What follows belongs to an exercise in optimizing a design on an open flow for small area, a short achievable clock period and few clock cycles per item; a production flow would make more cautious choices. RTL that was checked went through simulation tests only; none was proved equivalent to the original. The series may have gaps, and a smaller design here may also do less where the tests do not look. No functional check of the RTL was part of run 3.

**Run 1: sizing map**

Scale bar: 100 um.
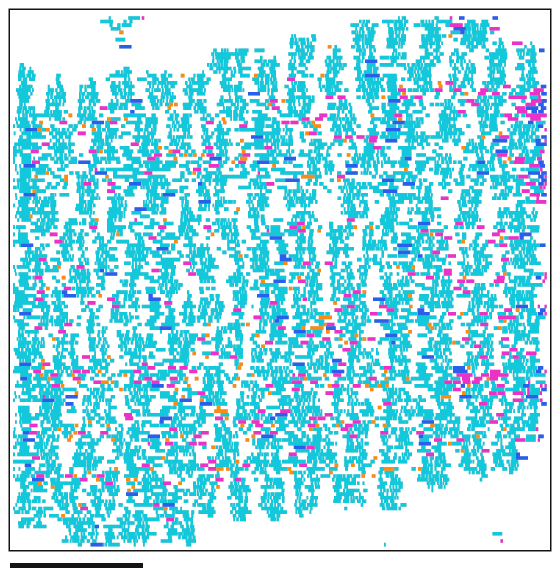
**Run 1: signal wires on met4**

Scale bar: 100 um.
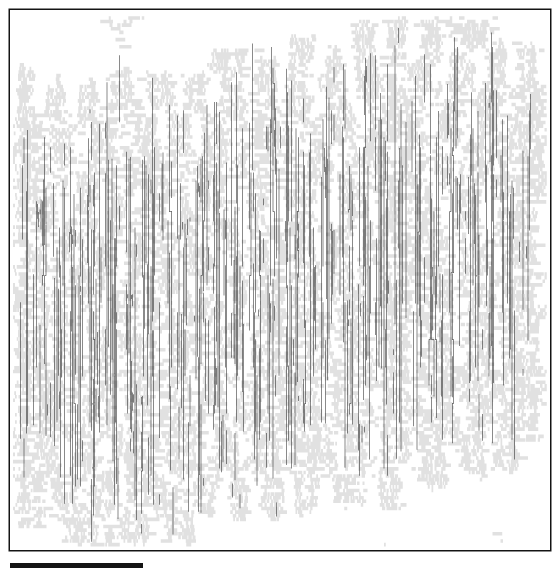
**Run 1: path with the least slack**

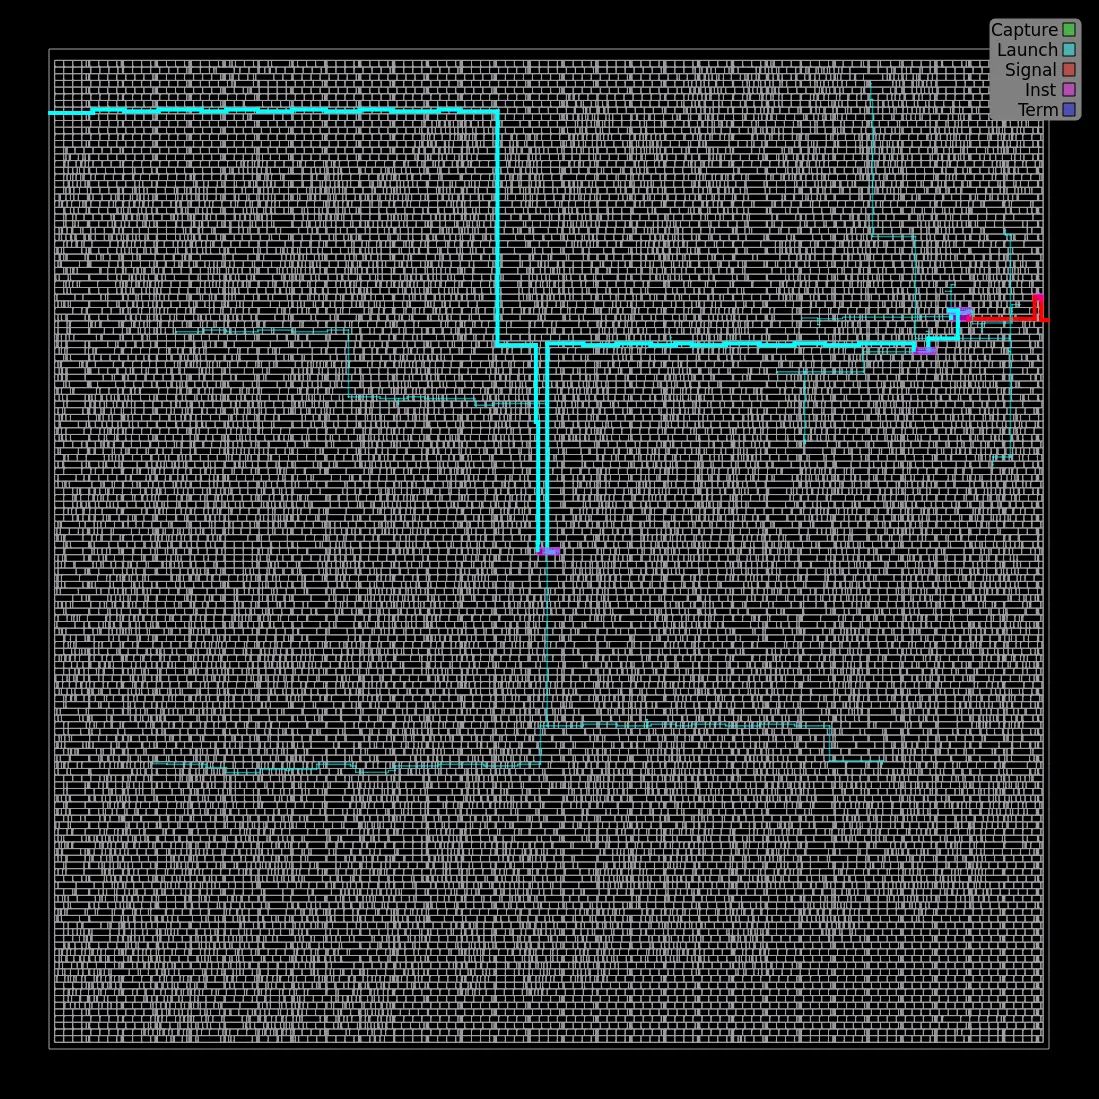
--- flow/design.v: outline only ---
// module des_ip: 6 lines
// module des_fp: 6 lines
// module des_pc1: 6 lines
// module des_subkey1: 6 lines
// module des_subkey2: 6 lines
// module des_subkey3: 6 lines
// module des_subkey4: 6 lines
// module des_subkey5: 6 lines
// module des_subkey6: 6 lines
// module des_subkey7: 6 lines
// module des_subkey8: 6 lines
// module des_subkey9: 6 lines
// module des_subkey10: 6 lines
// module des_subkey11: 6 lines
// module des_subkey12: 6 lines
// module des_subkey13: 6 lines
// module des_subkey14: 6 lines
// module des_subkey15: 6 lines
// module des_subkey16: 6 lines
// module des_sbk1: 79 lines
// module des_sbk2: 79 lines
// module des_sbk3: 79 lines
// module des_sbk4: 79 lines
// module des_sbk5: 79 lines
// module des_sbk6: 79 lines
// module des_sbk7: 79 lines
// module des_sbk8: 79 lines
// module des_round: 15 lines
// module des_rounds_1_4: 22 lines
// module des_rounds_5_8: 22 lines
// module des_rounds_9_12: 22 lines
// module des_rounds_13_16: 22 lines
// module des_enc: 51 lines
module des_enc (
    input         clk,
    input         rst,
    input         in_valid,
    output        in_ready,
    input  [63:0] in_block,
    input  [63:0] in_key,
    output        out_valid,
    output [63:0] out_block
);
  // ...
==> flow/flow/run.sh <==
#!/bin/bash
# Own flow: the standard layout (standard.sh), with the S-box modules replaced by
# pre-mapped gate-level netlists during synthesis (see swap.tcl).
set -euo pipefail
W=$(pwd)
export SYNTH_CANONICALIZE_TCL=$W/flow/swap.tcl
BUFFER_PORTS_ARGS="-buffer_cell sky130_fd_sc_hd__buf_1" bash standard.sh SETUP_SLACK_MARGIN=38.85 finish > $W/standard.log 2>&1 || { tail -50 $W/standard.log; exit 1; }
for f in $W/orfs/logs/*/*/*/*.log; do cp "$f" $W/ 2>/dev/null || true; done
tail -5 $W/standard.log
==> flow/flow/swap.tcl <==
# Run by ORFS's synthesis canonicalize step (SYNTH_CANONICALIZE_TCL): replace the
# behavioural S-box modules with the gate-level ones in sbk_gates.v. Registers and
# everything else go through the standard synthesis unchanged.
foreach m {des_sbk1 des_sbk2 des_sbk3 des_sbk4 des_sbk5 des_sbk6 des_sbk7 des_sbk8} {
  delete $m
}
read_verilog [file join [file dirname [info script]] sbk_gates.v]
hierarchy -check -top $::env(DESIGN_NAME)
==> flow/standard.sh <==
#!/bin/bash
# synth_recipe.tcl (not shown) runs the flow's synth.tcl, then flattens the netlist and writes it again
# the make line also repeats each setting of config.mk as NAME=value (left out here)
make -C /OpenROAD-flow-scripts/flow DESIGN_CONFIG=/design/flow/config.mk WORK_HOME=/design/flow/orfs CLKGATE_MAP_FILE= SYNTH_SCRIPT=/design/flow/synth_recipe.tcl "${@:-finish}"
==> flow/config.mk <==
export PLATFORM = sky130hd
export DESIGN_NAME = des_enc
export DESIGN_NICKNAME = des_enc
export VERILOG_FILES = /design/flow/design.v
export SDC_FILE = /design/flow/constraint.sdc
export NUM_CORES = 8
export LEC_CHECK = 0
export CAP_MARGIN = 20
export CORE_MARGIN = 2
export CORE_UTILIZATION = 40
export SLEW_MARGIN = 20
==> flow/constraint.sdc <==
create_clock -name core_clock -period 50.0 [get_ports {clk}]
set_input_delay 10.0000 -clock core_clock [delete_from_list [all_inputs] [get_ports {clk}]]
set_output_delay 10.0000 -clock core_clock [all_outputs]
set_load 0.01 [all_outputs]
Not shown: flow/flow/sbk_gates.v
==> summary.txt, run 1 <==
Outcome
  • Status: finished clean

Global route
  • GR Overflow Total: 0
  • First-pass GRT wire length: 407000 um
  • Initial antenna violation count: 1
  • GRT Resource Usage Total: 31.2%
  • Largest net degree at the start of global routing: 17
  • Vias in the first global route: 68357

Critical path
  • CP peak stage delay: 330 ps
  • Worst path depth: 1
  • Slowest CP cell: dfxtp_2
  • Crit path DAT: 1160 ps
  • CP required: 40000 ps
  • Worst path cell trace: buf_6
  • Critical path endpoint category: output port
  • Bufs and invs on worst path: 1
  • R2r setup slk: 39060 ps
  • R2R cell count: 31
  • CP delay by family, top: flip-flops
  • Kind of critical path: reg -> out
  • Startpoint Class: flop
  • CP max FO: 1

Synthesis
  • Syn nets: 9679
  • Post-synth EDFFs: 0
  • Post-synth top flop: dfxtp_1
  • Synth Cell Area: 0.0650 sq mm
  • Syn_area_per_cell: 6.81 sq um
  • Synthesis Warnings: 5
  • Sequential area share after synthesis: 16.9%
  • Asr flop ratio synth: 0%
  • #FFs+latches synth: 549
  • Synth unique cells: 52
  • Syn Inst Count: 9548

STA
  • Final number of setup-violating endpoints: 0
  • Fin Hold WS: 436 ps
  • Worst Tran Pin Value: 1170 ps
  • Clock Skew: 40.3 ps
  • Fin. Hold Viols: 0
  • Final slew viol count: 0
  • Fin crit share: 22.3%
  • Worst slew margin: 21.4%
  • Fmax: 89.6 MHz

Layout
  • Most frequent cells in the layout: nand2_1, nor2_1, o21ai_0
  • Nets: 10152
  • Fraction of layout cells with a size suffix above 1: 6.89%
  • Most common cell after layout, fill and taps aside: nand2_1

Flow run
  • Max Cap Violations: 0

Clock network
  • Clk root buf: clkbuf_16
  • H-tree lvl count: 3
  • CTS tree: built
  • CTS Buf Count: 74

Detailed routing
  • Vias per Instance: 6.28
  • Wl on met1: 101000 um
  • Met3 Wirelength: 20200 um
  • Pre-antenna DRT Iters: 9
  • Drt wl/cell: 22.7 um
  • Metal2 WL: 125000 um
  • DRC: 0

Min path
  • WHS Path Cells: 1
  • Hold WC Path Type: reg -> reg

Floorplan
  • # IOs: 197
  • Die height: 407 um
  • DIE AREA: 0.166 sq mm
  • Rows: 147
  • Die Span X: 407 um
  • Initial Util: 40.4%

Placement
  • RD Place Congestion: 1.03
  • Detailed Place HPWL: 218000 um
  • Buffers on Ports: 187
Testbench counts for the RTL of run 1, summed over its fixed seeds: cycles 2,088, items 2,048.
Notes on 'sizing map' above:
Blue shows _6 and larger, cells 142, share 1.4%, most used clkbuf_16. Cyan shows _0 and _1 cells, cells 9385, share 93%, most used nand2_1. Orange shows _3 and _4 cells, cells 225, share 2.2%, most used buf_4. Magenta shows _2 cells, cells 327, share 3.2%, most used xnor2_2.
design area: 0.0749 sq mm
Layout area overhead: 15.2%
bufs w/o clock: 398
fin worst setup slack: 38840 ps

Notes on 'signal wires on met4' above:
The longest straight run is 262 um. 372 nets have wire on it. The wires run mostly vertical.
routed vias: 76914
WL final: 277000 um

Notes on 'path with the least slack' above:
Core Util, Final: 46.5%
post-layout min period: 11160 ps
fin cells: 12240
setup TNS: 0 ps

==> run 1: per-layer routing <==
layer,GRT usage (%),up-vias
met5,0,-
li1,-,36273
met4,31.9,0
met2,49.8,4416
met3,4.08,939
met1,35.3,35286
==> run 1: metrics by stage <==
stage / utilization, % / cell area, sq um / cells / setup WS (ps)
5_1_grt: 46.5 / 74900 / 12239 / 38690
3_3_place_gp: 43.5 / 70000 / 12094 / 38290
2_1_floorplan: - / 65000 / 9548 / 39670
4_1_cts: 45.3 / 72900 / 12228 / 38680
3_5_place_dp: 43.5 / 70000 / 12094 / 38240
6_report: 46.5 / 74900 / 12240 / 38840
==> run 1: Yosys cell counts (all sizes together), types with 64 or more instances <==
master	instances	share of area, %
xor2	672	9.1
or2	96	0.92
o221ai	80	1.1
o211a	64	0.99
o211ai	160	1.8
dfxtp	549	17
nand4	160	1.5
nand3	336	2.6
nor3	320	2.5
clkinv	320	1.8
nand2b	208	2.0
a21o	64	0.74
a21oi	864	6.6
nor2	976	5.6
o22ai	112	1.1
xnor2	960	13
nor2b	213	2.0
o31ai	64	0.74
a22oi	96	1.1
a211oi	96	1.1
o21ai	928	7.1
nand2	1136	6.6
a32oi	96	1.3
a31oi	144	1.4
==> run 1: cell type report <==
cell class / count / area, sq um / area share, %
antenna: 1 / 2.50 / 0.00334
clock buffer: 90 / 2000 / 2.67
clock inverter: 44 / 554 / 0.740
inverter: 320 / 1200 / 1.60
multi-input combinational: 8678 / 54800 / 73.2
sequential: 549 / 11000 / 14.7
tap: 2160 / 2700 / 3.61
timing repair buffer: 398 / 2580 / 3.44
==> run 1: timing repair <==
item / 4_1_cts / 5_1_grt
endpoints found under the setup margin: 117 / 191
gates cloned: 0 / 0
buffers inserted: 0 / 10
hold buffers: 0 / 0
pin swaps: 0 / 4
resized for setup: 129 / 248
==> run 1: cells by family (layout without fill, tap and decap cells) <==
family	after synthesis	after routing	synth area share, %
other	1	2	0.00577
xor gates and xnor gates	1632	1632	22.0
and+or+nand+nor	3765	3765	27.1
muxes	48	48	0.739
DFF	549	549	16.9
buffers and inverters	321	852	1.86
AOI/OAI and AO/OA	3232	3232	31.4
**Run 1: selected gate families**

Scale bar: 100 um.
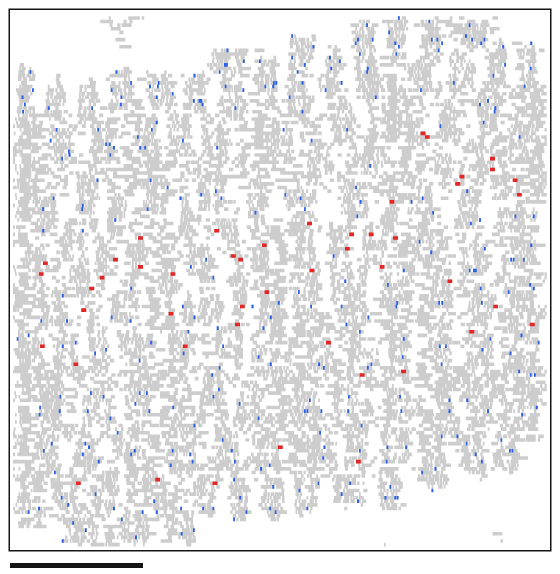

==> run 2: a larger rewrite; changed files in full <==
==> flow/flow/run.sh <==
#!/bin/bash
# Own flow: the standard layout (standard.sh), with the S-box modules replaced by
# pre-mapped gate-level netlists during synthesis (see swap.tcl).
set -euo pipefail
W=$(pwd)
export SYNTH_CANONICALIZE_TCL=$W/flow/swap.tcl
BUFFER_PORTS_ARGS="-buffer_cell sky130_fd_sc_hd__buf_1" bash standard.sh SETUP_SLACK_MARGIN=39 finish > $W/standard.log 2>&1 || { tail -50 $W/standard.log; exit 1; }
for f in $W/orfs/logs/*/*/*/*.log; do cp "$f" $W/ 2>/dev/null || true; done
tail -5 $W/standard.log
==> flow/flow/sbk_gates.v <==
// Gate-level DES S-box modules (o = l ^ S(r ^ k)) put in place of the RTL's
// behavioural des_sbk1..8 by swap.tcl. Generated by gen/gen_flow.py.
module des_sbk1 (r, k, l, o);
input [5:0] r;
input [5:0] k;
input [3:0] l;
output [3:0] o;
wire [5:0] x;
wire [3:0] y;
wire [15:0] z;
wire n21, n22, n23, n24, n25, n26, n27, n28, n29, n30, n32, n33, n34, n35, n36, n38, n40, n42, n48, n54;
sky130_fd_sc_hd__xnor2_1 i0 (.A(r[0]), .B(k[0]), .Y(x[0]));
sky130_fd_sc_hd__xor2_1 i1 (.A(r[1]), .B(k[1]), .X(x[1]));
sky130_fd_sc_hd__xnor2_1 i2 (.A(r[2]), .B(k[2]), .Y(x[2]));
sky130_fd_sc_hd__xor2_1 i3 (.A(r[3]), .B(k[3]), .X(x[3]));
sky130_fd_sc_hd__xor2_1 i4 (.A(r[4]), .B(k[4]), .X(x[4]));
sky130_fd_sc_hd__xnor2_1 i5 (.A(r[5]), .B(k[5]), .Y(x[5]));
sky130_fd_sc_hd__nor2_1 g0 (.A(x[2]), .B(x[0]), .Y(n21));
sky130_fd_sc_hd__nor2b_1 g1 (.A(x[0]), .B_N(x[1]), .Y(n22));
sky130_fd_sc_hd__nor2_1 g2 (.A(x[5]), .B(x[2]), .Y(n23));
sky130_fd_sc_hd__a21oi_1 g3 (.A1(x[0]), .A2(n23), .B1(n22), .Y(n24));
sky130_fd_sc_hd__nor2b_1 g4 (.A(x[1]), .B_N(x[0]), .Y(n25));
sky130_fd_sc_hd__nand2b_1 g5 (.A_N(x[1]), .B(x[0]), .Y(n26));
sky130_fd_sc_hd__nor2_1 g6 (.A(n22), .B(n25), .Y(n27));
sky130_fd_sc_hd__nand2_1 g7 (.A(x[5]), .B(n27), .Y(n28));
sky130_fd_sc_hd__o21ai_0 g8 (.A1(x[5]), .A2(n26), .B1(n28), .Y(n29));
sky130_fd_sc_hd__nor2_1 g9 (.A(x[1]), .B(n29), .Y(n30));
sky130_fd_sc_hd__o22ai_1 g10 (.A1(n21), .A2(n24), .B1(n29), .B2(x[1]), .Y(z[00]));
sky130_fd_sc_hd__nand2_1 g11 (.A(x[5]), .B(x[2]), .Y(n32));
sky130_fd_sc_hd__nand3_1 g12 (.A(x[5]), .B(x[2]), .C(x[1]), .Y(n33));
sky130_fd_sc_hd__nand2b_1 g13 (.A_N(n23), .B(n32), .Y(n34));
sky130_fd_sc_hd__nor2_1 g14 (.A(x[0]), .B(n34), .Y(n35));
sky130_fd_sc_hd__or2_0 g15 (.A(x[0]), .B(n34), .X(n36));
sky130_fd_sc_hd__nand3_1 g16 (.A(n26), .B(n33), .C(n36), .Y(z[01]));
sky130_fd_sc_hd__o21ai_0 g17 (.A1(n22), .A2(n25), .B1(n34), .Y(n38));
sky130_fd_sc_hd__o21ai_0 g18 (.A1(x[1]), .A2(n36), .B1(n38), .Y(z[02]));
sky130_fd_sc_hd__nor2b_1 g19 (.A(x[2]), .B_N(x[5]), .Y(n40));
sky130_fd_sc_hd__o22ai_1 g20 (.A1(x[1]), .A2(n36), .B1(n40), .B2(z[00]), .Y(z[09]));
sky130_fd_sc_hd__o211ai_1 g21 (.A1(x[2]), .A2(n26), .B1(n32), .C1(n24), .Y(n42));
sky130_fd_sc_hd__clkinv_1 g22 (.A(n42), .Y(z[14]));
sky130_fd_sc_hd__o21ai_0 g23 (.A1(z[09]), .A2(n42), .B1(n38), .Y(z[13]));
sky130_fd_sc_hd__a22o_1 g24 (.A1(x[1]), .A2(n21), .B1(n27), .B2(x[2]), .X(z[12]));
sky130_fd_sc_hd__o21ai_0 g25 (.A1(z[13]), .A2(z[12]), .B1(n28), .Y(z[08]));
sky130_fd_sc_hd__a221o_1 g26 (.A1(x[1]), .A2(n23), .B1(z[01]), .B2(z[08]), .C1(n21), .X(z[11]));
sky130_fd_sc_hd__nor2b_1 g27 (.A(x[5]), .B_N(z[11]), .Y(n48));
sky130_fd_sc_hd__o32ai_1 g28 (.A1(n24), .A2(n25), .A3(n35), .B1(n34), .B2(n22), .Y(z[05]));
sky130_fd_sc_hd__nor2b_1 g29 (.A(n48), .B_N(z[05]), .Y(z[03]));
sky130_fd_sc_hd__o21ai_0 g30 (.A1(n30), .A2(z[05]), .B1(z[00]), .Y(z[04]));
sky130_fd_sc_hd__a21o_1 g31 (.A1(x[5]), .A2(n42), .B1(n48), .X(z[06]));
sky130_fd_sc_hd__o22ai_1 g32 (.A1(x[5]), .A2(x[1]), .B1(z[09]), .B2(z[03]), .Y(z[07]));
sky130_fd_sc_hd__nor2_1 g33 (.A(n42), .B(z[12]), .Y(n54));
sky130_fd_sc_hd__nor2_1 g34 (.A(n35), .B(n54), .Y(z[10]));
sky130_fd_sc_hd__nand2b_1 g35 (.A_N(n29), .B(n38), .Y(z[15]));
sky130_fd_sc_hd__mux4_1 m0 (.A0(z[3]), .A1(z[7]), .A2(z[11]), .A3(z[15]), .S0(x[4]), .S1(x[3]), .X(y[0]));
sky130_fd_sc_hd__mux4_1 m1 (.A0(z[2]), .A1(z[6]), .A2(z[10]), .A3(z[14]), .S0(x[4]), .S1(x[3]), .X(y[1]));
sky130_fd_sc_hd__mux4_1 m2 (.A0(z[1]), .A1(z[5]), .A2(z[9]), .A3(z[13]), .S0(x[4]), .S1(x[3]), .X(y[2]));
sky130_fd_sc_hd__mux4_1 m3 (.A0(z[0]), .A1(z[4]), .A2(z[8]), .A3(z[12]), .S0(x[4]), .S1(x[3]), .X(y[3]));
sky130_fd_sc_hd__xor2_1 o0 (.A(l[0]), .B(y[0]), .X(o[0]));
sky130_fd_sc_hd__xor2_1 o1 (.A(l[1]), .B(y[1]), .X(o[1]));
sky130_fd_sc_hd__xor2_1 o2 (.A(l[2]), .B(y[2]), .X(o[2]));
sky130_fd_sc_hd__xor2_1 o3 (.A(l[3]), .B(y[3]), .X(o[3]));
endmodule

module des_sbk2 (r, k, l, o);
input [5:0] r;
input [5:0] k;
input [3:0] l;
output [3:0] o;
wire [5:0] x;
wire [3:0] y;
wire [7:0] z;
wire n14, n15, n16, n17, n18, n19, n20, n21, n22, n23, n24, n25, n26, n28, n29, n30, n31, n33, n34, n35, n36, n37, n39, n40, n41, n42, n44, n45, n46, n48, n49, n50, n52, n53, n54, n56, n57;
sky130_fd_sc_hd__xnor2_1 i0 (.A(r[0]), .B(k[0]), .Y(x[0]));
sky130_fd_sc_hd__xnor2_1 i1 (.A(r[1]), .B(k[1]), .Y(x[1]));
sky130_fd_sc_hd__xnor2_1 i2 (.A(r[2]), .B(k[2]), .Y(x[2]));
sky130_fd_sc_hd__xnor2_1 i3 (.A(r[3]), .B(k[3]), .Y(x[3]));
sky130_fd_sc_hd__xor2_1 i4 (.A(r[4]), .B(k[4]), .X(x[4]));
sky130_fd_sc_hd__xor2_1 i5 (.A(r[5]), .B(k[5]), .X(x[5]));
sky130_fd_sc_hd__nor2_1 g0 (.A(x[5]), .B(x[3]), .Y(n14));
sky130_fd_sc_hd__and2_0 g1 (.A(x[5]), .B(x[3]), .X(n15));
sky130_fd_sc_hd__nor2_1 g2 (.A(n14), .B(n15), .Y(n16));
sky130_fd_sc_hd__nand2_1 g3 (.A(x[0]), .B(n16), .Y(n17));
sky130_fd_sc_hd__xnor2_1 g4 (.A(x[1]), .B(x[0]), .Y(n18));
sky130_fd_sc_hd__o21ai_0 g5 (.A1(n14), .A2(n15), .B1(n18), .Y(n19));
sky130_fd_sc_hd__nand2_1 g6 (.A(x[0]), .B(n19), .Y(n20));
sky130_fd_sc_hd__nor2b_1 g7 (.A(x[1]), .B_N(x[2]), .Y(n21));
sky130_fd_sc_hd__xnor2_1 g8 (.A(n14), .B(n21), .Y(n22));
sky130_fd_sc_hd__or3_1 g9 (.A(x[3]), .B(x[2]), .C(n18), .X(n23));
sky130_fd_sc_hd__nand4_1 g10 (.A(x[0]), .B(n19), .C(n22), .D(n23), .Y(n24));
sky130_fd_sc_hd__or2_0 g11 (.A(x[0]), .B(n22), .X(n25));
sky130_fd_sc_hd__nand2b_1 g12 (.A_N(n18), .B(n15), .Y(n26));
sky130_fd_sc_hd__nand3_1 g13 (.A(n24), .B(n25), .C(n26), .Y(z[0]));
sky130_fd_sc_hd__nand2b_1 g14 (.A_N(x[0]), .B(x[3]), .Y(n28));
sky130_fd_sc_hd__o21ai_0 g15 (.A1(x[2]), .A2(x[1]), .B1(n28), .Y(n29));
sky130_fd_sc_hd__nand2_1 g16 (.A(x[2]), .B(x[1]), .Y(n30));
sky130_fd_sc_hd__xor2_1 g17 (.A(x[5]), .B(n30), .X(n31));
sky130_fd_sc_hd__xnor2_1 g18 (.A(n29), .B(n31), .Y(z[1]));
sky130_fd_sc_hd__nand2b_1 g19 (.A_N(x[2]), .B(x[1]), .Y(n33));
sky130_fd_sc_hd__nor2b_1 g20 (.A(n21), .B_N(n33), .Y(n34));
sky130_fd_sc_hd__nor2_1 g21 (.A(x[3]), .B(x[0]), .Y(n35));
sky130_fd_sc_hd__a21oi_1 g22 (.A1(x[0]), .A2(n15), .B1(n35), .Y(n36));
sky130_fd_sc_hd__o41ai_1 g23 (.A1(n14), .A2(n15), .A3(n34), .A4(n35), .B1(n23), .Y(n37));
sky130_fd_sc_hd__a31oi_1 g24 (.A1(n15), .A2(n20), .A3(n33), .B1(n37), .Y(z[2]));
sky130_fd_sc_hd__nand2_1 g25 (.A(x[5]), .B(x[0]), .Y(n39));
sky130_fd_sc_hd__nand3_1 g26 (.A(x[2]), .B(n19), .C(n39), .Y(n40));
sky130_fd_sc_hd__nor2_1 g27 (.A(x[1]), .B(n35), .Y(n41));
sky130_fd_sc_hd__o22ai_1 g28 (.A1(x[5]), .A2(n20), .B1(n41), .B2(x[0]), .Y(n42));
sky130_fd_sc_hd__o21ai_0 g29 (.A1(x[2]), .A2(n42), .B1(n40), .Y(z[3]));
sky130_fd_sc_hd__nor2_1 g30 (.A(x[3]), .B(n40), .Y(n44));
sky130_fd_sc_hd__o21ai_0 g31 (.A1(n14), .A2(n15), .B1(n34), .Y(n45));
sky130_fd_sc_hd__mux2i_1 g32 (.A0(n45), .A1(n34), .S(n36), .Y(n46));
sky130_fd_sc_hd__nor2_1 g33 (.A(n44), .B(n46), .Y(z[4]));
sky130_fd_sc_hd__a21oi_1 g34 (.A1(x[5]), .A2(x[2]), .B1(n18), .Y(n48));
sky130_fd_sc_hd__o21ai_0 g35 (.A1(x[5]), .A2(x[3]), .B1(n48), .Y(n49));
sky130_fd_sc_hd__nand3_1 g36 (.A(n19), .B(n25), .C(n49), .Y(n50));
sky130_fd_sc_hd__o31a_1 g37 (.A1(x[5]), .A2(x[0]), .A3(n34), .B1(n50), .X(z[5]));
sky130_fd_sc_hd__a21boi_0 g38 (.A1(x[5]), .A2(x[2]), .B1_N(n50), .Y(n52));
sky130_fd_sc_hd__nand2_1 g39 (.A(x[0]), .B(n37), .Y(n53));
sky130_fd_sc_hd__o21ai_0 g40 (.A1(x[5]), .A2(n35), .B1(n48), .Y(n54));
sky130_fd_sc_hd__o211ai_1 g41 (.A1(n28), .A2(n52), .B1(n53), .C1(n54), .Y(z[6]));
sky130_fd_sc_hd__o22ai_1 g42 (.A1(n15), .A2(n30), .B1(n35), .B2(x[1]), .Y(n56));
sky130_fd_sc_hd__nor2_1 g43 (.A(n14), .B(n33), .Y(n57));
sky130_fd_sc_hd__a22oi_1 g44 (.A1(n17), .A2(n56), .B1(n57), .B2(n28), .Y(z[7]));
sky130_fd_sc_hd__mux2i_1 m0 (.A0(z[3]), .A1(z[7]), .S(x[4]), .Y(y[0]));
sky130_fd_sc_hd__mux2i_1 m1 (.A0(z[2]), .A1(z[6]), .S(x[4]), .Y(y[1]));
sky130_fd_sc_hd__mux2i_1 m2 (.A0(z[1]), .A1(z[5]), .S(x[4]), .Y(y[2]));
sky130_fd_sc_hd__mux2i_1 m3 (.A0(z[0]), .A1(z[4]), .S(x[4]), .Y(y[3]));
sky130_fd_sc_hd__xnor2_1 o0 (.A(l[0]), .B(y[0]), .Y(o[0]));
sky130_fd_sc_hd__xnor2_1 o1 (.A(l[1]), .B(y[1]), .Y(o[1]));
sky130_fd_sc_hd__xnor2_1 o2 (.A(l[2]), .B(y[2]), .Y(o[2]));
sky130_fd_sc_hd__xnor2_1 o3 (.A(l[3]), .B(y[3]), .Y(o[3]));
endmodule

module des_sbk3 (r, k, l, o);
input [5:0] r;
input [5:0] k;
input [3:0] l;
output [3:0] o;
wire [5:0] x;
wire [3:0] y;
wire [15:0] z;
wire n21, n22, n23, n24, n25, n26, n28, n29, n30, n31, n32, n35, n36, n38, n39, n44, n45, n49, n52, n54;
sky130_fd_sc_hd__xnor2_1 i0 (.A(r[0]), .B(k[0]), .Y(x[0]));
sky130_fd_sc_hd__xor2_1 i1 (.A(r[1]), .B(k[1]), .X(x[1]));
sky130_fd_sc_hd__xor2_1 i2 (.A(r[2]), .B(k[2]), .X(x[2]));
sky130_fd_sc_hd__xnor2_1 i3 (.A(r[3]), .B(k[3]), .Y(x[3]));
sky130_fd_sc_hd__xnor2_1 i4 (.A(r[4]), .B(k[4]), .Y(x[4]));
sky130_fd_sc_hd__xor2_1 i5 (.A(r[5]), .B(k[5]), .X(x[5]));
sky130_fd_sc_hd__clkinv_1 g0 (.A(x[0]), .Y(n21));
sky130_fd_sc_hd__xor2_1 g1 (.A(x[3]), .B(x[1]), .X(n22));
sky130_fd_sc_hd__nand2_1 g2 (.A(x[2]), .B(n21), .Y(n23));
sky130_fd_sc_hd__xor2_1 g3 (.A(x[2]), .B(x[0]), .X(n24));
sky130_fd_sc_hd__nand2_1 g4 (.A(n22), .B(n24), .Y(n25));
sky130_fd_sc_hd__or2_0 g5 (.A(n22), .B(n24), .X(n26));
sky130_fd_sc_hd__nand2_1 g6 (.A(n25), .B(n26), .Y(z[04]));
sky130_fd_sc_hd__xor2_1 g7 (.A(x[3]), .B(x[0]), .X(n28));
sky130_fd_sc_hd__nand2_1 g8 (.A(x[1]), .B(n28), .Y(n29));
sky130_fd_sc_hd__nor2_1 g9 (.A(x[1]), .B(n28), .Y(n30));
sky130_fd_sc_hd__or2_0 g10 (.A(x[1]), .B(n28), .X(n31));
sky130_fd_sc_hd__o211ai_1 g11 (.A1(x[2]), .A2(n21), .B1(n29), .C1(n31), .Y(n32));
sky130_fd_sc_hd__nand2_1 g12 (.A(n25), .B(n32), .Y(z[15]));
sky130_fd_sc_hd__o21ai_0 g13 (.A1(x[3]), .A2(z[04]), .B1(z[15]), .Y(z[00]));
sky130_fd_sc_hd__nand2_1 g14 (.A(x[3]), .B(x[2]), .Y(n35));
sky130_fd_sc_hd__nand2_1 g15 (.A(x[1]), .B(n24), .Y(n36));
sky130_fd_sc_hd__a31oi_1 g16 (.A1(x[1]), .A2(n24), .A3(n32), .B1(n30), .Y(z[05]));
sky130_fd_sc_hd__nand2b_1 g17 (.A_N(z[00]), .B(n29), .Y(n38));
sky130_fd_sc_hd__nor2_1 g18 (.A(x[1]), .B(n23), .Y(n39));
sky130_fd_sc_hd__a21oi_1 g19 (.A1(n35), .A2(n38), .B1(n39), .Y(z[08]));
sky130_fd_sc_hd__o21ai_0 g20 (.A1(z[05]), .A2(z[08]), .B1(n35), .Y(z[01]));
sky130_fd_sc_hd__o21ai_0 g21 (.A1(x[1]), .A2(n24), .B1(n29), .Y(z[11]));
sky130_fd_sc_hd__clkinv_1 g22 (.A(z[11]), .Y(z[03]));
sky130_fd_sc_hd__nor2_1 g23 (.A(z[08]), .B(z[03]), .Y(n44));
sky130_fd_sc_hd__nand2_1 g24 (.A(n23), .B(z[05]), .Y(n45));
sky130_fd_sc_hd__o21ai_0 g25 (.A1(x[3]), .A2(z[04]), .B1(n45), .Y(z[09]));
sky130_fd_sc_hd__a31oi_1 g26 (.A1(x[3]), .A2(x[2]), .A3(x[1]), .B1(z[09]), .Y(z[13]));
sky130_fd_sc_hd__nor2_1 g27 (.A(n44), .B(z[13]), .Y(z[02]));
sky130_fd_sc_hd__nand2b_1 g28 (.A_N(x[1]), .B(x[2]), .Y(n49));
sky130_fd_sc_hd__nand3_1 g29 (.A(n29), .B(n31), .C(n49), .Y(z[06]));
sky130_fd_sc_hd__o21a_1 g30 (.A1(n30), .A2(z[00]), .B1(n49), .X(z[07]));
sky130_fd_sc_hd__nand2_1 g31 (.A(z[04]), .B(n49), .Y(n52));
sky130_fd_sc_hd__o21ai_0 g32 (.A1(x[3]), .A2(x[1]), .B1(n52), .Y(z[10]));
sky130_fd_sc_hd__o21ai_0 g33 (.A1(x[3]), .A2(n21), .B1(x[1]), .Y(n54));
sky130_fd_sc_hd__xnor2_1 g34 (.A(n24), .B(n54), .Y(z[12]));
sky130_fd_sc_hd__a21boi_0 g35 (.A1(n26), .A2(n36), .B1_N(n35), .Y(z[14]));
sky130_fd_sc_hd__mux4_1 m0 (.A0(z[3]), .A1(z[7]), .A2(z[11]), .A3(z[15]), .S0(x[5]), .S1(x[4]), .X(y[0]));
sky130_fd_sc_hd__mux4_1 m1 (.A0(z[2]), .A1(z[6]), .A2(z[10]), .A3(z[14]), .S0(x[5]), .S1(x[4]), .X(y[1]));
sky130_fd_sc_hd__mux4_1 m2 (.A0(z[1]), .A1(z[5]), .A2(z[9]), .A3(z[13]), .S0(x[5]), .S1(x[4]), .X(y[2]));
sky130_fd_sc_hd__mux4_1 m3 (.A0(z[0]), .A1(z[4]), .A2(z[8]), .A3(z[12]), .S0(x[5]), .S1(x[4]), .X(y[3]));
sky130_fd_sc_hd__xor2_1 o0 (.A(l[0]), .B(y[0]), .X(o[0]));
sky130_fd_sc_hd__xor2_1 o1 (.A(l[1]), .B(y[1]), .X(o[1]));
sky130_fd_sc_hd__xor2_1 o2 (.A(l[2]), .B(y[2]), .X(o[2]));
sky130_fd_sc_hd__xor2_1 o3 (.A(l[3]), .B(y[3]), .X(o[3]));
endmodule

module des_sbk4 (r, k, l, o);
input [5:0] r;
input [5:0] k;
input [3:0] l;
output [3:0] o;
wire [5:0] x;
wire [3:0] y;
wire [7:0] z;
wire n14, n15, n16, n17, n18, n19, n20, n21, n22, n23, n24, n25, n26, n27, n28, n31, n32, n33, n35, n36, n37, n38, n39, n41, n42, n43, n44;
sky130_fd_sc_hd__xor2_1 i0 (.A(r[0]), .B(k[0]), .X(x[0]));
sky130_fd_sc_hd__xor2_1 i1 (.A(r[1]), .B(k[1]), .X(x[1]));
sky130_fd_sc_hd__xor2_1 i2 (.A(r[2]), .B(k[2]), .X(x[2]));
sky130_fd_sc_hd__xor2_1 i3 (.A(r[3]), .B(k[3]), .X(x[3]));
sky130_fd_sc_hd__xnor2_1 i4 (.A(r[4]), .B(k[4]), .Y(x[4]));
sky130_fd_sc_hd__xor2_1 i5 (.A(r[5]), .B(k[5]), .X(x[5]));
sky130_fd_sc_hd__clkinv_1 g0 (.A(x[5]), .Y(n14));
sky130_fd_sc_hd__clkinv_1 g1 (.A(x[2]), .Y(n15));
sky130_fd_sc_hd__clkinv_1 g2 (.A(x[1]), .Y(n16));
sky130_fd_sc_hd__xor2_1 g3 (.A(x[5]), .B(x[4]), .X(n17));
sky130_fd_sc_hd__nor2_1 g4 (.A(x[3]), .B(n17), .Y(n18));
sky130_fd_sc_hd__xor2_1 g5 (.A(x[5]), .B(x[2]), .X(n19));
sky130_fd_sc_hd__nor2_1 g6 (.A(n18), .B(n19), .Y(n20));
sky130_fd_sc_hd__nor3_1 g7 (.A(x[3]), .B(n16), .C(n20), .Y(n21));
sky130_fd_sc_hd__nand2_1 g8 (.A(x[3]), .B(n17), .Y(n22));
sky130_fd_sc_hd__a21oi_1 g9 (.A1(n14), .A2(x[3]), .B1(x[1]), .Y(n23));
sky130_fd_sc_hd__a21boi_0 g10 (.A1(n14), .A2(n23), .B1_N(n22), .Y(n24));
sky130_fd_sc_hd__xor2_1 g11 (.A(x[5]), .B(x[3]), .X(n25));
sky130_fd_sc_hd__a21oi_1 g12 (.A1(x[4]), .A2(n25), .B1(x[1]), .Y(n26));
sky130_fd_sc_hd__or3_1 g13 (.A(x[4]), .B(n15), .C(n23), .X(n27));
sky130_fd_sc_hd__a21oi_1 g14 (.A1(x[2]), .A2(n27), .B1(n24), .Y(n28));
sky130_fd_sc_hd__a311oi_1 g15 (.A1(x[2]), .A2(n24), .A3(n26), .B1(n28), .C1(n21), .Y(z[5]));
sky130_fd_sc_hd__clkinv_1 g16 (.A(z[5]), .Y(z[0]));
sky130_fd_sc_hd__xnor2_1 g17 (.A(n18), .B(n19), .Y(n31));
sky130_fd_sc_hd__o21ai_0 g18 (.A1(x[4]), .A2(n15), .B1(n23), .Y(n32));
sky130_fd_sc_hd__o21ai_0 g19 (.A1(n18), .A2(n32), .B1(n27), .Y(n33));
sky130_fd_sc_hd__a21oi_1 g20 (.A1(x[1]), .A2(n31), .B1(n33), .Y(z[1]));
sky130_fd_sc_hd__nor2_1 g21 (.A(x[4]), .B(x[2]), .Y(n35));
sky130_fd_sc_hd__o21ai_0 g22 (.A1(x[4]), .A2(x[2]), .B1(n25), .Y(n36));
sky130_fd_sc_hd__o211ai_1 g23 (.A1(n25), .A2(n31), .B1(n36), .C1(x[1]), .Y(n37));
sky130_fd_sc_hd__o21ai_0 g24 (.A1(x[2]), .A2(n26), .B1(n18), .Y(n38));
sky130_fd_sc_hd__o211ai_1 g25 (.A1(n17), .A2(n19), .B1(x[3]), .C1(n16), .Y(n39));
sky130_fd_sc_hd__nand3_1 g26 (.A(n37), .B(n38), .C(n39), .Y(z[2]));
sky130_fd_sc_hd__xnor2_1 g27 (.A(n19), .B(n22), .Y(n41));
sky130_fd_sc_hd__o21ai_0 g28 (.A1(n14), .A2(x[3]), .B1(x[1]), .Y(n42));
sky130_fd_sc_hd__nor3b_1 g29 (.A(n35), .B(n42), .C_N(n24), .Y(n43));
sky130_fd_sc_hd__a21oi_1 g30 (.A1(n35), .A2(n42), .B1(n43), .Y(n44));
sky130_fd_sc_hd__o21ai_0 g31 (.A1(x[1]), .A2(n41), .B1(n44), .Y(z[6]));
sky130_fd_sc_hd__clkinv_1 g32 (.A(z[6]), .Y(z[3]));
sky130_fd_sc_hd__a21oi_1 g33 (.A1(x[1]), .A2(n31), .B1(n33), .Y(z[4]));
sky130_fd_sc_hd__nand3_1 g34 (.A(n37), .B(n38), .C(n39), .Y(z[7]));
sky130_fd_sc_hd__mux2i_1 m0 (.A0(z[3]), .A1(z[7]), .S(x[0]), .Y(y[0]));
sky130_fd_sc_hd__mux2i_1 m1 (.A0(z[2]), .A1(z[6]), .S(x[0]), .Y(y[1]));
sky130_fd_sc_hd__mux2i_1 m2 (.A0(z[1]), .A1(z[5]), .S(x[0]), .Y(y[2]));
sky130_fd_sc_hd__mux2i_1 m3 (.A0(z[0]), .A1(z[4]), .S(x[0]), .Y(y[3]));
sky130_fd_sc_hd__xor2_1 o0 (.A(l[0]), .B(y[0]), .X(o[0]));
sky130_fd_sc_hd__xor2_1 o1 (.A(l[1]), .B(y[1]), .X(o[1]));
sky130_fd_sc_hd__xor2_1 o2 (.A(l[2]), .B(y[2]), .X(o[2]));
sky130_fd_sc_hd__xor2_1 o3 (.A(l[3]), .B(y[3]), .X(o[3]));
endmodule

module des_sbk5 (r, k, l, o);
input [5:0] r;
input [5:0] k;
input [3:0] l;
output [3:0] o;
wire [5:0] x;
wire [3:0] y;
wire [15:0] z;
wire n21, n22, n23, n24, n25, n26, n27, n28, n29, n30, n31, n32, n33, n35, n36, n37, n38, n40, n41, n42, n44, n46, n51, n53, n56;
sky130_fd_sc_hd__xor2_1 i0 (.A(r[0]), .B(k[0]), .X(x[0]));
sky130_fd_sc_hd__xnor2_1 i1 (.A(r[1]), .B(k[1]), .Y(x[1]));
sky130_fd_sc_hd__xor2_1 i2 (.A(r[2]), .B(k[2]), .X(x[2]));
sky130_fd_sc_hd__xor2_1 i3 (.A(r[3]), .B(k[3]), .X(x[3]));
sky130_fd_sc_hd__xnor2_1 i4 (.A(r[4]), .B(k[4]), .Y(x[4]));
sky130_fd_sc_hd__xor2_1 i5 (.A(r[5]), .B(k[5]), .X(x[5]));
sky130_fd_sc_hd__nor2b_1 g0 (.A(x[1]), .B_N(x[5]), .Y(n21));
sky130_fd_sc_hd__nor2b_1 g1 (.A(x[5]), .B_N(x[1]), .Y(n22));
sky130_fd_sc_hd__nor2_1 g2 (.A(n21), .B(n22), .Y(n23));
sky130_fd_sc_hd__or2_0 g3 (.A(n21), .B(n22), .X(n24));
sky130_fd_sc_hd__nand2_1 g4 (.A(x[0]), .B(n23), .Y(n25));
sky130_fd_sc_hd__nor2b_1 g5 (.A(x[0]), .B_N(n21), .Y(n26));
sky130_fd_sc_hd__a21oi_1 g6 (.A1(x[0]), .A2(n23), .B1(n26), .Y(n27));
sky130_fd_sc_hd__clkinv_1 g7 (.A(n27), .Y(n28));
sky130_fd_sc_hd__and2_0 g8 (.A(x[3]), .B(x[0]), .X(n29));
sky130_fd_sc_hd__nand2_1 g9 (.A(x[3]), .B(x[0]), .Y(n30));
sky130_fd_sc_hd__nor2_1 g10 (.A(x[3]), .B(x[0]), .Y(n31));
sky130_fd_sc_hd__nor2_1 g11 (.A(n29), .B(n31), .Y(n32));
sky130_fd_sc_hd__o21ai_0 g12 (.A1(x[5]), .A2(x[0]), .B1(n32), .Y(n33));
sky130_fd_sc_hd__o21ai_0 g13 (.A1(x[1]), .A2(n28), .B1(n33), .Y(z[04]));
sky130_fd_sc_hd__nand2_1 g14 (.A(x[3]), .B(n24), .Y(n35));
sky130_fd_sc_hd__nor2_1 g15 (.A(x[3]), .B(n21), .Y(n36));
sky130_fd_sc_hd__a21oi_1 g16 (.A1(x[3]), .A2(n24), .B1(n36), .Y(n37));
sky130_fd_sc_hd__nand2_1 g17 (.A(x[0]), .B(n37), .Y(n38));
sky130_fd_sc_hd__o21ai_0 g18 (.A1(x[0]), .A2(z[04]), .B1(n38), .Y(z[00]));
sky130_fd_sc_hd__nand2_1 g19 (.A(x[1]), .B(n32), .Y(n40));
sky130_fd_sc_hd__nor2_1 g20 (.A(n24), .B(n32), .Y(n41));
sky130_fd_sc_hd__o21ai_0 g21 (.A1(x[5]), .A2(n41), .B1(n27), .Y(n42));
sky130_fd_sc_hd__nand2_1 g22 (.A(n40), .B(n42), .Y(z[01]));
sky130_fd_sc_hd__o21a_1 g23 (.A1(x[5]), .A2(n29), .B1(x[1]), .X(n44));
sky130_fd_sc_hd__a21o_1 g24 (.A1(x[5]), .A2(n32), .B1(n44), .X(z[02]));
sky130_fd_sc_hd__nand2_1 g25 (.A(x[5]), .B(n29), .Y(n46));
sky130_fd_sc_hd__a211oi_1 g26 (.A1(n22), .A2(n32), .B1(n41), .C1(n26), .Y(z[13]));
sky130_fd_sc_hd__clkinv_1 g27 (.A(z[13]), .Y(z[09]));
sky130_fd_sc_hd__a22oi_1 g28 (.A1(x[5]), .A2(n37), .B1(z[13]), .B2(n30), .Y(z[05]));
sky130_fd_sc_hd__o21a_1 g29 (.A1(n21), .A2(z[05]), .B1(n46), .X(z[03]));
sky130_fd_sc_hd__a21oi_1 g30 (.A1(n30), .A2(n40), .B1(n22), .Y(n51));
sky130_fd_sc_hd__a21oi_1 g31 (.A1(n24), .A2(n31), .B1(n51), .Y(z[08]));
sky130_fd_sc_hd__o21a_1 g32 (.A1(x[5]), .A2(n41), .B1(z[08]), .X(n53));
sky130_fd_sc_hd__a21oi_1 g33 (.A1(x[1]), .A2(n29), .B1(n53), .Y(z[06]));
sky130_fd_sc_hd__o21ai_0 g34 (.A1(x[0]), .A2(n35), .B1(n25), .Y(z[07]));
sky130_fd_sc_hd__nor2_1 g35 (.A(n36), .B(z[05]), .Y(n56));
sky130_fd_sc_hd__nor2_1 g36 (.A(n44), .B(n56), .Y(z[10]));
sky130_fd_sc_hd__o21ai_0 g37 (.A1(n44), .A2(z[07]), .B1(n46), .Y(z[11]));
sky130_fd_sc_hd__o21ai_0 g38 (.A1(x[3]), .A2(n27), .B1(n35), .Y(z[12]));
sky130_fd_sc_hd__o22ai_1 g39 (.A1(x[5]), .A2(n40), .B1(z[05]), .B2(n36), .Y(z[14]));
sky130_fd_sc_hd__a21bo_1 g40 (.A1(n33), .A2(z[03]), .B1_N(n42), .X(z[15]));
sky130_fd_sc_hd__mux4_1 m0 (.A0(z[3]), .A1(z[7]), .A2(z[11]), .A3(z[15]), .S0(x[4]), .S1(x[2]), .X(y[0]));
sky130_fd_sc_hd__mux4_1 m1 (.A0(z[2]), .A1(z[6]), .A2(z[10]), .A3(z[14]), .S0(x[4]), .S1(x[2]), .X(y[1]));
sky130_fd_sc_hd__mux4_1 m2 (.A0(z[1]), .A1(z[5]), .A2(z[9]), .A3(z[13]), .S0(x[4]), .S1(x[2]), .X(y[2]));
sky130_fd_sc_hd__mux4_1 m3 (.A0(z[0]), .A1(z[4]), .A2(z[8]), .A3(z[12]), .S0(x[4]), .S1(x[2]), .X(y[3]));
sky130_fd_sc_hd__xor2_1 o0 (.A(l[0]), .B(y[0]), .X(o[0]));
sky130_fd_sc_hd__xor2_1 o1 (.A(l[1]), .B(y[1]), .X(o[1]));
sky130_fd_sc_hd__xor2_1 o2 (.A(l[2]), .B(y[2]), .X(o[2]));
sky130_fd_sc_hd__xor2_1 o3 (.A(l[3]), .B(y[3]), .X(o[3]));
endmodule

module des_sbk6 (r, k, l, o);
input [5:0] r;
input [5:0] k;
input [3:0] l;
output [3:0] o;
wire [5:0] x;
wire [3:0] y;
wire [15:0] z;
wire n21, n22, n23, n24, n25, n26, n27, n28, n29, n30, n31, n32, n34, n36, n38, n39, n41, n45, n47, n50;
sky130_fd_sc_hd__xnor2_1 i0 (.A(r[0]), .B(k[0]), .Y(x[0]));
sky130_fd_sc_hd__xor2_1 i1 (.A(r[1]), .B(k[1]), .X(x[1]));
sky130_fd_sc_hd__xnor2_1 i2 (.A(r[2]), .B(k[2]), .Y(x[2]));
sky130_fd_sc_hd__xor2_1 i3 (.A(r[3]), .B(k[3]), .X(x[3]));
sky130_fd_sc_hd__xnor2_1 i4 (.A(r[4]), .B(k[4]), .Y(x[4]));
sky130_fd_sc_hd__xnor2_1 i5 (.A(r[5]), .B(k[5]), .Y(x[5]));
sky130_fd_sc_hd__clkinv_1 g0 (.A(x[4]), .Y(n21));
sky130_fd_sc_hd__clkinv_1 g1 (.A(x[2]), .Y(n22));
sky130_fd_sc_hd__clkinv_1 g2 (.A(x[1]), .Y(n23));
sky130_fd_sc_hd__nand2_1 g3 (.A(x[4]), .B(n23), .Y(n24));
sky130_fd_sc_hd__xnor2_1 g4 (.A(x[4]), .B(x[1]), .Y(n25));
sky130_fd_sc_hd__a21oi_1 g5 (.A1(x[5]), .A2(n22), .B1(n25), .Y(n26));
sky130_fd_sc_hd__a21oi_1 g6 (.A1(x[5]), .A2(n23), .B1(n26), .Y(n27));
sky130_fd_sc_hd__or2_0 g7 (.A(x[2]), .B(n27), .X(n28));
sky130_fd_sc_hd__xor2_1 g8 (.A(x[5]), .B(x[2]), .X(n29));
sky130_fd_sc_hd__o21ai_0 g9 (.A1(x[4]), .A2(n23), .B1(n29), .Y(n30));
sky130_fd_sc_hd__nand2_1 g10 (.A(n28), .B(n30), .Y(n31));
sky130_fd_sc_hd__nor2_1 g11 (.A(x[4]), .B(n29), .Y(n32));
sky130_fd_sc_hd__a21oi_1 g12 (.A1(x[4]), .A2(n31), .B1(n32), .Y(z[00]));
sky130_fd_sc_hd__xor2_1 g13 (.A(x[5]), .B(x[1]), .X(n34));
sky130_fd_sc_hd__a21oi_1 g14 (.A1(x[4]), .A2(x[2]), .B1(n27), .Y(z[13]));
sky130_fd_sc_hd__nor3_1 g15 (.A(n21), .B(n22), .C(n34), .Y(n36));
sky130_fd_sc_hd__a21oi_1 g16 (.A1(n34), .A2(z[13]), .B1(n36), .Y(z[09]));
sky130_fd_sc_hd__nand2_1 g17 (.A(x[1]), .B(z[00]), .Y(n38));
sky130_fd_sc_hd__and2_0 g18 (.A(z[09]), .B(n38), .X(n39));
sky130_fd_sc_hd__clkinv_1 g19 (.A(n39), .Y(z[01]));
sky130_fd_sc_hd__nor2_1 g20 (.A(n29), .B(z[09]), .Y(n41));
sky130_fd_sc_hd__o22a_1 g21 (.A1(x[4]), .A2(n31), .B1(n39), .B2(n41), .X(z[05]));
sky130_fd_sc_hd__xnor2_1 g22 (.A(x[2]), .B(n34), .Y(z[12]));
sky130_fd_sc_hd__a21o_1 g23 (.A1(z[01]), .A2(z[12]), .B1(z[05]), .X(z[02]));
sky130_fd_sc_hd__nand2_1 g24 (.A(x[2]), .B(x[1]), .Y(n45));
sky130_fd_sc_hd__a22oi_1 g25 (.A1(z[01]), .A2(z[12]), .B1(n45), .B2(x[4]), .Y(z[03]));
sky130_fd_sc_hd__a21oi_1 g26 (.A1(x[4]), .A2(n23), .B1(n30), .Y(n47));
sky130_fd_sc_hd__a21oi_1 g27 (.A1(x[2]), .A2(n34), .B1(n47), .Y(z[04]));
sky130_fd_sc_hd__a21oi_1 g28 (.A1(x[4]), .A2(n31), .B1(n41), .Y(z[15]));
sky130_fd_sc_hd__nand2b_1 g29 (.A_N(z[12]), .B(z[15]), .Y(n50));
sky130_fd_sc_hd__o21ai_0 g30 (.A1(n24), .A2(n29), .B1(n50), .Y(z[06]));
sky130_fd_sc_hd__o21ai_0 g31 (.A1(n23), .A2(z[00]), .B1(n24), .Y(z[08]));
sky130_fd_sc_hd__nand2b_1 g32 (.A_N(z[08]), .B(n28), .Y(z[07]));
sky130_fd_sc_hd__a21oi_1 g33 (.A1(n28), .A2(n30), .B1(n36), .Y(z[10]));
sky130_fd_sc_hd__o21ai_0 g34 (.A1(n21), .A2(n34), .B1(n50), .Y(z[11]));
sky130_fd_sc_hd__a21oi_1 g35 (.A1(n26), .A2(z[12]), .B1(n47), .Y(z[14]));
sky130_fd_sc_hd__mux4_1 m0 (.A0(z[3]), .A1(z[7]), .A2(z[11]), .A3(z[15]), .S0(x[3]), .S1(x[0]), .X(y[0]));
sky130_fd_sc_hd__mux4_1 m1 (.A0(z[2]), .A1(z[6]), .A2(z[10]), .A3(z[14]), .S0(x[3]), .S1(x[0]), .X(y[1]));
sky130_fd_sc_hd__mux4_1 m2 (.A0(z[1]), .A1(z[5]), .A2(z[9]), .A3(z[13]), .S0(x[3]), .S1(x[0]), .X(y[2]));
sky130_fd_sc_hd__mux4_1 m3 (.A0(z[0]), .A1(z[4]), .A2(z[8]), .A3(z[12]), .S0(x[3]), .S1(x[0]), .X(y[3]));
sky130_fd_sc_hd__xor2_1 o0 (.A(l[0]), .B(y[0]), .X(o[0]));
sky130_fd_sc_hd__xor2_1 o1 (.A(l[1]), .B(y[1]), .X(o[1]));
sky130_fd_sc_hd__xor2_1 o2 (.A(l[2]), .B(y[2]), .X(o[2]));
sky130_fd_sc_hd__xor2_1 o3 (.A(l[3]), .B(y[3]), .X(o[3]));
endmodule

module des_sbk7 (r, k, l, o);
input [5:0] r;
input [5:0] k;
input [3:0] l;
output [3:0] o;
wire [5:0] x;
wire [3:0] y;
wire [7:0] z;
wire n14, n15, n16, n17, n18, n19, n20, n21, n22, n23, n24, n25, n26, n27, n28, n29, n30, n31, n32, n33, n34, n35, n37, n38, n39, n40, n41, n42, n43, n44, n45, n47, n48, n50, n51, n52, n53, n55, n56, n57;
sky130_fd_sc_hd__xor2_1 i0 (.A(r[0]), .B(k[0]), .X(x[0]));
sky130_fd_sc_hd__xnor2_1 i1 (.A(r[1]), .B(k[1]), .Y(x[1]));
sky130_fd_sc_hd__xor2_1 i2 (.A(r[2]), .B(k[2]), .X(x[2]));
sky130_fd_sc_hd__xnor2_1 i3 (.A(r[3]), .B(k[3]), .Y(x[3]));
sky130_fd_sc_hd__xnor2_1 i4 (.A(r[4]), .B(k[4]), .Y(x[4]));
sky130_fd_sc_hd__xnor2_1 i5 (.A(r[5]), .B(k[5]), .Y(x[5]));
sky130_fd_sc_hd__clkinv_1 g0 (.A(x[0]), .Y(n14));
sky130_fd_sc_hd__and2_0 g1 (.A(x[2]), .B(x[1]), .X(n15));
sky130_fd_sc_hd__nand2b_1 g2 (.A_N(x[5]), .B(x[3]), .Y(n16));
sky130_fd_sc_hd__nor2_1 g3 (.A(x[3]), .B(x[0]), .Y(n17));
sky130_fd_sc_hd__and2_0 g4 (.A(x[3]), .B(x[0]), .X(n18));
sky130_fd_sc_hd__nor3_1 g5 (.A(x[5]), .B(n17), .C(n18), .Y(n19));
sky130_fd_sc_hd__nand2_1 g6 (.A(x[1]), .B(n19), .Y(n20));
sky130_fd_sc_hd__nand2_1 g7 (.A(n16), .B(n20), .Y(n21));
sky130_fd_sc_hd__o21ai_0 g8 (.A1(n17), .A2(n18), .B1(x[5]), .Y(n22));
sky130_fd_sc_hd__nand2_1 g9 (.A(x[1]), .B(n22), .Y(n23));
sky130_fd_sc_hd__nand2b_1 g10 (.A_N(n19), .B(n22), .Y(n24));
sky130_fd_sc_hd__nor2_1 g11 (.A(n17), .B(n24), .Y(n25));
sky130_fd_sc_hd__o21a_1 g12 (.A1(x[1]), .A2(n25), .B1(n23), .X(n26));
sky130_fd_sc_hd__a21oi_1 g13 (.A1(x[2]), .A2(n21), .B1(n26), .Y(n27));
sky130_fd_sc_hd__nor2_1 g14 (.A(x[2]), .B(x[1]), .Y(n28));
sky130_fd_sc_hd__nor2_1 g15 (.A(n15), .B(n28), .Y(n29));
sky130_fd_sc_hd__or2_0 g16 (.A(n15), .B(n28), .X(n30));
sky130_fd_sc_hd__nand2_1 g17 (.A(x[5]), .B(n30), .Y(n31));
sky130_fd_sc_hd__a21oi_1 g18 (.A1(n16), .A2(n31), .B1(n15), .Y(n32));
sky130_fd_sc_hd__nand2b_1 g19 (.A_N(x[3]), .B(x[5]), .Y(n33));
sky130_fd_sc_hd__nand2_1 g20 (.A(x[0]), .B(n33), .Y(n34));
sky130_fd_sc_hd__nor2_1 g21 (.A(n30), .B(n34), .Y(n35));
sky130_fd_sc_hd__a221oi_1 g22 (.A1(n15), .A2(n27), .B1(n32), .B2(n34), .C1(n35), .Y(z[0]));
sky130_fd_sc_hd__or3_1 g23 (.A(x[0]), .B(n15), .C(n26), .X(n37));
sky130_fd_sc_hd__nor2_1 g24 (.A(x[5]), .B(x[2]), .Y(n38));
sky130_fd_sc_hd__o21ai_0 g25 (.A1(n14), .A2(n38), .B1(n37), .Y(n39));
sky130_fd_sc_hd__nor2_1 g26 (.A(n20), .B(n39), .Y(n40));
sky130_fd_sc_hd__nor2_1 g27 (.A(n26), .B(n40), .Y(n41));
sky130_fd_sc_hd__nor2_1 g28 (.A(x[0]), .B(n38), .Y(n42));
sky130_fd_sc_hd__nor2_1 g29 (.A(x[1]), .B(n42), .Y(n43));
sky130_fd_sc_hd__o21ai_0 g30 (.A1(x[2]), .A2(n14), .B1(n43), .Y(n44));
sky130_fd_sc_hd__nand2_1 g31 (.A(n41), .B(n44), .Y(n45));
sky130_fd_sc_hd__clkinv_1 g32 (.A(n45), .Y(z[1]));
sky130_fd_sc_hd__nand3_1 g33 (.A(n24), .B(n30), .C(n41), .Y(n47));
sky130_fd_sc_hd__nand3_1 g34 (.A(x[5]), .B(n14), .C(n15), .Y(n48));
sky130_fd_sc_hd__o211ai_1 g35 (.A1(n24), .A2(n30), .B1(n47), .C1(n48), .Y(z[7]));
sky130_fd_sc_hd__nand2b_1 g36 (.A_N(x[3]), .B(z[7]), .Y(n50));
sky130_fd_sc_hd__a21oi_1 g37 (.A1(x[2]), .A2(n48), .B1(x[3]), .Y(n51));
sky130_fd_sc_hd__a21oi_1 g38 (.A1(n39), .A2(n50), .B1(n51), .Y(n52));
sky130_fd_sc_hd__nand2_1 g39 (.A(n23), .B(z[7]), .Y(n53));
sky130_fd_sc_hd__o311a_1 g40 (.A1(x[2]), .A2(n17), .A3(n52), .B1(n53), .C1(n20), .X(z[2]));
sky130_fd_sc_hd__nand3_1 g41 (.A(n15), .B(n16), .C(n33), .Y(n55));
sky130_fd_sc_hd__a21oi_1 g42 (.A1(x[5]), .A2(n29), .B1(n43), .Y(n56));
sky130_fd_sc_hd__o21ai_0 g43 (.A1(x[0]), .A2(n56), .B1(n55), .Y(n57));
sky130_fd_sc_hd__a21oi_1 g44 (.A1(x[0]), .A2(n32), .B1(n57), .Y(z[3]));
sky130_fd_sc_hd__a21boi_0 g45 (.A1(n17), .A2(n29), .B1_N(n27), .Y(z[4]));
sky130_fd_sc_hd__o311ai_0 g46 (.A1(x[1]), .A2(n24), .A3(n42), .B1(n31), .C1(n20), .Y(z[5]));
sky130_fd_sc_hd__a21oi_1 g47 (.A1(n45), .A2(z[2]), .B1(n52), .Y(z[6]));
sky130_fd_sc_hd__mux2i_1 m0 (.A0(z[3]), .A1(z[7]), .S(x[4]), .Y(y[0]));
sky130_fd_sc_hd__mux2i_1 m1 (.A0(z[2]), .A1(z[6]), .S(x[4]), .Y(y[1]));
sky130_fd_sc_hd__mux2i_1 m2 (.A0(z[1]), .A1(z[5]), .S(x[4]), .Y(y[2]));
sky130_fd_sc_hd__mux2i_1 m3 (.A0(z[0]), .A1(z[4]), .S(x[4]), .Y(y[3]));
sky130_fd_sc_hd__xor2_1 o0 (.A(l[0]), .B(y[0]), .X(o[0]));
sky130_fd_sc_hd__xor2_1 o1 (.A(l[1]), .B(y[1]), .X(o[1]));
sky130_fd_sc_hd__xor2_1 o2 (.A(l[2]), .B(y[2]), .X(o[2]));
sky130_fd_sc_hd__xor2_1 o3 (.A(l[3]), .B(y[3]), .X(o[3]));
endmodule

module des_sbk8 (r, k, l, o);
input [5:0] r;
input [5:0] k;
input [3:0] l;
output [3:0] o;
wire [5:0] x;
wire [3:0] y;
wire [15:0] z;
wire n21, n22, n23, n24, n25, n26, n27, n28, n29, n31, n32, n33, n38, n39, n41, n42, n43, n44, n45, n49, n50;
sky130_fd_sc_hd__xnor2_1 i0 (.A(r[0]), .B(k[0]), .Y(x[0]));
sky130_fd_sc_hd__xnor2_1 i1 (.A(r[1]), .B(k[1]), .Y(x[1]));
sky130_fd_sc_hd__xor2_1 i2 (.A(r[2]), .B(k[2]), .X(x[2]));
sky130_fd_sc_hd__xor2_1 i3 (.A(r[3]), .B(k[3]), .X(x[3]));
sky130_fd_sc_hd__xnor2_1 i4 (.A(r[4]), .B(k[4]), .Y(x[4]));
sky130_fd_sc_hd__xnor2_1 i5 (.A(r[5]), .B(k[5]), .Y(x[5]));
sky130_fd_sc_hd__clkinv_1 g0 (.A(x[1]), .Y(n21));
sky130_fd_sc_hd__nor2_1 g1 (.A(x[4]), .B(x[3]), .Y(n22));
sky130_fd_sc_hd__nor2_1 g2 (.A(x[1]), .B(n22), .Y(n23));
sky130_fd_sc_hd__o211ai_1 g3 (.A1(x[4]), .A2(x[2]), .B1(n21), .C1(x[3]), .Y(n24));
sky130_fd_sc_hd__nand2_1 g4 (.A(x[1]), .B(n22), .Y(n25));
sky130_fd_sc_hd__a21boi_0 g5 (.A1(x[4]), .A2(x[3]), .B1_N(n25), .Y(n26));
sky130_fd_sc_hd__nand2_1 g6 (.A(x[2]), .B(n26), .Y(n27));
sky130_fd_sc_hd__or2_0 g7 (.A(x[2]), .B(n26), .X(n28));
sky130_fd_sc_hd__nand2_1 g8 (.A(n27), .B(n28), .Y(n29));
sky130_fd_sc_hd__clkinv_1 g9 (.A(n29), .Y(z[10]));
sky130_fd_sc_hd__and2_0 g10 (.A(x[1]), .B(n26), .X(n31));
sky130_fd_sc_hd__nand2b_1 g11 (.A_N(x[2]), .B(x[4]), .Y(n32));
sky130_fd_sc_hd__xor2_1 g12 (.A(x[4]), .B(x[2]), .X(n33));
sky130_fd_sc_hd__o32a_1 g13 (.A1(x[3]), .A2(n21), .A3(n33), .B1(n31), .B2(n29), .X(z[13]));
sky130_fd_sc_hd__clkinv_1 g14 (.A(z[13]), .Y(z[05]));
sky130_fd_sc_hd__o21ai_0 g15 (.A1(n23), .A2(z[13]), .B1(n24), .Y(z[00]));
sky130_fd_sc_hd__clkinv_1 g16 (.A(z[00]), .Y(z[11]));
sky130_fd_sc_hd__nor2_1 g17 (.A(x[1]), .B(n33), .Y(n38));
sky130_fd_sc_hd__nand2_1 g18 (.A(x[1]), .B(n29), .Y(n39));
sky130_fd_sc_hd__o21ai_0 g19 (.A1(x[1]), .A2(n33), .B1(n39), .Y(z[01]));
sky130_fd_sc_hd__nand2b_1 g20 (.A_N(x[2]), .B(x[3]), .Y(n41));
sky130_fd_sc_hd__nor2_1 g21 (.A(n21), .B(n41), .Y(n42));
sky130_fd_sc_hd__nand2_1 g22 (.A(n23), .B(n28), .Y(n43));
sky130_fd_sc_hd__nand2_1 g23 (.A(x[4]), .B(n42), .Y(n44));
sky130_fd_sc_hd__nand3_1 g24 (.A(n25), .B(n43), .C(n44), .Y(n45));
sky130_fd_sc_hd__clkinv_1 g25 (.A(n45), .Y(z[09]));
sky130_fd_sc_hd__a21oi_1 g26 (.A1(n28), .A2(n45), .B1(n42), .Y(z[12]));
sky130_fd_sc_hd__a21oi_1 g27 (.A1(z[01]), .A2(n41), .B1(n31), .Y(z[06]));
sky130_fd_sc_hd__nor2b_1 g28 (.A(z[06]), .B_N(z[12]), .Y(n49));
sky130_fd_sc_hd__o21ai_0 g29 (.A1(n23), .A2(n49), .B1(n29), .Y(n50));
sky130_fd_sc_hd__nand2b_1 g30 (.A_N(n31), .B(n50), .Y(z[02]));
sky130_fd_sc_hd__a21oi_1 g31 (.A1(n32), .A2(n45), .B1(n42), .Y(z[07]));
sky130_fd_sc_hd__o21ai_0 g32 (.A1(x[4]), .A2(z[07]), .B1(n43), .Y(z[03]));
sky130_fd_sc_hd__o21a_1 g33 (.A1(x[1]), .A2(z[00]), .B1(n39), .X(z[15]));
sky130_fd_sc_hd__clkinv_1 g34 (.A(z[15]), .Y(z[04]));
sky130_fd_sc_hd__nor2_1 g35 (.A(n38), .B(n49), .Y(z[08]));
sky130_fd_sc_hd__nor2_1 g36 (.A(n31), .B(n38), .Y(z[14]));
sky130_fd_sc_hd__mux4_1 m0 (.A0(z[3]), .A1(z[7]), .A2(z[11]), .A3(z[15]), .S0(x[5]), .S1(x[0]), .X(y[0]));
sky130_fd_sc_hd__mux4_1 m1 (.A0(z[2]), .A1(z[6]), .A2(z[10]), .A3(z[14]), .S0(x[5]), .S1(x[0]), .X(y[1]));
sky130_fd_sc_hd__mux4_1 m2 (.A0(z[1]), .A1(z[5]), .A2(z[9]), .A3(z[13]), .S0(x[5]), .S1(x[0]), .X(y[2]));
sky130_fd_sc_hd__mux4_1 m3 (.A0(z[0]), .A1(z[4]), .A2(z[8]), .A3(z[12]), .S0(x[5]), .S1(x[0]), .X(y[3]));
sky130_fd_sc_hd__xor2_1 o0 (.A(l[0]), .B(y[0]), .X(o[0]));
sky130_fd_sc_hd__xor2_1 o1 (.A(l[1]), .B(y[1]), .X(o[1]));
sky130_fd_sc_hd__xor2_1 o2 (.A(l[2]), .B(y[2]), .X(o[2]));
sky130_fd_sc_hd__xor2_1 o3 (.A(l[3]), .B(y[3]), .X(o[3]));
endmodule

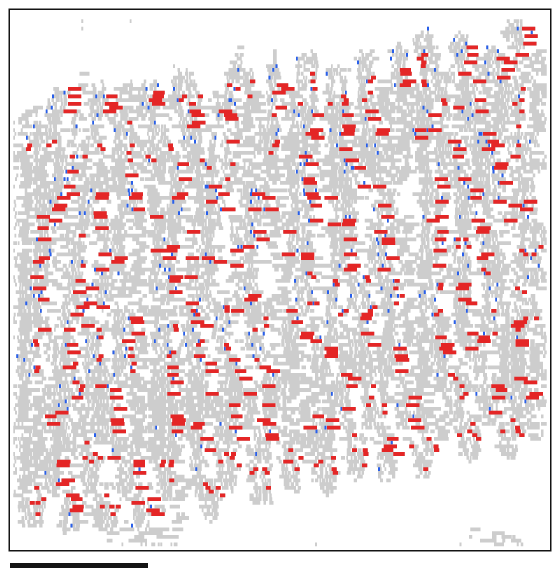
**Above:** run 2 (selected gate families).
Scale bar: 100 um.
Red shows multiplexers, cells 528, where spread over the die. Blue shows inverters, cells 352.
multi-input gate share of the layout cell area: 71.3%
fin cells: 10141

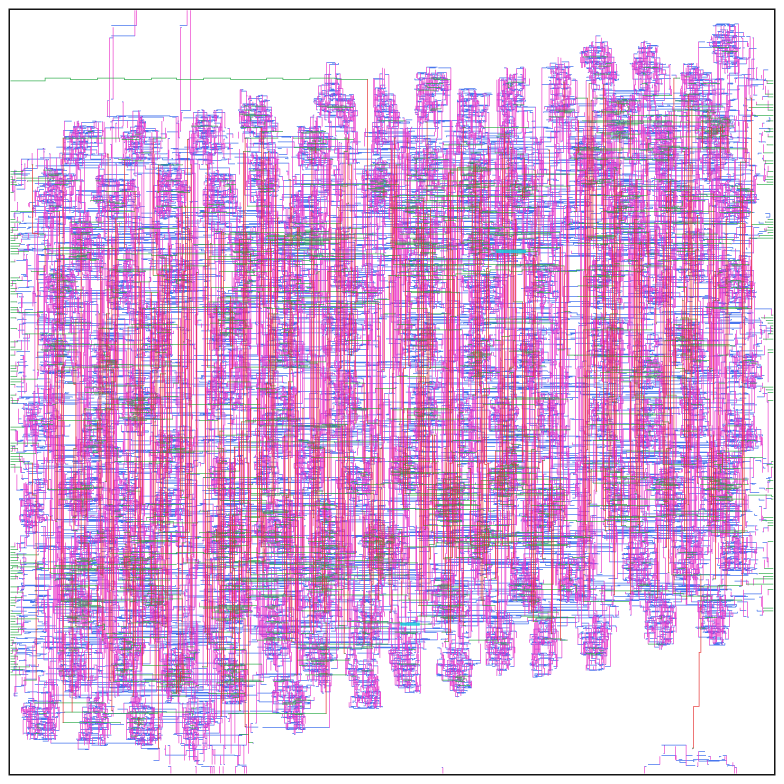
**Above:** run 2 (routed metal, one color a layer).
Blue shows metal 1, wire length 84.8 mm. Green shows metal 3, wire length 16500 um. Magenta shows metal 2, wire length 113 mm. Red shows metal 4, wire length 28.2 mm. Cyan shows metal 5, wire length 22.1 um.
routed vias: 61364
WL final: 242000 um
drt wl/cell: 23.9 um
GRT Resource Usage Total: 29.8%

==> run 2 against run 1 <==
Still clean on timing, DRC and antenna. Core utilization increased by 7.0 points. Count of clock-buffer cells in the layout decreased by 3. Via count decreased by 20%. Clock skew decreased by 9.0 ps. Design area increased by 5.7%. Global-route usage decreased by 1.5 points. Final cell count decreased by 17%. Critical path depth unchanged. Critical path type unchanged.
==> summary.txt, run 2 <==
Synthesis
  • Syn Inst Count: 7372 (was 9548)
  • Synth area leader: dfxtp_1 (unchanged)
  • Synth Cell Area: 0.0596 sq mm (was 0.0650 sq mm)
  • Sequential area share after synthesis: 18.4% (was 16.9%)
  • Top-count cell post-synth: xor2_1 (was nand2_1)
  • Syn_area_per_cell: 8.09 sq um (was 6.81 sq um)
  • Commonest cells in the netlist: xor2_1, nor2_1, o21ai_0 (was nand2_1, nor2_1, xnor2_1)
  • Synth top area share: 18.4% (was 16.9%)
  • Post-synth EDFFs: 0 (unchanged)
  • Synth unique cells: 41 (was 52)
  • #FFs+latches synth: 549 (unchanged)
  • Synthesis Warnings: 5 (unchanged)
  • Asr flop ratio synth: 0% (unchanged)
  • Syn nets: 7503 (was 9679)
  • Top cells by area, synth: dfxtp_1, xor2_1, mux4_1 (was dfxtp_1, xnor2_1, xor2_1)

Clock network
  • CTS tree: built (unchanged)
  • H-tree lvl count: 3 (unchanged)
  • Clk root buf: clkbuf_16 (unchanged)
  • Hold_buf cts: 0 (unchanged)
  • CTS sink cnt: 549 (unchanged)
  • CTS Buf Count: 67 (was 74)

Critical path
  • CP required: 40000 ps (about the same)
  • Startpoint Class: flop (unchanged)
  • R2R cell count: 49 (was 31)
  • Slowest CP cell: dfxtp_2 (unchanged)
  • CP delay by family, top: flip-flops (unchanged)
  • Worst path depth: 1 (unchanged)
  • Bufs and invs on worst path: 1 (unchanged)
  • CP max FO: 1 (unchanged)
  • Critical path endpoint category: output port (unchanged)
  • R2r setup slk: 39110 ps (was 39060 ps)
  • CP peak stage delay: 330 ps (about the same)
  • Kind of critical path: reg -> out (unchanged)
  • Crit path DAT: 1100 ps (was 1160 ps)
  • Worst path cell trace: buf_6 (unchanged)

Min path
  • Hold WC Path Type: reg -> reg (unchanged)
  • WHS Path Cells: 1 (unchanged)

Placement
  • Buffers on Ports: 187 (unchanged)
  • Detailed Place HPWL: 187000 um (was 218000 um)
  • RD Place Congestion: 1.03 (about the same)
  • Placed Cells: 9540 (was 12094)

STA
  • Worst Tran Pin Value: 1060 ps (was 1170 ps)
  • Fmax: 90.1 MHz (was 89.6 MHz)
  • Fin Hold WS: 431 ps (was 436 ps)
  • Worst slew margin: 29.3% (was 21.4%)
  • Final number of setup-violating endpoints: 0 (unchanged)
  • Setup TNS: 0 ps (unchanged)
  • Clock Skew: 31.3 ps (was 40.3 ps)
  • Fin. Hold Viols: 0 (unchanged)
  • Final slew viol count: 0 (unchanged)

Global route
  • Largest net degree at the start of global routing: 15 (was 17)
  • Vias in the first global route: 56009 (was 68357)
  • GR Overflow Total: 0 (unchanged)
  • Initial antenna violation count: 2 (was 1)
  • First-pass GRT wire length: 343000 um (was 407000 um)

Floorplan
  • Die Span X: 390 um (was 407 um)
  • Rows: 141 (was 147)
  • Core area: 0.148 sq mm (was 0.161 sq mm)
  • DIE AREA: 0.152 sq mm (was 0.166 sq mm)
  • # IOs: 197 (unchanged)
  • Initial Util: 40.3% (was 40.4%)
  • Die height: 390 um (was 407 um)

Layout
  • Most frequent cells in the layout: nor2_1, nand2_1, xor2_1 (was nand2_1, nor2_1, o21ai_0)
  • Fraction of layout cells with a size suffix above 1: 22.4% (was 6.89%)
  • Nets: 8292 (was 10152)
  • Layout area overhead: 32.7% (was 15.2%)
  • Most common cell after layout, fill and taps aside: nor2_1 (was nand2_1)

Detailed routing
  • DRC: 0 (unchanged)
  • Vias per Instance: 6.05 (was 6.28)
  • Pre-antenna DRT Iters: 9 (unchanged)

Outcome
  • Status: finished clean (unchanged)

Flow run
  • Max Cap Violations: 0 (unchanged)
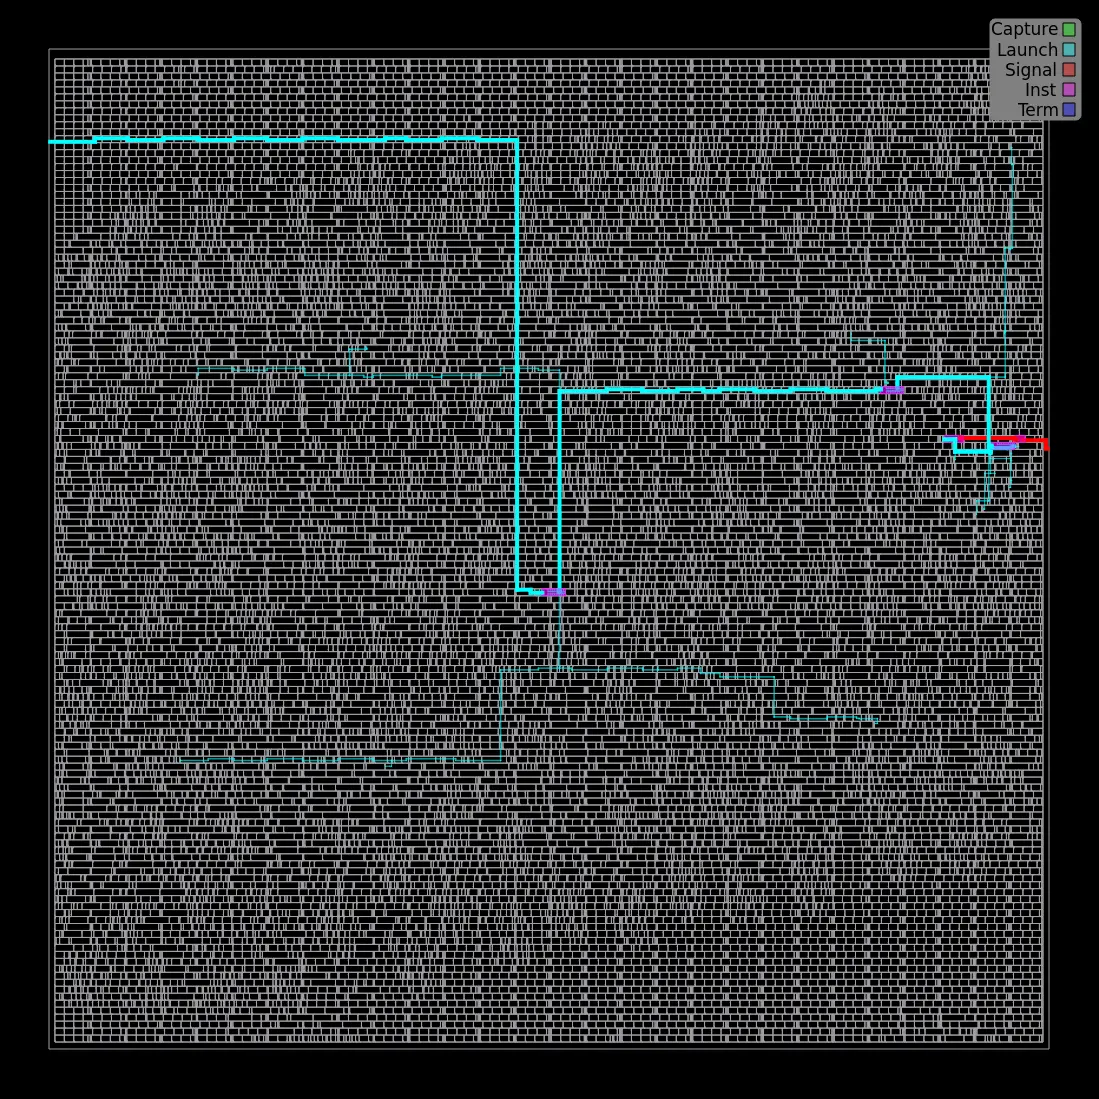
**Above:** run 2 (path with the least slack).
post-layout min period: 11100 ps
fin worst setup slack: 38900 ps
Core Util, Final: 53.5%

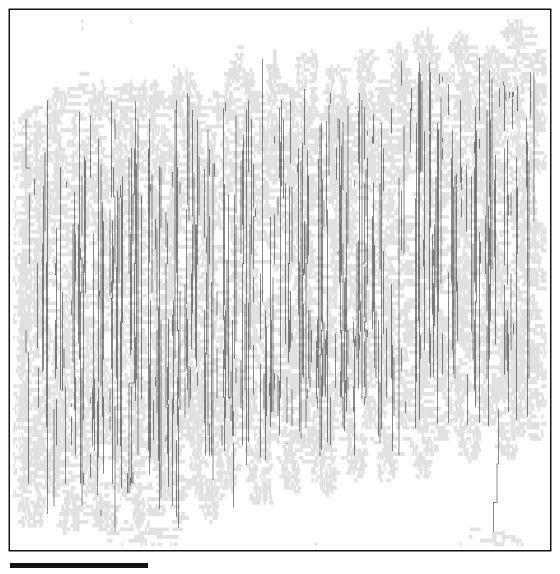
**Above:** run 2 (signal wires on met4).
Scale bar: 100 um.
The layer holds 12% of the routed length. The layer carries 28.2 mm of wire.

[run 2: routing by layer]
metal	global-route usage (%)	routed length, um
met1	32.7	84800
met2	49.3	113000
met3	3.98	16500
met4	28.8	28200
met5	0	22
[run 2: logic make-up (layout without fill, tap and decap cells)]
group | after synthesis | after routing | share of synthesized area [%]
buffers and inverters | 353 | 1190 | 2.23
AO/OA/AOI/OAI | 1984 | 1984 | 20.0
multiplexers | 528 | 528 | 17.6
AND/OR/NAND/NOR | 2389 | 2389 | 18.7
other | 1 | 2 | 0.00629
flip-flops | 549 | 549 | 18.4
XOR/XNOR | 1568 | 1569 | 23.0
[run 2: metrics by stage]
stage	util (%)	instance area, sq um	setup WS, ps
after CTS	49.7	73500	38860
after detailed placement	42.7	63100	36120
after floorplan	-	59600	39030
final	53.5	79100	38900
after global placement	42.7	63100	36210
after global routing	53.5	79100	38660
[run 2: timing repair]
item,CTS,global route
setup buffers,207,274
setup endpoints to repair,194,191
resized for setup,1114,774
pin swaps,153,238
cloned,0,1
[run 2: area by class of cell]
class                      count  area, sq um
multi-input combinational   6471        56400
timing repair buffer         720         5370
inverter                     352         1320
antenna                        1         2.50
clock buffer                  87         1850
tap                         1930         2410
fill                       13029        68700
sequential                   549        11500
clock inverter                31          295
**Run 2: sizing map**

Scale bar: 100 um.
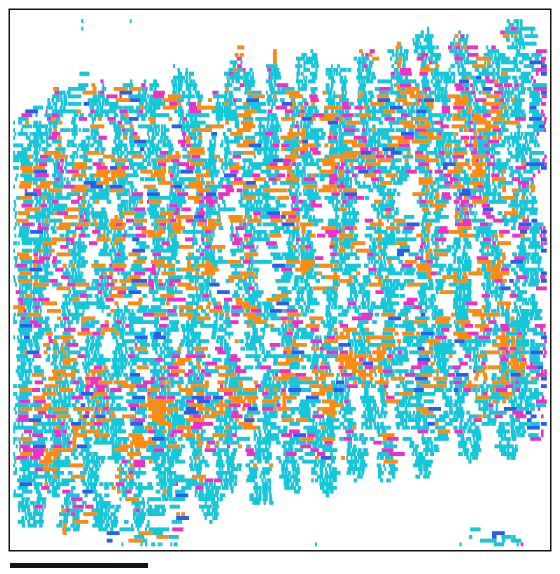

--- run 3 (diff from run 2) ---
--- a/flow/design.v
+++ b/flow/design.v
@@ -759,12 +759,12 @@
 des_sbk7 u_s7 (.r({r[8], r[7], r[6], r[5], r[4], r[3]}), .k({k[11], k[10], k[9], k[8], k[7], k[6]}), .l({l[0], l[20], l[10], l[25]}), .o({r_new[0], r_new[20], r_new[10], r_new[25]}));
 des_sbk8 u_s8 (.r({r[4], r[3], r[2], r[1], r[0], r[31]}), .k({k[5], k[4], k[3], k[2], k[1], k[0]}), .l({l[27], l[5], l[17], l[11]}), .o({r_new[27], r_new[5], r_new[17], r_new[11]}));
 endmodule
-module des_rounds_1_4 (
+module des_rounds_1_3 (
     input  [63:0] lr_in,
     input  [55:0] cd,
     output [63:0] lr_out
 );
-wire [31:0] h [0:5];
+wire [31:0] h [0:4];
 assign h[0] = lr_in[63:32];
 assign h[1] = lr_in[31:0];
 wire [47:0] k1;
@@ -776,66 +776,76 @@
 wire [47:0] k3;
 des_subkey3 u_k3 (.cd(cd), .k(k3));
 des_round u_r3 (.l(h[2]), .r(h[3]), .k(k3), .r_new(h[4]));
-wire [47:0] k4;
-des_subkey4 u_k4 (.cd(cd), .k(k4));
-des_round u_r4 (.l(h[3]), .r(h[4]), .k(k4), .r_new(h[5]));
-assign lr_out = {h[4], h[5]};
+assign lr_out = {h[3], h[4]};
 endmodule
-module des_rounds_5_8 (
+module des_rounds_4_6 (
     input  [63:0] lr_in,
     input  [55:0] cd,
     output [63:0] lr_out
 );
-wire [31:0] h [4:9];
-assign h[4] = lr_in[63:32];
-assign h[5] = lr_in[31:0];
+wire [31:0] h [3:7];
+assign h[3] = lr_in[63:32];
+assign h[4] = lr_in[31:0];
+wire [47:0] k4;
+des_subkey4 u_k4 (.cd(cd), .k(k4));
+des_round u_r4 (.l(h[3]), .r(h[4]), .k(k4), .r_new(h[5]));
 wire [47:0] k5;
 des_subkey5 u_k5 (.cd(cd), .k(k5));
 des_round u_r5 (.l(h[4]), .r(h[5]), .k(k5), .r_new(h[6]));
 wire [47:0] k6;
 des_subkey6 u_k6 (.cd(cd), .k(k6));
 des_round u_r6 (.l(h[5]), .r(h[6]), .k(k6), .r_new(h[7]));
+assign lr_out = {h[6], h[7]};
+endmodule
+module des_rounds_7_10 (
+    input  [63:0] lr_in,
+    input  [55:0] cd,
+    output [63:0] lr_out
+);
+wire [31:0] h [6:11];
+assign h[6] = lr_in[63:32];
+assign h[7] = lr_in[31:0];
 wire [47:0] k7;
 des_subkey7 u_k7 (.cd(cd), .k(k7));
 des_round u_r7 (.l(h[6]), .r(h[7]), .k(k7), .r_new(h[8]));
 wire [47:0] k8;
 des_subkey8 u_k8 (.cd(cd), .k(k8));
 des_round u_r8 (.l(h[7]), .r(h[8]), .k(k8), .r_new(h[9]));
-assign lr_out = {h[8], h[9]};
-endmodule
-module des_rounds_9_12 (
-    input  [63:0] lr_in,
-    input  [55:0] cd,
-    output [63:0] lr_out
-);
-wire [31:0] h [8:13];
-assign h[8] = lr_in[63:32];
-assign h[9] = lr_in[31:0];
 wire [47:0] k9;
 des_subkey9 u_k9 (.cd(cd), .k(k9));
 des_round u_r9 (.l(h[8]), .r(h[9]), .k(k9), .r_new(h[10]));
 wire [47:0] k10;
 des_subkey10 u_k10 (.cd(cd), .k(k10));
 des_round u_r10 (.l(h[9]), .r(h[10]), .k(k10), .r_new(h[11]));
+assign lr_out = {h[10], h[11]};
+endmodule
+module des_rounds_11_13 (
+    input  [63:0] lr_in,
+    input  [55:0] cd,
+    output [63:0] lr_out
+);
+wire [31:0] h [10:14];
+assign h[10] = lr_in[63:32];
+assign h[11] = lr_in[31:0];
 wire [47:0] k11;
 des_subkey11 u_k11 (.cd(cd), .k(k11));
 des_round u_r11 (.l(h[10]), .r(h[11]), .k(k11), .r_new(h[12]));
 wire [47:0] k12;
 des_subkey12 u_k12 (.cd(cd), .k(k12));
 des_round u_r12 (.l(h[11]), .r(h[12]), .k(k12), .r_new(h[13]));
-assign lr_out = {h[12], h[13]};
+wire [47:0] k13;
+des_subkey13 u_k13 (.cd(cd), .k(k13));
+des_round u_r13 (.l(h[12]), .r(h[13]), .k(k13), .r_new(h[14]));
+assign lr_out = {h[13], h[14]};
 endmodule
-module des_rounds_13_16 (
+module des_rounds_14_16 (
     input  [63:0] lr_in,
     input  [55:0] cd,
     output [63:0] lr_out
 );
-wire [31:0] h [12:17];
-assign h[12] = lr_in[63:32];
-assign h[13] = lr_in[31:0];
-wire [47:0] k13;
-des_subkey13 u_k13 (.cd(cd), .k(k13));
-des_round u_r13 (.l(h[12]), .r(h[13]), .k(k13), .r_new(h[14]));
+wire [31:0] h [13:17];
+assign h[13] = lr_in[63:32];
+assign h[14] = lr_in[31:0];
 wire [47:0] k14;
 des_subkey14 u_k14 (.cd(cd), .k(k14));
 des_round u_r14 (.l(h[13]), .r(h[14]), .k(k14), .r_new(h[15]));
@@ -861,7 +871,7 @@
 wire [55:0] cd_w;
 des_ip u_ip (.x(in_block), .y(ip_w));
 des_pc1 u_pc1 (.key(in_key), .cd(cd_w));
-reg [4:0] v_q;
+reg [5:0] v_q;
 reg [63:0] lr0_q;
 reg [55:0] cd0_q;
 reg [63:0] lr1_q;
@@ -870,20 +880,24 @@
 reg [55:0] cd2_q;
 reg [63:0] lr3_q;
 reg [55:0] cd3_q;
+reg [63:0] lr4_q;
+reg [55:0] cd4_q;
 reg [63:0] out_q;
 wire [63:0] st0_w;
-des_rounds_1_4 u_st0 (.lr_in(lr0_q), .cd(cd0_q), .lr_out(st0_w));
+des_rounds_1_3 u_st0 (.lr_in(lr0_q), .cd(cd0_q), .lr_out(st0_w));
 wire [63:0] st1_w;
-des_rounds_5_8 u_st1 (.lr_in(lr1_q), .cd(cd1_q), .lr_out(st1_w));
+des_rounds_4_6 u_st1 (.lr_in(lr1_q), .cd(cd1_q), .lr_out(st1_w));
 wire [63:0] st2_w;
-des_rounds_9_12 u_st2 (.lr_in(lr2_q), .cd(cd2_q), .lr_out(st2_w));
+des_rounds_7_10 u_st2 (.lr_in(lr2_q), .cd(cd2_q), .lr_out(st2_w));
 wire [63:0] st3_w;
-des_rounds_13_16 u_st3 (.lr_in(lr3_q), .cd(cd3_q), .lr_out(st3_w));
+des_rounds_11_13 u_st3 (.lr_in(lr3_q), .cd(cd3_q), .lr_out(st3_w));
+wire [63:0] st4_w;
+des_rounds_14_16 u_st4 (.lr_in(lr4_q), .cd(cd4_q), .lr_out(st4_w));
 wire [63:0] fp_w;
-des_fp u_fp (.x({st3_w[31:0], st3_w[63:32]}), .y(fp_w));
+des_fp u_fp (.x({st4_w[31:0], st4_w[63:32]}), .y(fp_w));
 always @(posedge clk) begin
     if (rst) v_q <= 0;
-    else v_q <= {v_q[3:0], in_valid};
+    else v_q <= {v_q[4:0], in_valid};
     lr0_q <= ip_w;
     cd0_q <= cd_w;
     lr1_q <= st0_w;
@@ -892,9 +906,11 @@
     cd2_q <= cd1_q;
     lr3_q <= st2_w;
     cd3_q <= cd2_q;
+    lr4_q <= st3_w;
+    cd4_q <= cd3_q;
     out_q <= fp_w;
 end
 assign in_ready = 1'b1;
-assign out_valid = v_q[4];
+assign out_valid = v_q[5];
 assign out_block = out_q;
 endmodule
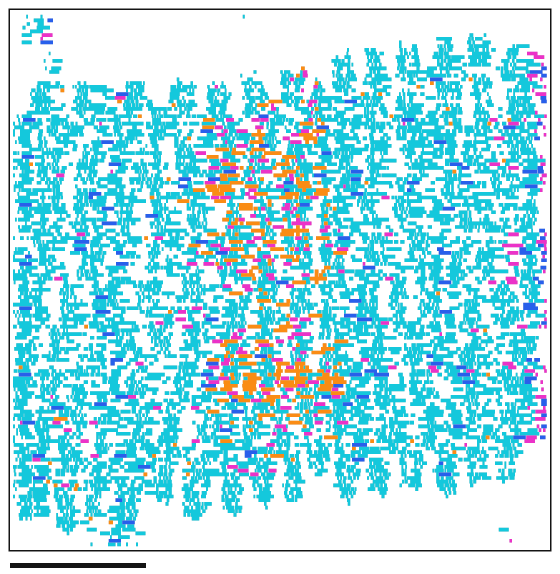
**Above:** run 3 (sizing map).
Scale bar: 100 um.
Orange shows _3 and _4 cells, cells 288, share 3.6%, most used buf_4. Magenta shows _2 cells, cells 260, share 3.3%, most used xor2_2. Blue shows _6 and larger, cells 137, share 1.7%, most used clkbuf_16. Cyan shows _0 and _1 cells, cells 7294, share 91%, most used xor2_1.
bufs w/o clock: 347
Layout area overhead: 16.3%
fin worst setup slack: 38840 ps
design area: 0.0722 sq mm

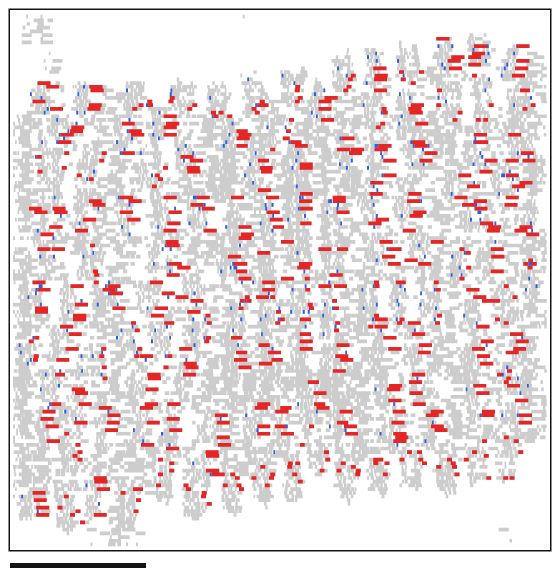
**Above:** run 3 (selected gate families).
Scale bar: 100 um.
Blue shows inverters, cells 352. Red shows multiplexers, cells 528, where spread over the die.
most common cell after layout, fill and taps aside: xor2_1
fin cells: 10024
multi-input gate share of the layout cell area: 69.1%

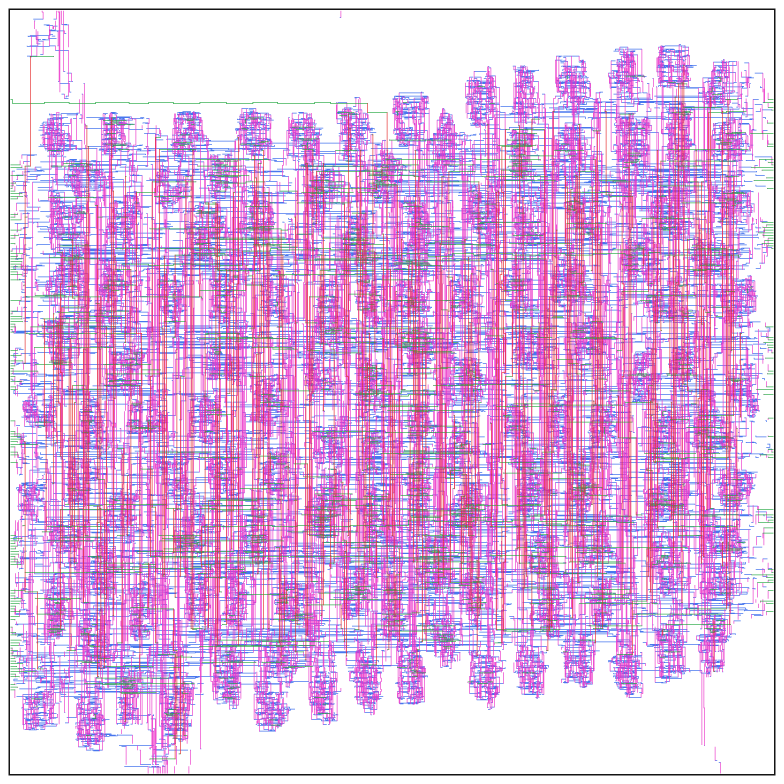
**Above:** run 3 (routed metal, one color a layer).
Magenta shows metal 2, wire length 108 mm. Green shows metal 3, wire length 12800 um. Red shows metal 4, wire length 26.6 mm. Blue shows metal 1, wire length 84.3 mm.
routed vias: 59110
GRT Resource Usage Total: 28.0%

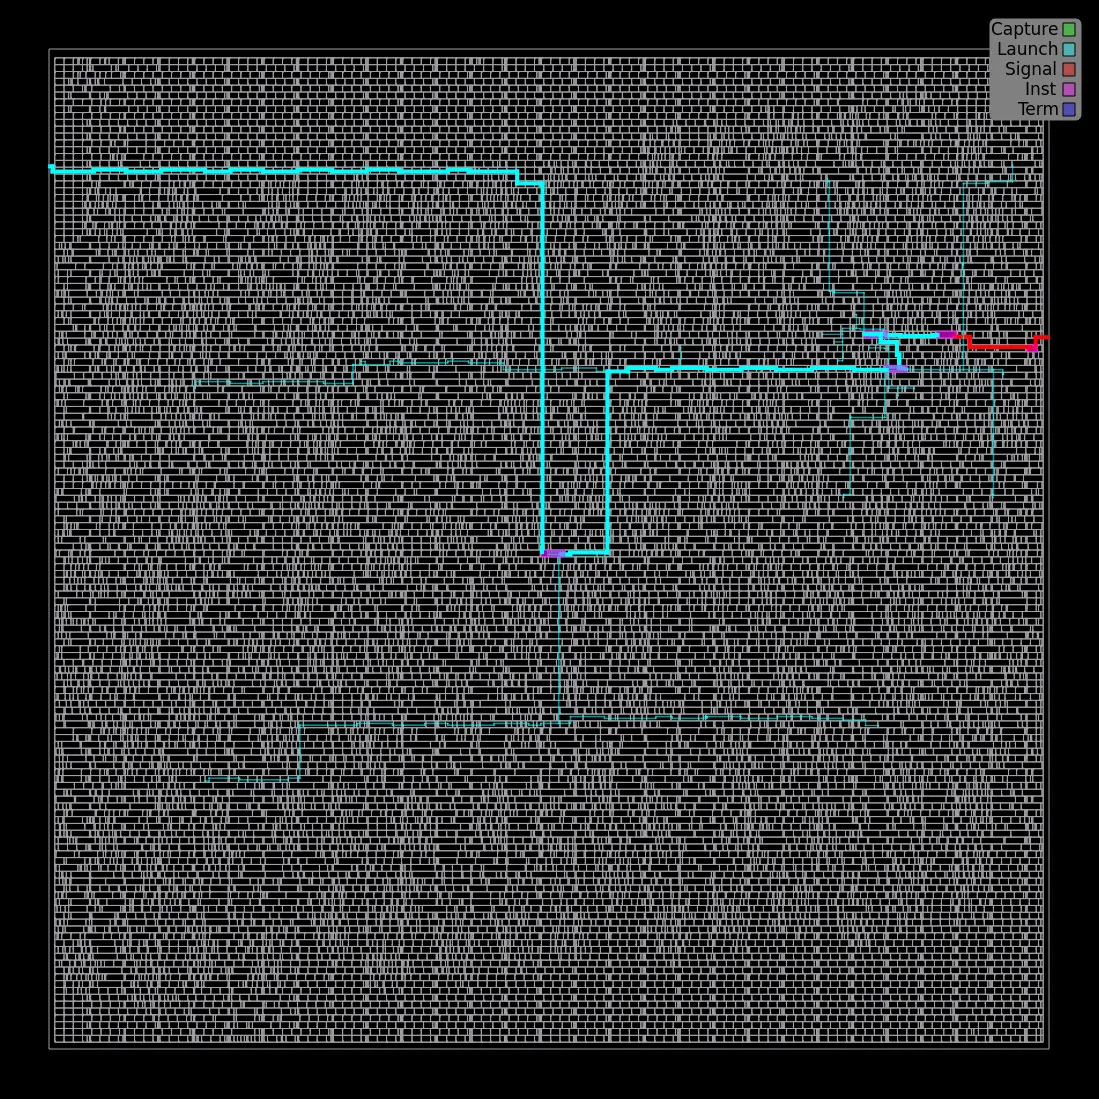
**Above:** run 3 (path with the least slack).
post-layout min period: 11160 ps
Core Util, Final: 46.8%

==> run 3 against run 2 <==
Via count decreased by 3.7%. Sequential share of layout area is 4.3 points higher. Register-to-register slack improved by 120 ps. Flip-flop and latch count increased by 121. Core utilization decreased by 6.7 points. Final cell count is 1.2% lower. Design area down 8.8%. Global-route usage down 1.7 points. Routed wire length decreased by 4.1%. Area after synthesis grew 4.1%. Critical path type unchanged. Critical endpoint is now out_block[35]. Highest routed layer is now met4.
==> summary.txt, run 3 <==
Critical path
  • Slowest CP cell: dfxtp_2 (unchanged)
  • Worst path cell trace: buf_6 (unchanged)
  • Critical path endpoint category: output port (unchanged)
  • Crit path DAT: 1160 ps (was 1100 ps)
  • Bufs and invs on worst path: 1 (unchanged)
  • CP required: 40000 ps (about the same)
  • Worst path depth: 1 (unchanged)
  • R2R cell count: 48 (was 49)
  • Kind of critical path: reg -> out (unchanged)
  • CP peak stage delay: 330 ps (about the same)
  • CP delay by family, top: flip-flops (unchanged)
  • R2r setup slk: 39230 ps (was 39110 ps)
  • Startpoint Class: flop (unchanged)
  • CP max FO: 1 (unchanged)

Synthesis
  • Sequential area share after synthesis: 21.6% (was 18.4%)
  • Synth Cell Area: 0.0621 sq mm (was 0.0596 sq mm)
  • Syn_area_per_cell: 8.28 sq um (was 8.09 sq um)
  • Syn Inst Count: 7494 (was 7372)
  • #FFs+latches synth: 670 (was 549)
  • Adder-cell share of the synthesized area: 0% (unchanged)
  • Largest family of logic cells by synthesized area: XOR/XNOR gates (unchanged)
  • Synth Area in Compound Gates: 19.2% (was 20.0%)
  • Post-synth top flop: dfxtp_1 (unchanged)
  • Post-synth EDFFs: 0 (unchanged)
  • Synthesis Warnings: 6 (was 5)
  • Synth area leader: dfxtp_1 (unchanged)
  • Syn nets: 7625 (was 7503)
  • Top cells by area, synth: dfxtp_1, xor2_1, mux4_1 (unchanged)
  • Synth Area in XOR/XNOR: 22.1% (was 23.0%)
  • Commonest cells in the netlist: xor2_1, nor2_1, o21ai_0 (unchanged)
  • Post-Synth Simple-Gate Area: 18.0% (was 18.7%)
  • Synth unique cells: 41 (unchanged)
  • Asr flop ratio synth: 0% (unchanged)
  • Synth top area share: 21.6% (was 18.4%)
  • Top-count cell post-synth: xor2_1 (unchanged)
  • Multiplexer area fraction after synthesis: 16.9% (was 17.6%)

Global route
  • GR Overflow Total: 0 (unchanged)
  • Largest net degree at the start of global routing: 15 (unchanged)
  • Vias in the first global route: 54872 (was 56009)
  • Initial antenna violation count: 4 (was 2)
  • First-pass GRT wire length: 335000 um (was 343000 um)

Clock network
  • Clock transition at the registers of the reported paths: 60 ps (about the same)
  • CTS sink cnt: 670 (was 549)
  • CTS Buf Count: 77 (was 67)
  • CTS tree: built (unchanged)
  • H-tree lvl count: 3 (unchanged)
  • Hold_buf cts: 0 (unchanged)
  • Buffers from clock root to sink, at most: 3 (unchanged)
  • Clk root buf: clkbuf_16 (unchanged)
  • Clk latency of the worst-skew pair: 720 ps (was 690 ps)

Floorplan
  • Initial Util: 40.3% (about the same)
  • Core area: 0.154 sq mm (was 0.148 sq mm)
  • # IOs: 197 (unchanged)
  • Die height: 398 um (was 390 um)
  • DIE AREA: 0.158 sq mm (was 0.152 sq mm)
  • Die Span X: 398 um (was 390 um)
  • Rows: 144 (was 141)

Placement
  • RD Place Congestion: 1.02 (was 1.03)
  • Detailed Place HPWL: 190000 um (was 187000 um)
  • Buffers on Ports: 187 (unchanged)
  • Placed Area: 0.0657 sq mm (was 0.0631 sq mm)
  • Placed Cells: 9775 (was 9540)

Detailed routing
  • WL final: 232000 um (was 242000 um)
  • Antenna viol nets, final: 0 (unchanged)
  • DRC: 0 (unchanged)
  • Pre-antenna DRT Iters: 9 (unchanged)
  • Number of DRC markers in iteration 0: 5407 (was 5571)
  • Vias per Instance: 5.90 (was 6.05)
  • Drt wl/cell: 23.2 um (was 23.9 um)

STA
  • RSZ-0062 raised after global routing: true (unchanged)
  • Fin crit share: 22.3% (was 22.2%)
  • Worst Tran Pin Value: 1220 ps (was 1060 ps)
  • Setup TNS: 0 ps (unchanged)
  • Fin. Hold Viols: 0 (unchanged)
  • Worst slew margin: 18.1% (was 29.3%)
  • Final slew viol count: 0 (unchanged)
  • Clock Skew: 45.6 ps (was 31.3 ps)
  • Final number of setup-violating endpoints: 0 (unchanged)
  • Fmax: 89.6 MHz (was 90.1 MHz)

Min path
  • WHS Path Cells: 0 (was 1)
  • Hold WC Path Type: reg -> reg (unchanged)

Layout
  • Most frequent cells in the layout: xor2_1, nor2_1, o21ai_0 (was nor2_1, nand2_1, xor2_1)
  • Fraction of layout cells with a size suffix above 1: 8.59% (was 22.4%)
  • Nets: 8050 (was 8292)

Flow run
  • Max Cap Violations: 0 (unchanged)

Outcome
  • Status: finished clean (unchanged)
-- run 3: changes by cell type in the layout (fill, tap and decap cells not counted), sizes merged, moves of 3 or more --
cell and delta:
buf -373, clkbuf +8, dfxtp +121, inv -14
clkinv +18, bufinv +6, clkinvlp +3
-- run 3: timing repair --
action,4_1_cts,5_1_grt
buffers inserted,39,68
resized for setup,332,250
setup endpoints to repair,97,126
pin swaps,38,56
-- run 3: kinds of logic (layout without fill, tap and decap cells) --
group / Yosys count / after routing
simple gates: 2390 / 2390
compound gates: 1984 / 1984
xor+xnor: 1568 / 1568
flops: 670 / 670
mux: 528 / 528
buf+inv: 353 / 838
other cells: 1 / 2
-- run 3: layer usage --
metal,global-route usage [%],part of all wire [%],vias up
li1,-,-,27761
met5,0,0,-
met2,47.5,47,2807
met1,30.5,36,27822
met4,26.4,11,0
met3,3.10,5.5,720
-- run 3: cell type report --
class / count / area [sq um]
Fill cell: 14816 / 81900
Timing Repair Buffer: 347 / 2240
Antenna cell: 1 / 2.50
Clock inverter: 44 / 549
Sequential cell: 670 / 13600
Clock buffer: 95 / 2080
Inverter: 352 / 1320
Multi-Input combinational cell: 6471 / 49800
Tap cell: 2044 / 2560
-- run 3: metrics by stage --
stage	setup WS (ps)	utilization, %	hold slack (ps)
2_1_floorplan	39030	-	349
3_3_place_gp	36330	42.7	351
3_5_place_dp	36340	42.7	364
4_1_cts	38800	45.7	372
5_1_grt	38810	46.8	378
6_report	38840	46.8	371
**Run 3: signal wires on met4**

Scale bar: 100 um.
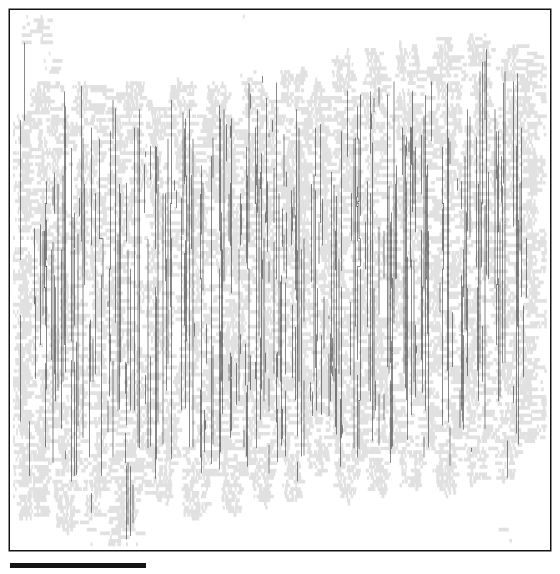

==> run 4: too many edits to list; what changed since run 3 <==
flow/design.v: 916 -> 900 lines; modules unchanged: 28
  des_rounds_1_4: new, 22 lines
  des_rounds_5_8: new, 22 lines
  des_rounds_9_12: new, 22 lines
  des_rounds_13_16: new, 22 lines
  des_enc: edited, 57 -> 51 lines
  removed: des_rounds_1_3, des_rounds_4_6, des_rounds_7_10, des_rounds_11_13, des_rounds_14_16
==> module des_rounds_1_4 as of run 4 <==
module des_rounds_1_4 (
    input  [63:0] lr_in,
    input  [55:0] cd,
    output [63:0] lr_out
);
wire [31:0] h [0:5];
assign h[0] = lr_in[63:32];
assign h[1] = lr_in[31:0];
wire [47:0] k1;
des_subkey1 u_k1 (.cd(cd), .k(k1));
des_round u_r1 (.l(h[0]), .r(h[1]), .k(k1), .r_new(h[2]));
wire [47:0] k2;
des_subkey2 u_k2 (.cd(cd), .k(k2));
des_round u_r2 (.l(h[1]), .r(h[2]), .k(k2), .r_new(h[3]));
wire [47:0] k3;
des_subkey3 u_k3 (.cd(cd), .k(k3));
des_round u_r3 (.l(h[2]), .r(h[3]), .k(k3), .r_new(h[4]));
wire [47:0] k4;
des_subkey4 u_k4 (.cd(cd), .k(k4));
des_round u_r4 (.l(h[3]), .r(h[4]), .k(k4), .r_new(h[5]));
assign lr_out = {h[4], h[5]};
endmodule
==> module des_rounds_13_16 as of run 4 <==
module des_rounds_13_16 (
    input  [63:0] lr_in,
    input  [55:0] cd,
    output [63:0] lr_out
);
wire [31:0] h [12:17];
assign h[12] = lr_in[63:32];
assign h[13] = lr_in[31:0];
wire [47:0] k13;
des_subkey13 u_k13 (.cd(cd), .k(k13));
des_round u_r13 (.l(h[12]), .r(h[13]), .k(k13), .r_new(h[14]));
wire [47:0] k14;
des_subkey14 u_k14 (.cd(cd), .k(k14));
des_round u_r14 (.l(h[13]), .r(h[14]), .k(k14), .r_new(h[15]));
wire [47:0] k15;
des_subkey15 u_k15 (.cd(cd), .k(k15));
des_round u_r15 (.l(h[14]), .r(h[15]), .k(k15), .r_new(h[16]));
wire [47:0] k16;
des_subkey16 u_k16 (.cd(cd), .k(k16));
des_round u_r16 (.l(h[15]), .r(h[16]), .k(k16), .r_new(h[17]));
assign lr_out = {h[16], h[17]};
endmodule
==> module des_enc as of run 4 <==
module des_enc (
    input         clk,
    input         rst,
    input         in_valid,
    output        in_ready,
    input  [63:0] in_block,
    input  [63:0] in_key,
    output        out_valid,
    output [63:0] out_block
);
wire [63:0] ip_w;
wire [55:0] cd_w;
des_ip u_ip (.x(in_block), .y(ip_w));
des_pc1 u_pc1 (.key(in_key), .cd(cd_w));
reg [4:0] v_q;
reg [63:0] lr0_q;
reg [55:0] cd0_q;
reg [63:0] lr1_q;
reg [55:0] cd1_q;
reg [63:0] lr2_q;
reg [55:0] cd2_q;
reg [63:0] lr3_q;
reg [55:0] cd3_q;
reg [63:0] out_q;
wire [63:0] st0_w;
des_rounds_1_4 u_st0 (.lr_in(lr0_q), .cd(cd0_q), .lr_out(st0_w));
wire [63:0] st1_w;
des_rounds_5_8 u_st1 (.lr_in(lr1_q), .cd(cd1_q), .lr_out(st1_w));
wire [63:0] st2_w;
des_rounds_9_12 u_st2 (.lr_in(lr2_q), .cd(cd2_q), .lr_out(st2_w));
wire [63:0] st3_w;
des_rounds_13_16 u_st3 (.lr_in(lr3_q), .cd(cd3_q), .lr_out(st3_w));
wire [63:0] fp_w;
des_fp u_fp (.x({st3_w[31:0], st3_w[63:32]}), .y(fp_w));
always @(posedge clk) begin
    if (rst) v_q <= 0;
    else v_q <= {v_q[3:0], in_valid};
    lr0_q <= ip_w;
    cd0_q <= cd_w;
    lr1_q <= st0_w;
    cd1_q <= cd0_q;
    lr2_q <= st1_w;
    cd2_q <= cd1_q;
    lr3_q <= st2_w;
    cd3_q <= cd2_q;
    out_q <= fp_w;
end
assign in_ready = 1'b1;
assign out_valid = v_q[4];
assign out_block = out_q;
endmodule
==> module des_rounds_9_12 as of run 4 <==
module des_rounds_9_12 (
    input  [63:0] lr_in,
    input  [55:0] cd,
    output [63:0] lr_out
);
wire [31:0] h [8:13];
assign h[8] = lr_in[63:32];
assign h[9] = lr_in[31:0];
wire [47:0] k9;
des_subkey9 u_k9 (.cd(cd), .k(k9));
des_round u_r9 (.l(h[8]), .r(h[9]), .k(k9), .r_new(h[10]));
wire [47:0] k10;
des_subkey10 u_k10 (.cd(cd), .k(k10));
des_round u_r10 (.l(h[9]), .r(h[10]), .k(k10), .r_new(h[11]));
wire [47:0] k11;
des_subkey11 u_k11 (.cd(cd), .k(k11));
des_round u_r11 (.l(h[10]), .r(h[11]), .k(k11), .r_new(h[12]));
wire [47:0] k12;
des_subkey12 u_k12 (.cd(cd), .k(k12));
des_round u_r12 (.l(h[11]), .r(h[12]), .k(k12), .r_new(h[13]));
assign lr_out = {h[12], h[13]};
endmodule
==> module des_rounds_5_8 as of run 4 <==
module des_rounds_5_8 (
    input  [63:0] lr_in,
    input  [55:0] cd,
    output [63:0] lr_out
);
wire [31:0] h [4:9];
assign h[4] = lr_in[63:32];
assign h[5] = lr_in[31:0];
wire [47:0] k5;
des_subkey5 u_k5 (.cd(cd), .k(k5));
des_round u_r5 (.l(h[4]), .r(h[5]), .k(k5), .r_new(h[6]));
wire [47:0] k6;
des_subkey6 u_k6 (.cd(cd), .k(k6));
des_round u_r6 (.l(h[5]), .r(h[6]), .k(k6), .r_new(h[7]));
wire [47:0] k7;
des_subkey7 u_k7 (.cd(cd), .k(k7));
des_round u_r7 (.l(h[6]), .r(h[7]), .k(k7), .r_new(h[8]));
wire [47:0] k8;
des_subkey8 u_k8 (.cd(cd), .k(k8));
des_round u_r8 (.l(h[7]), .r(h[8]), .k(k8), .r_new(h[9]));
assign lr_out = {h[8], h[9]};
endmodule
changed, not shown: flow/flow/sbk_gates.v
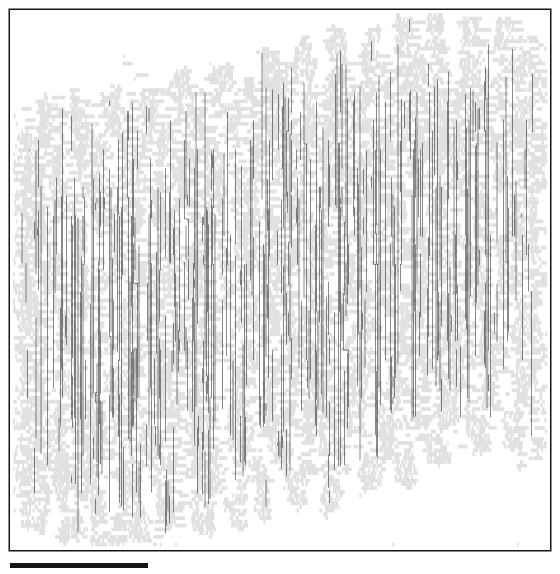
**Above:** run 4 (signal wires on met4).
Scale bar: 100 um.
The layer carries 29.2 mm of wire. The wires run mostly vertical. 321 nets have wire on it.
routed vias: 60129
WL final: 238000 um

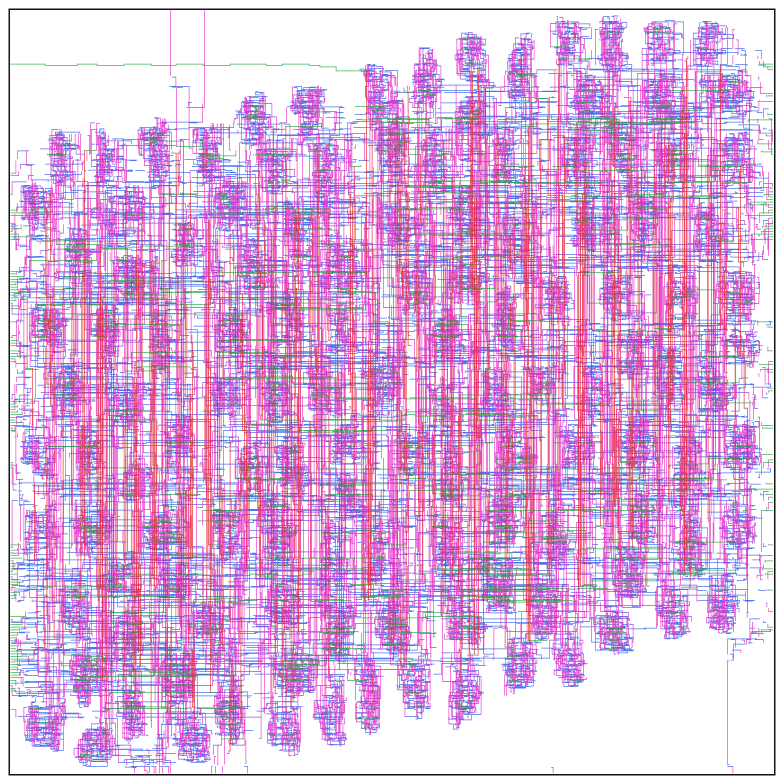
**Above:** run 4 (routed metal, one color a layer).
Red shows metal 4, wire length 29.2 mm. Green shows metal 3, wire length 14600 um. Blue shows metal 1, wire length 84.5 mm. Magenta shows metal 2, wire length 110 mm.
GRT Resource Usage Total: 29.7%
drt wl/cell: 23.8 um

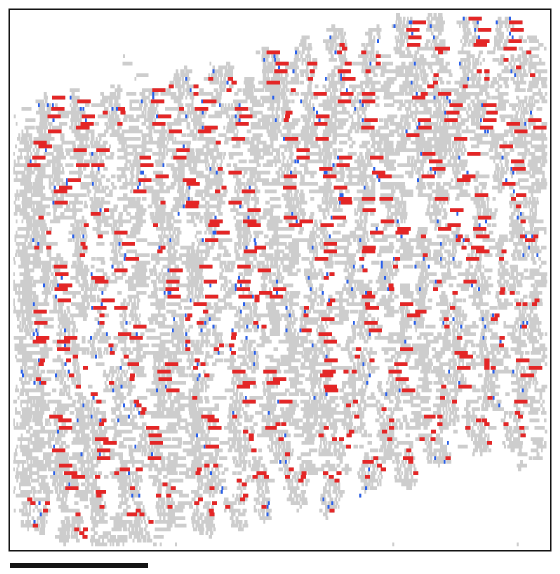
**Above:** run 4 (selected gate families).
Scale bar: 100 um.
Blue shows inverters, cells 352, where spread over the die. Red shows multiplexers, cells 544, where spread over the die.
most common cell after layout, fill and taps aside: nand2_1
multi-input gate share of the layout cell area: 73.1%
fin cells: 10000

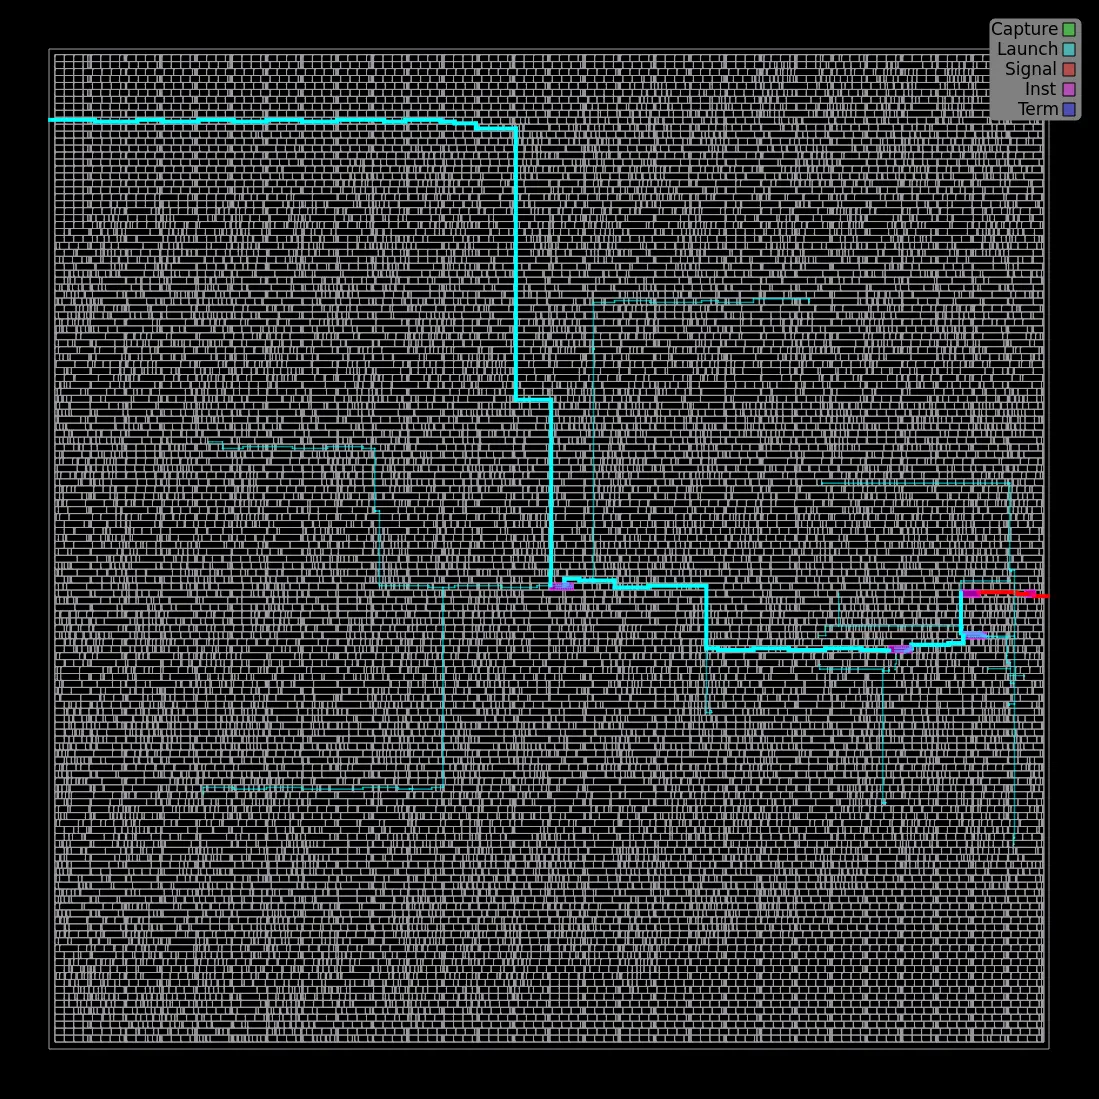
**Above:** run 4 (path with the least slack).
post-layout min period: 11130 ps
fin worst setup slack: 38870 ps

==> run 4 against run 3 <==
Synthesized cell count decreased by 0.13%. Critical endpoint is now out_block[15]. First-iteration DRC count increased by 9.5%. Die area decreased by 3.4%. Routed wire length increased by 2.7%. Sequential share of layout area decreased by 3.8 points. Critical path depth unchanged. Still clean. Fmax increased by 0.27%.
==> summary.txt, run 4 <==
Detailed routing
  • Antenna viol nets, final: 0 (unchanged)
  • Number of DRC markers in iteration 0: 5920 (was 5407)

Outcome
  • Status: finished clean (unchanged)

Layout
  • Layout area overhead: 24.6% (was 16.3%)
  • Most frequent cells in the layout: nand2_1, nor2_1, o21ai_0 (was xor2_1, nor2_1, o21ai_0)
  • Storage cell area: 0.0112 sq mm (was 0.0136 sq mm)
  • Nets: 8064 (was 8050)

Flow run
  • Max Cap Violations: 0 (unchanged)

Critical path
  • CP max FO: 1 (unchanged)
  • Crit path DAT: 1130 ps (was 1160 ps)
  • Bufs and invs on worst path: 1 (unchanged)
  • Worst path cell trace: buf_6 (unchanged)
  • Startpoint Class: flop (unchanged)
  • Worst path depth: 1 (unchanged)
  • CP peak stage delay: 330 ps (about the same)
  • CP required: 40000 ps (about the same)
  • CP delay by family, top: flip-flops (unchanged)

Floorplan
  • Rows: 142 (was 144)
  • DIE AREA: 0.153 sq mm (was 0.158 sq mm)
  • Die height: 391 um (was 398 um)
  • Core area: 0.149 sq mm (was 0.154 sq mm)
  • Die Span X: 391 um (was 398 um)

Clock network
  • Clk root buf: clkbuf_16 (unchanged)
  • Clk latency of the worst-skew pair: 690 ps (was 720 ps)
  • CTS sink cnt: 549 (was 670)
  • Buffers from clock root to sink, at most: 3 (unchanged)
  • CTS Buf Count: 68 (was 77)
  • Clock transition at the registers of the reported paths: 70 ps (was 60 ps)
  • CTS tree: built (unchanged)

Synthesis
  • Syn nets: 7615 (was 7625)
  • Post-synth top flop: dfxtp_1 (unchanged)
  • Sequential area share after synthesis: 18.3% (was 21.6%)
  • Synth area leader: dfxtp_1 (unchanged)
  • Synthesis Warnings: 5 (was 6)
  • #FFs+latches synth: 549 (was 670)
  • Synth top area share: 18.3% (was 21.6%)
  • Syn_area_per_cell: 8.01 sq um (was 8.28 sq um)
  • Synth Cell Area: 0.0600 sq mm (was 0.0621 sq mm)
  • Commonest cells in the netlist: xor2_1, nand2_1, nor2_1, xnor2_1, o21ai_0 (was xor2_1, nor2_1, o21ai_0)
  • Top-count cell post-synth: xor2_1 (unchanged)
  • Post-synth EDFFs: 0 (unchanged)
  • Top cells by area, synth: dfxtp_1, xor2_1, mux4_1 (unchanged)
  • Syn Inst Count: 7484 (was 7494)

STA
  • Final number of setup-violating endpoints: 0 (unchanged)
  • Fin crit share: 22.3% (about the same)
  • RSZ-0062 raised after global routing: true (unchanged)

Global route
  • First-pass GRT wire length: 342000 um (was 335000 um)
  • Global routing usage on met1: 32.6% (was 30.5%)
  • GR Layer Usage met2: 48.9% (was 47.5%)
  • Initial antenna violation count: 0 (was 4)
  • Vias in the first global route: 54564 (was 54872)
  • Busiest grt layer: met2 (unchanged)
  • Routing usage on met3: 3.42% (was 3.10%)

Min path
  • WHS Path Cells: 1 (was 0)
  • Hold WC Path Type: reg -> reg (unchanged)

Placement
  • RD Place Congestion: 1.00 (was 1.02)
  • Detailed Place HPWL: 192000 um (was 190000 um)
Testbench counts for the RTL of run 4, summed over its fixed seeds: cycles 2,088, items 2,048.
-- run 4: final cells by class --
type                       instances  share of cell area [%]
clock buffer                      77                    2.45
antenna                            1                 0.00335
timing repair buffer             380                    3.61
sequential                       549                    15.0
inverter                         352                    1.77
clock inverter                    43                   0.704
tap                             2016                    3.38
multi-input combinational       6582                    73.1
-- run 4: logic make-up (layout without fill, tap and decap cells) --
logic type / after synthesis / in the layout / synth area share, %
DFF: 549 / 549 / 18.3
muxes: 544 / 544 / 16.0
buffers and inverters: 353 / 852 / 2.22
xor gates and xnor gates: 1648 / 1648 / 24.1
and+or+nand+nor: 2293 / 2293 / 17.4
AOI/OAI and AO/OA: 2096 / 2096 / 21.9
other: 1 / 2 / 0.00625
-- run 4: repair_timing --
action	in CTS	in global routing
resized for setup	553	552
hold buffers	0	0
endpoints found under the setup margin	193	191
setup buffers	20	122
pin swaps	13	63
-- run 4: through the flow --
stage          utilization, %  setup slack (ps)  hold slack [ps]  area, sq um
2_1_floorplan               -             39670              373        60000
3_3_place_gp             42.5             36650              415        63600
3_5_place_dp             42.5             36760              420        63600
4_1_cts                  46.7             38840              431        69700
5_1_grt                  50.0             38830              450        74700
6_report                 50.0             38870              434        74700
-- run 4: metal layers --
metal,wire [um],vias up
met5,0,-
met4,29200,0
met3,14600,799
met2,110000,3136
met1,84500,28321
li1,-,27873

## static timing again, ports no longer ideal
The results above use ideal ports. As a check the final layouts listed here were re-extracted and re-timed, cells and wires unchanged. Step 1 sets driving cells, clkbuf_16 on the clock port and buf_2 on the other inputs (assumed; they add their load-dependent delay and slew). Step 2 times the ports against the registers' clock, not the clock port: input delays grow and output delays shrink by t, the midpoint of the rising clock arrivals with the driver on. a / b / c = ideal ports / drivers / drivers and shift; a / b = the first two.
run	t (ns)	setup slack, ns	clock arrival spread, ns	worst data-port slew with drivers (ns)
run 1	0.778	38.843 / 38.767 / 39.062	0.041 / 0.041	0.04
run 2	0.756	38.898 / 38.817 / 39.115	0.038 / 0.039	0.05
run 3	0.773	38.844 / 38.770 / 39.232	0.056 / 0.056	0.05
run 4	0.756	38.874 / 38.796 / 39.210	0.024 / 0.024	0.05
After both steps every run listed still meets setup and hold.
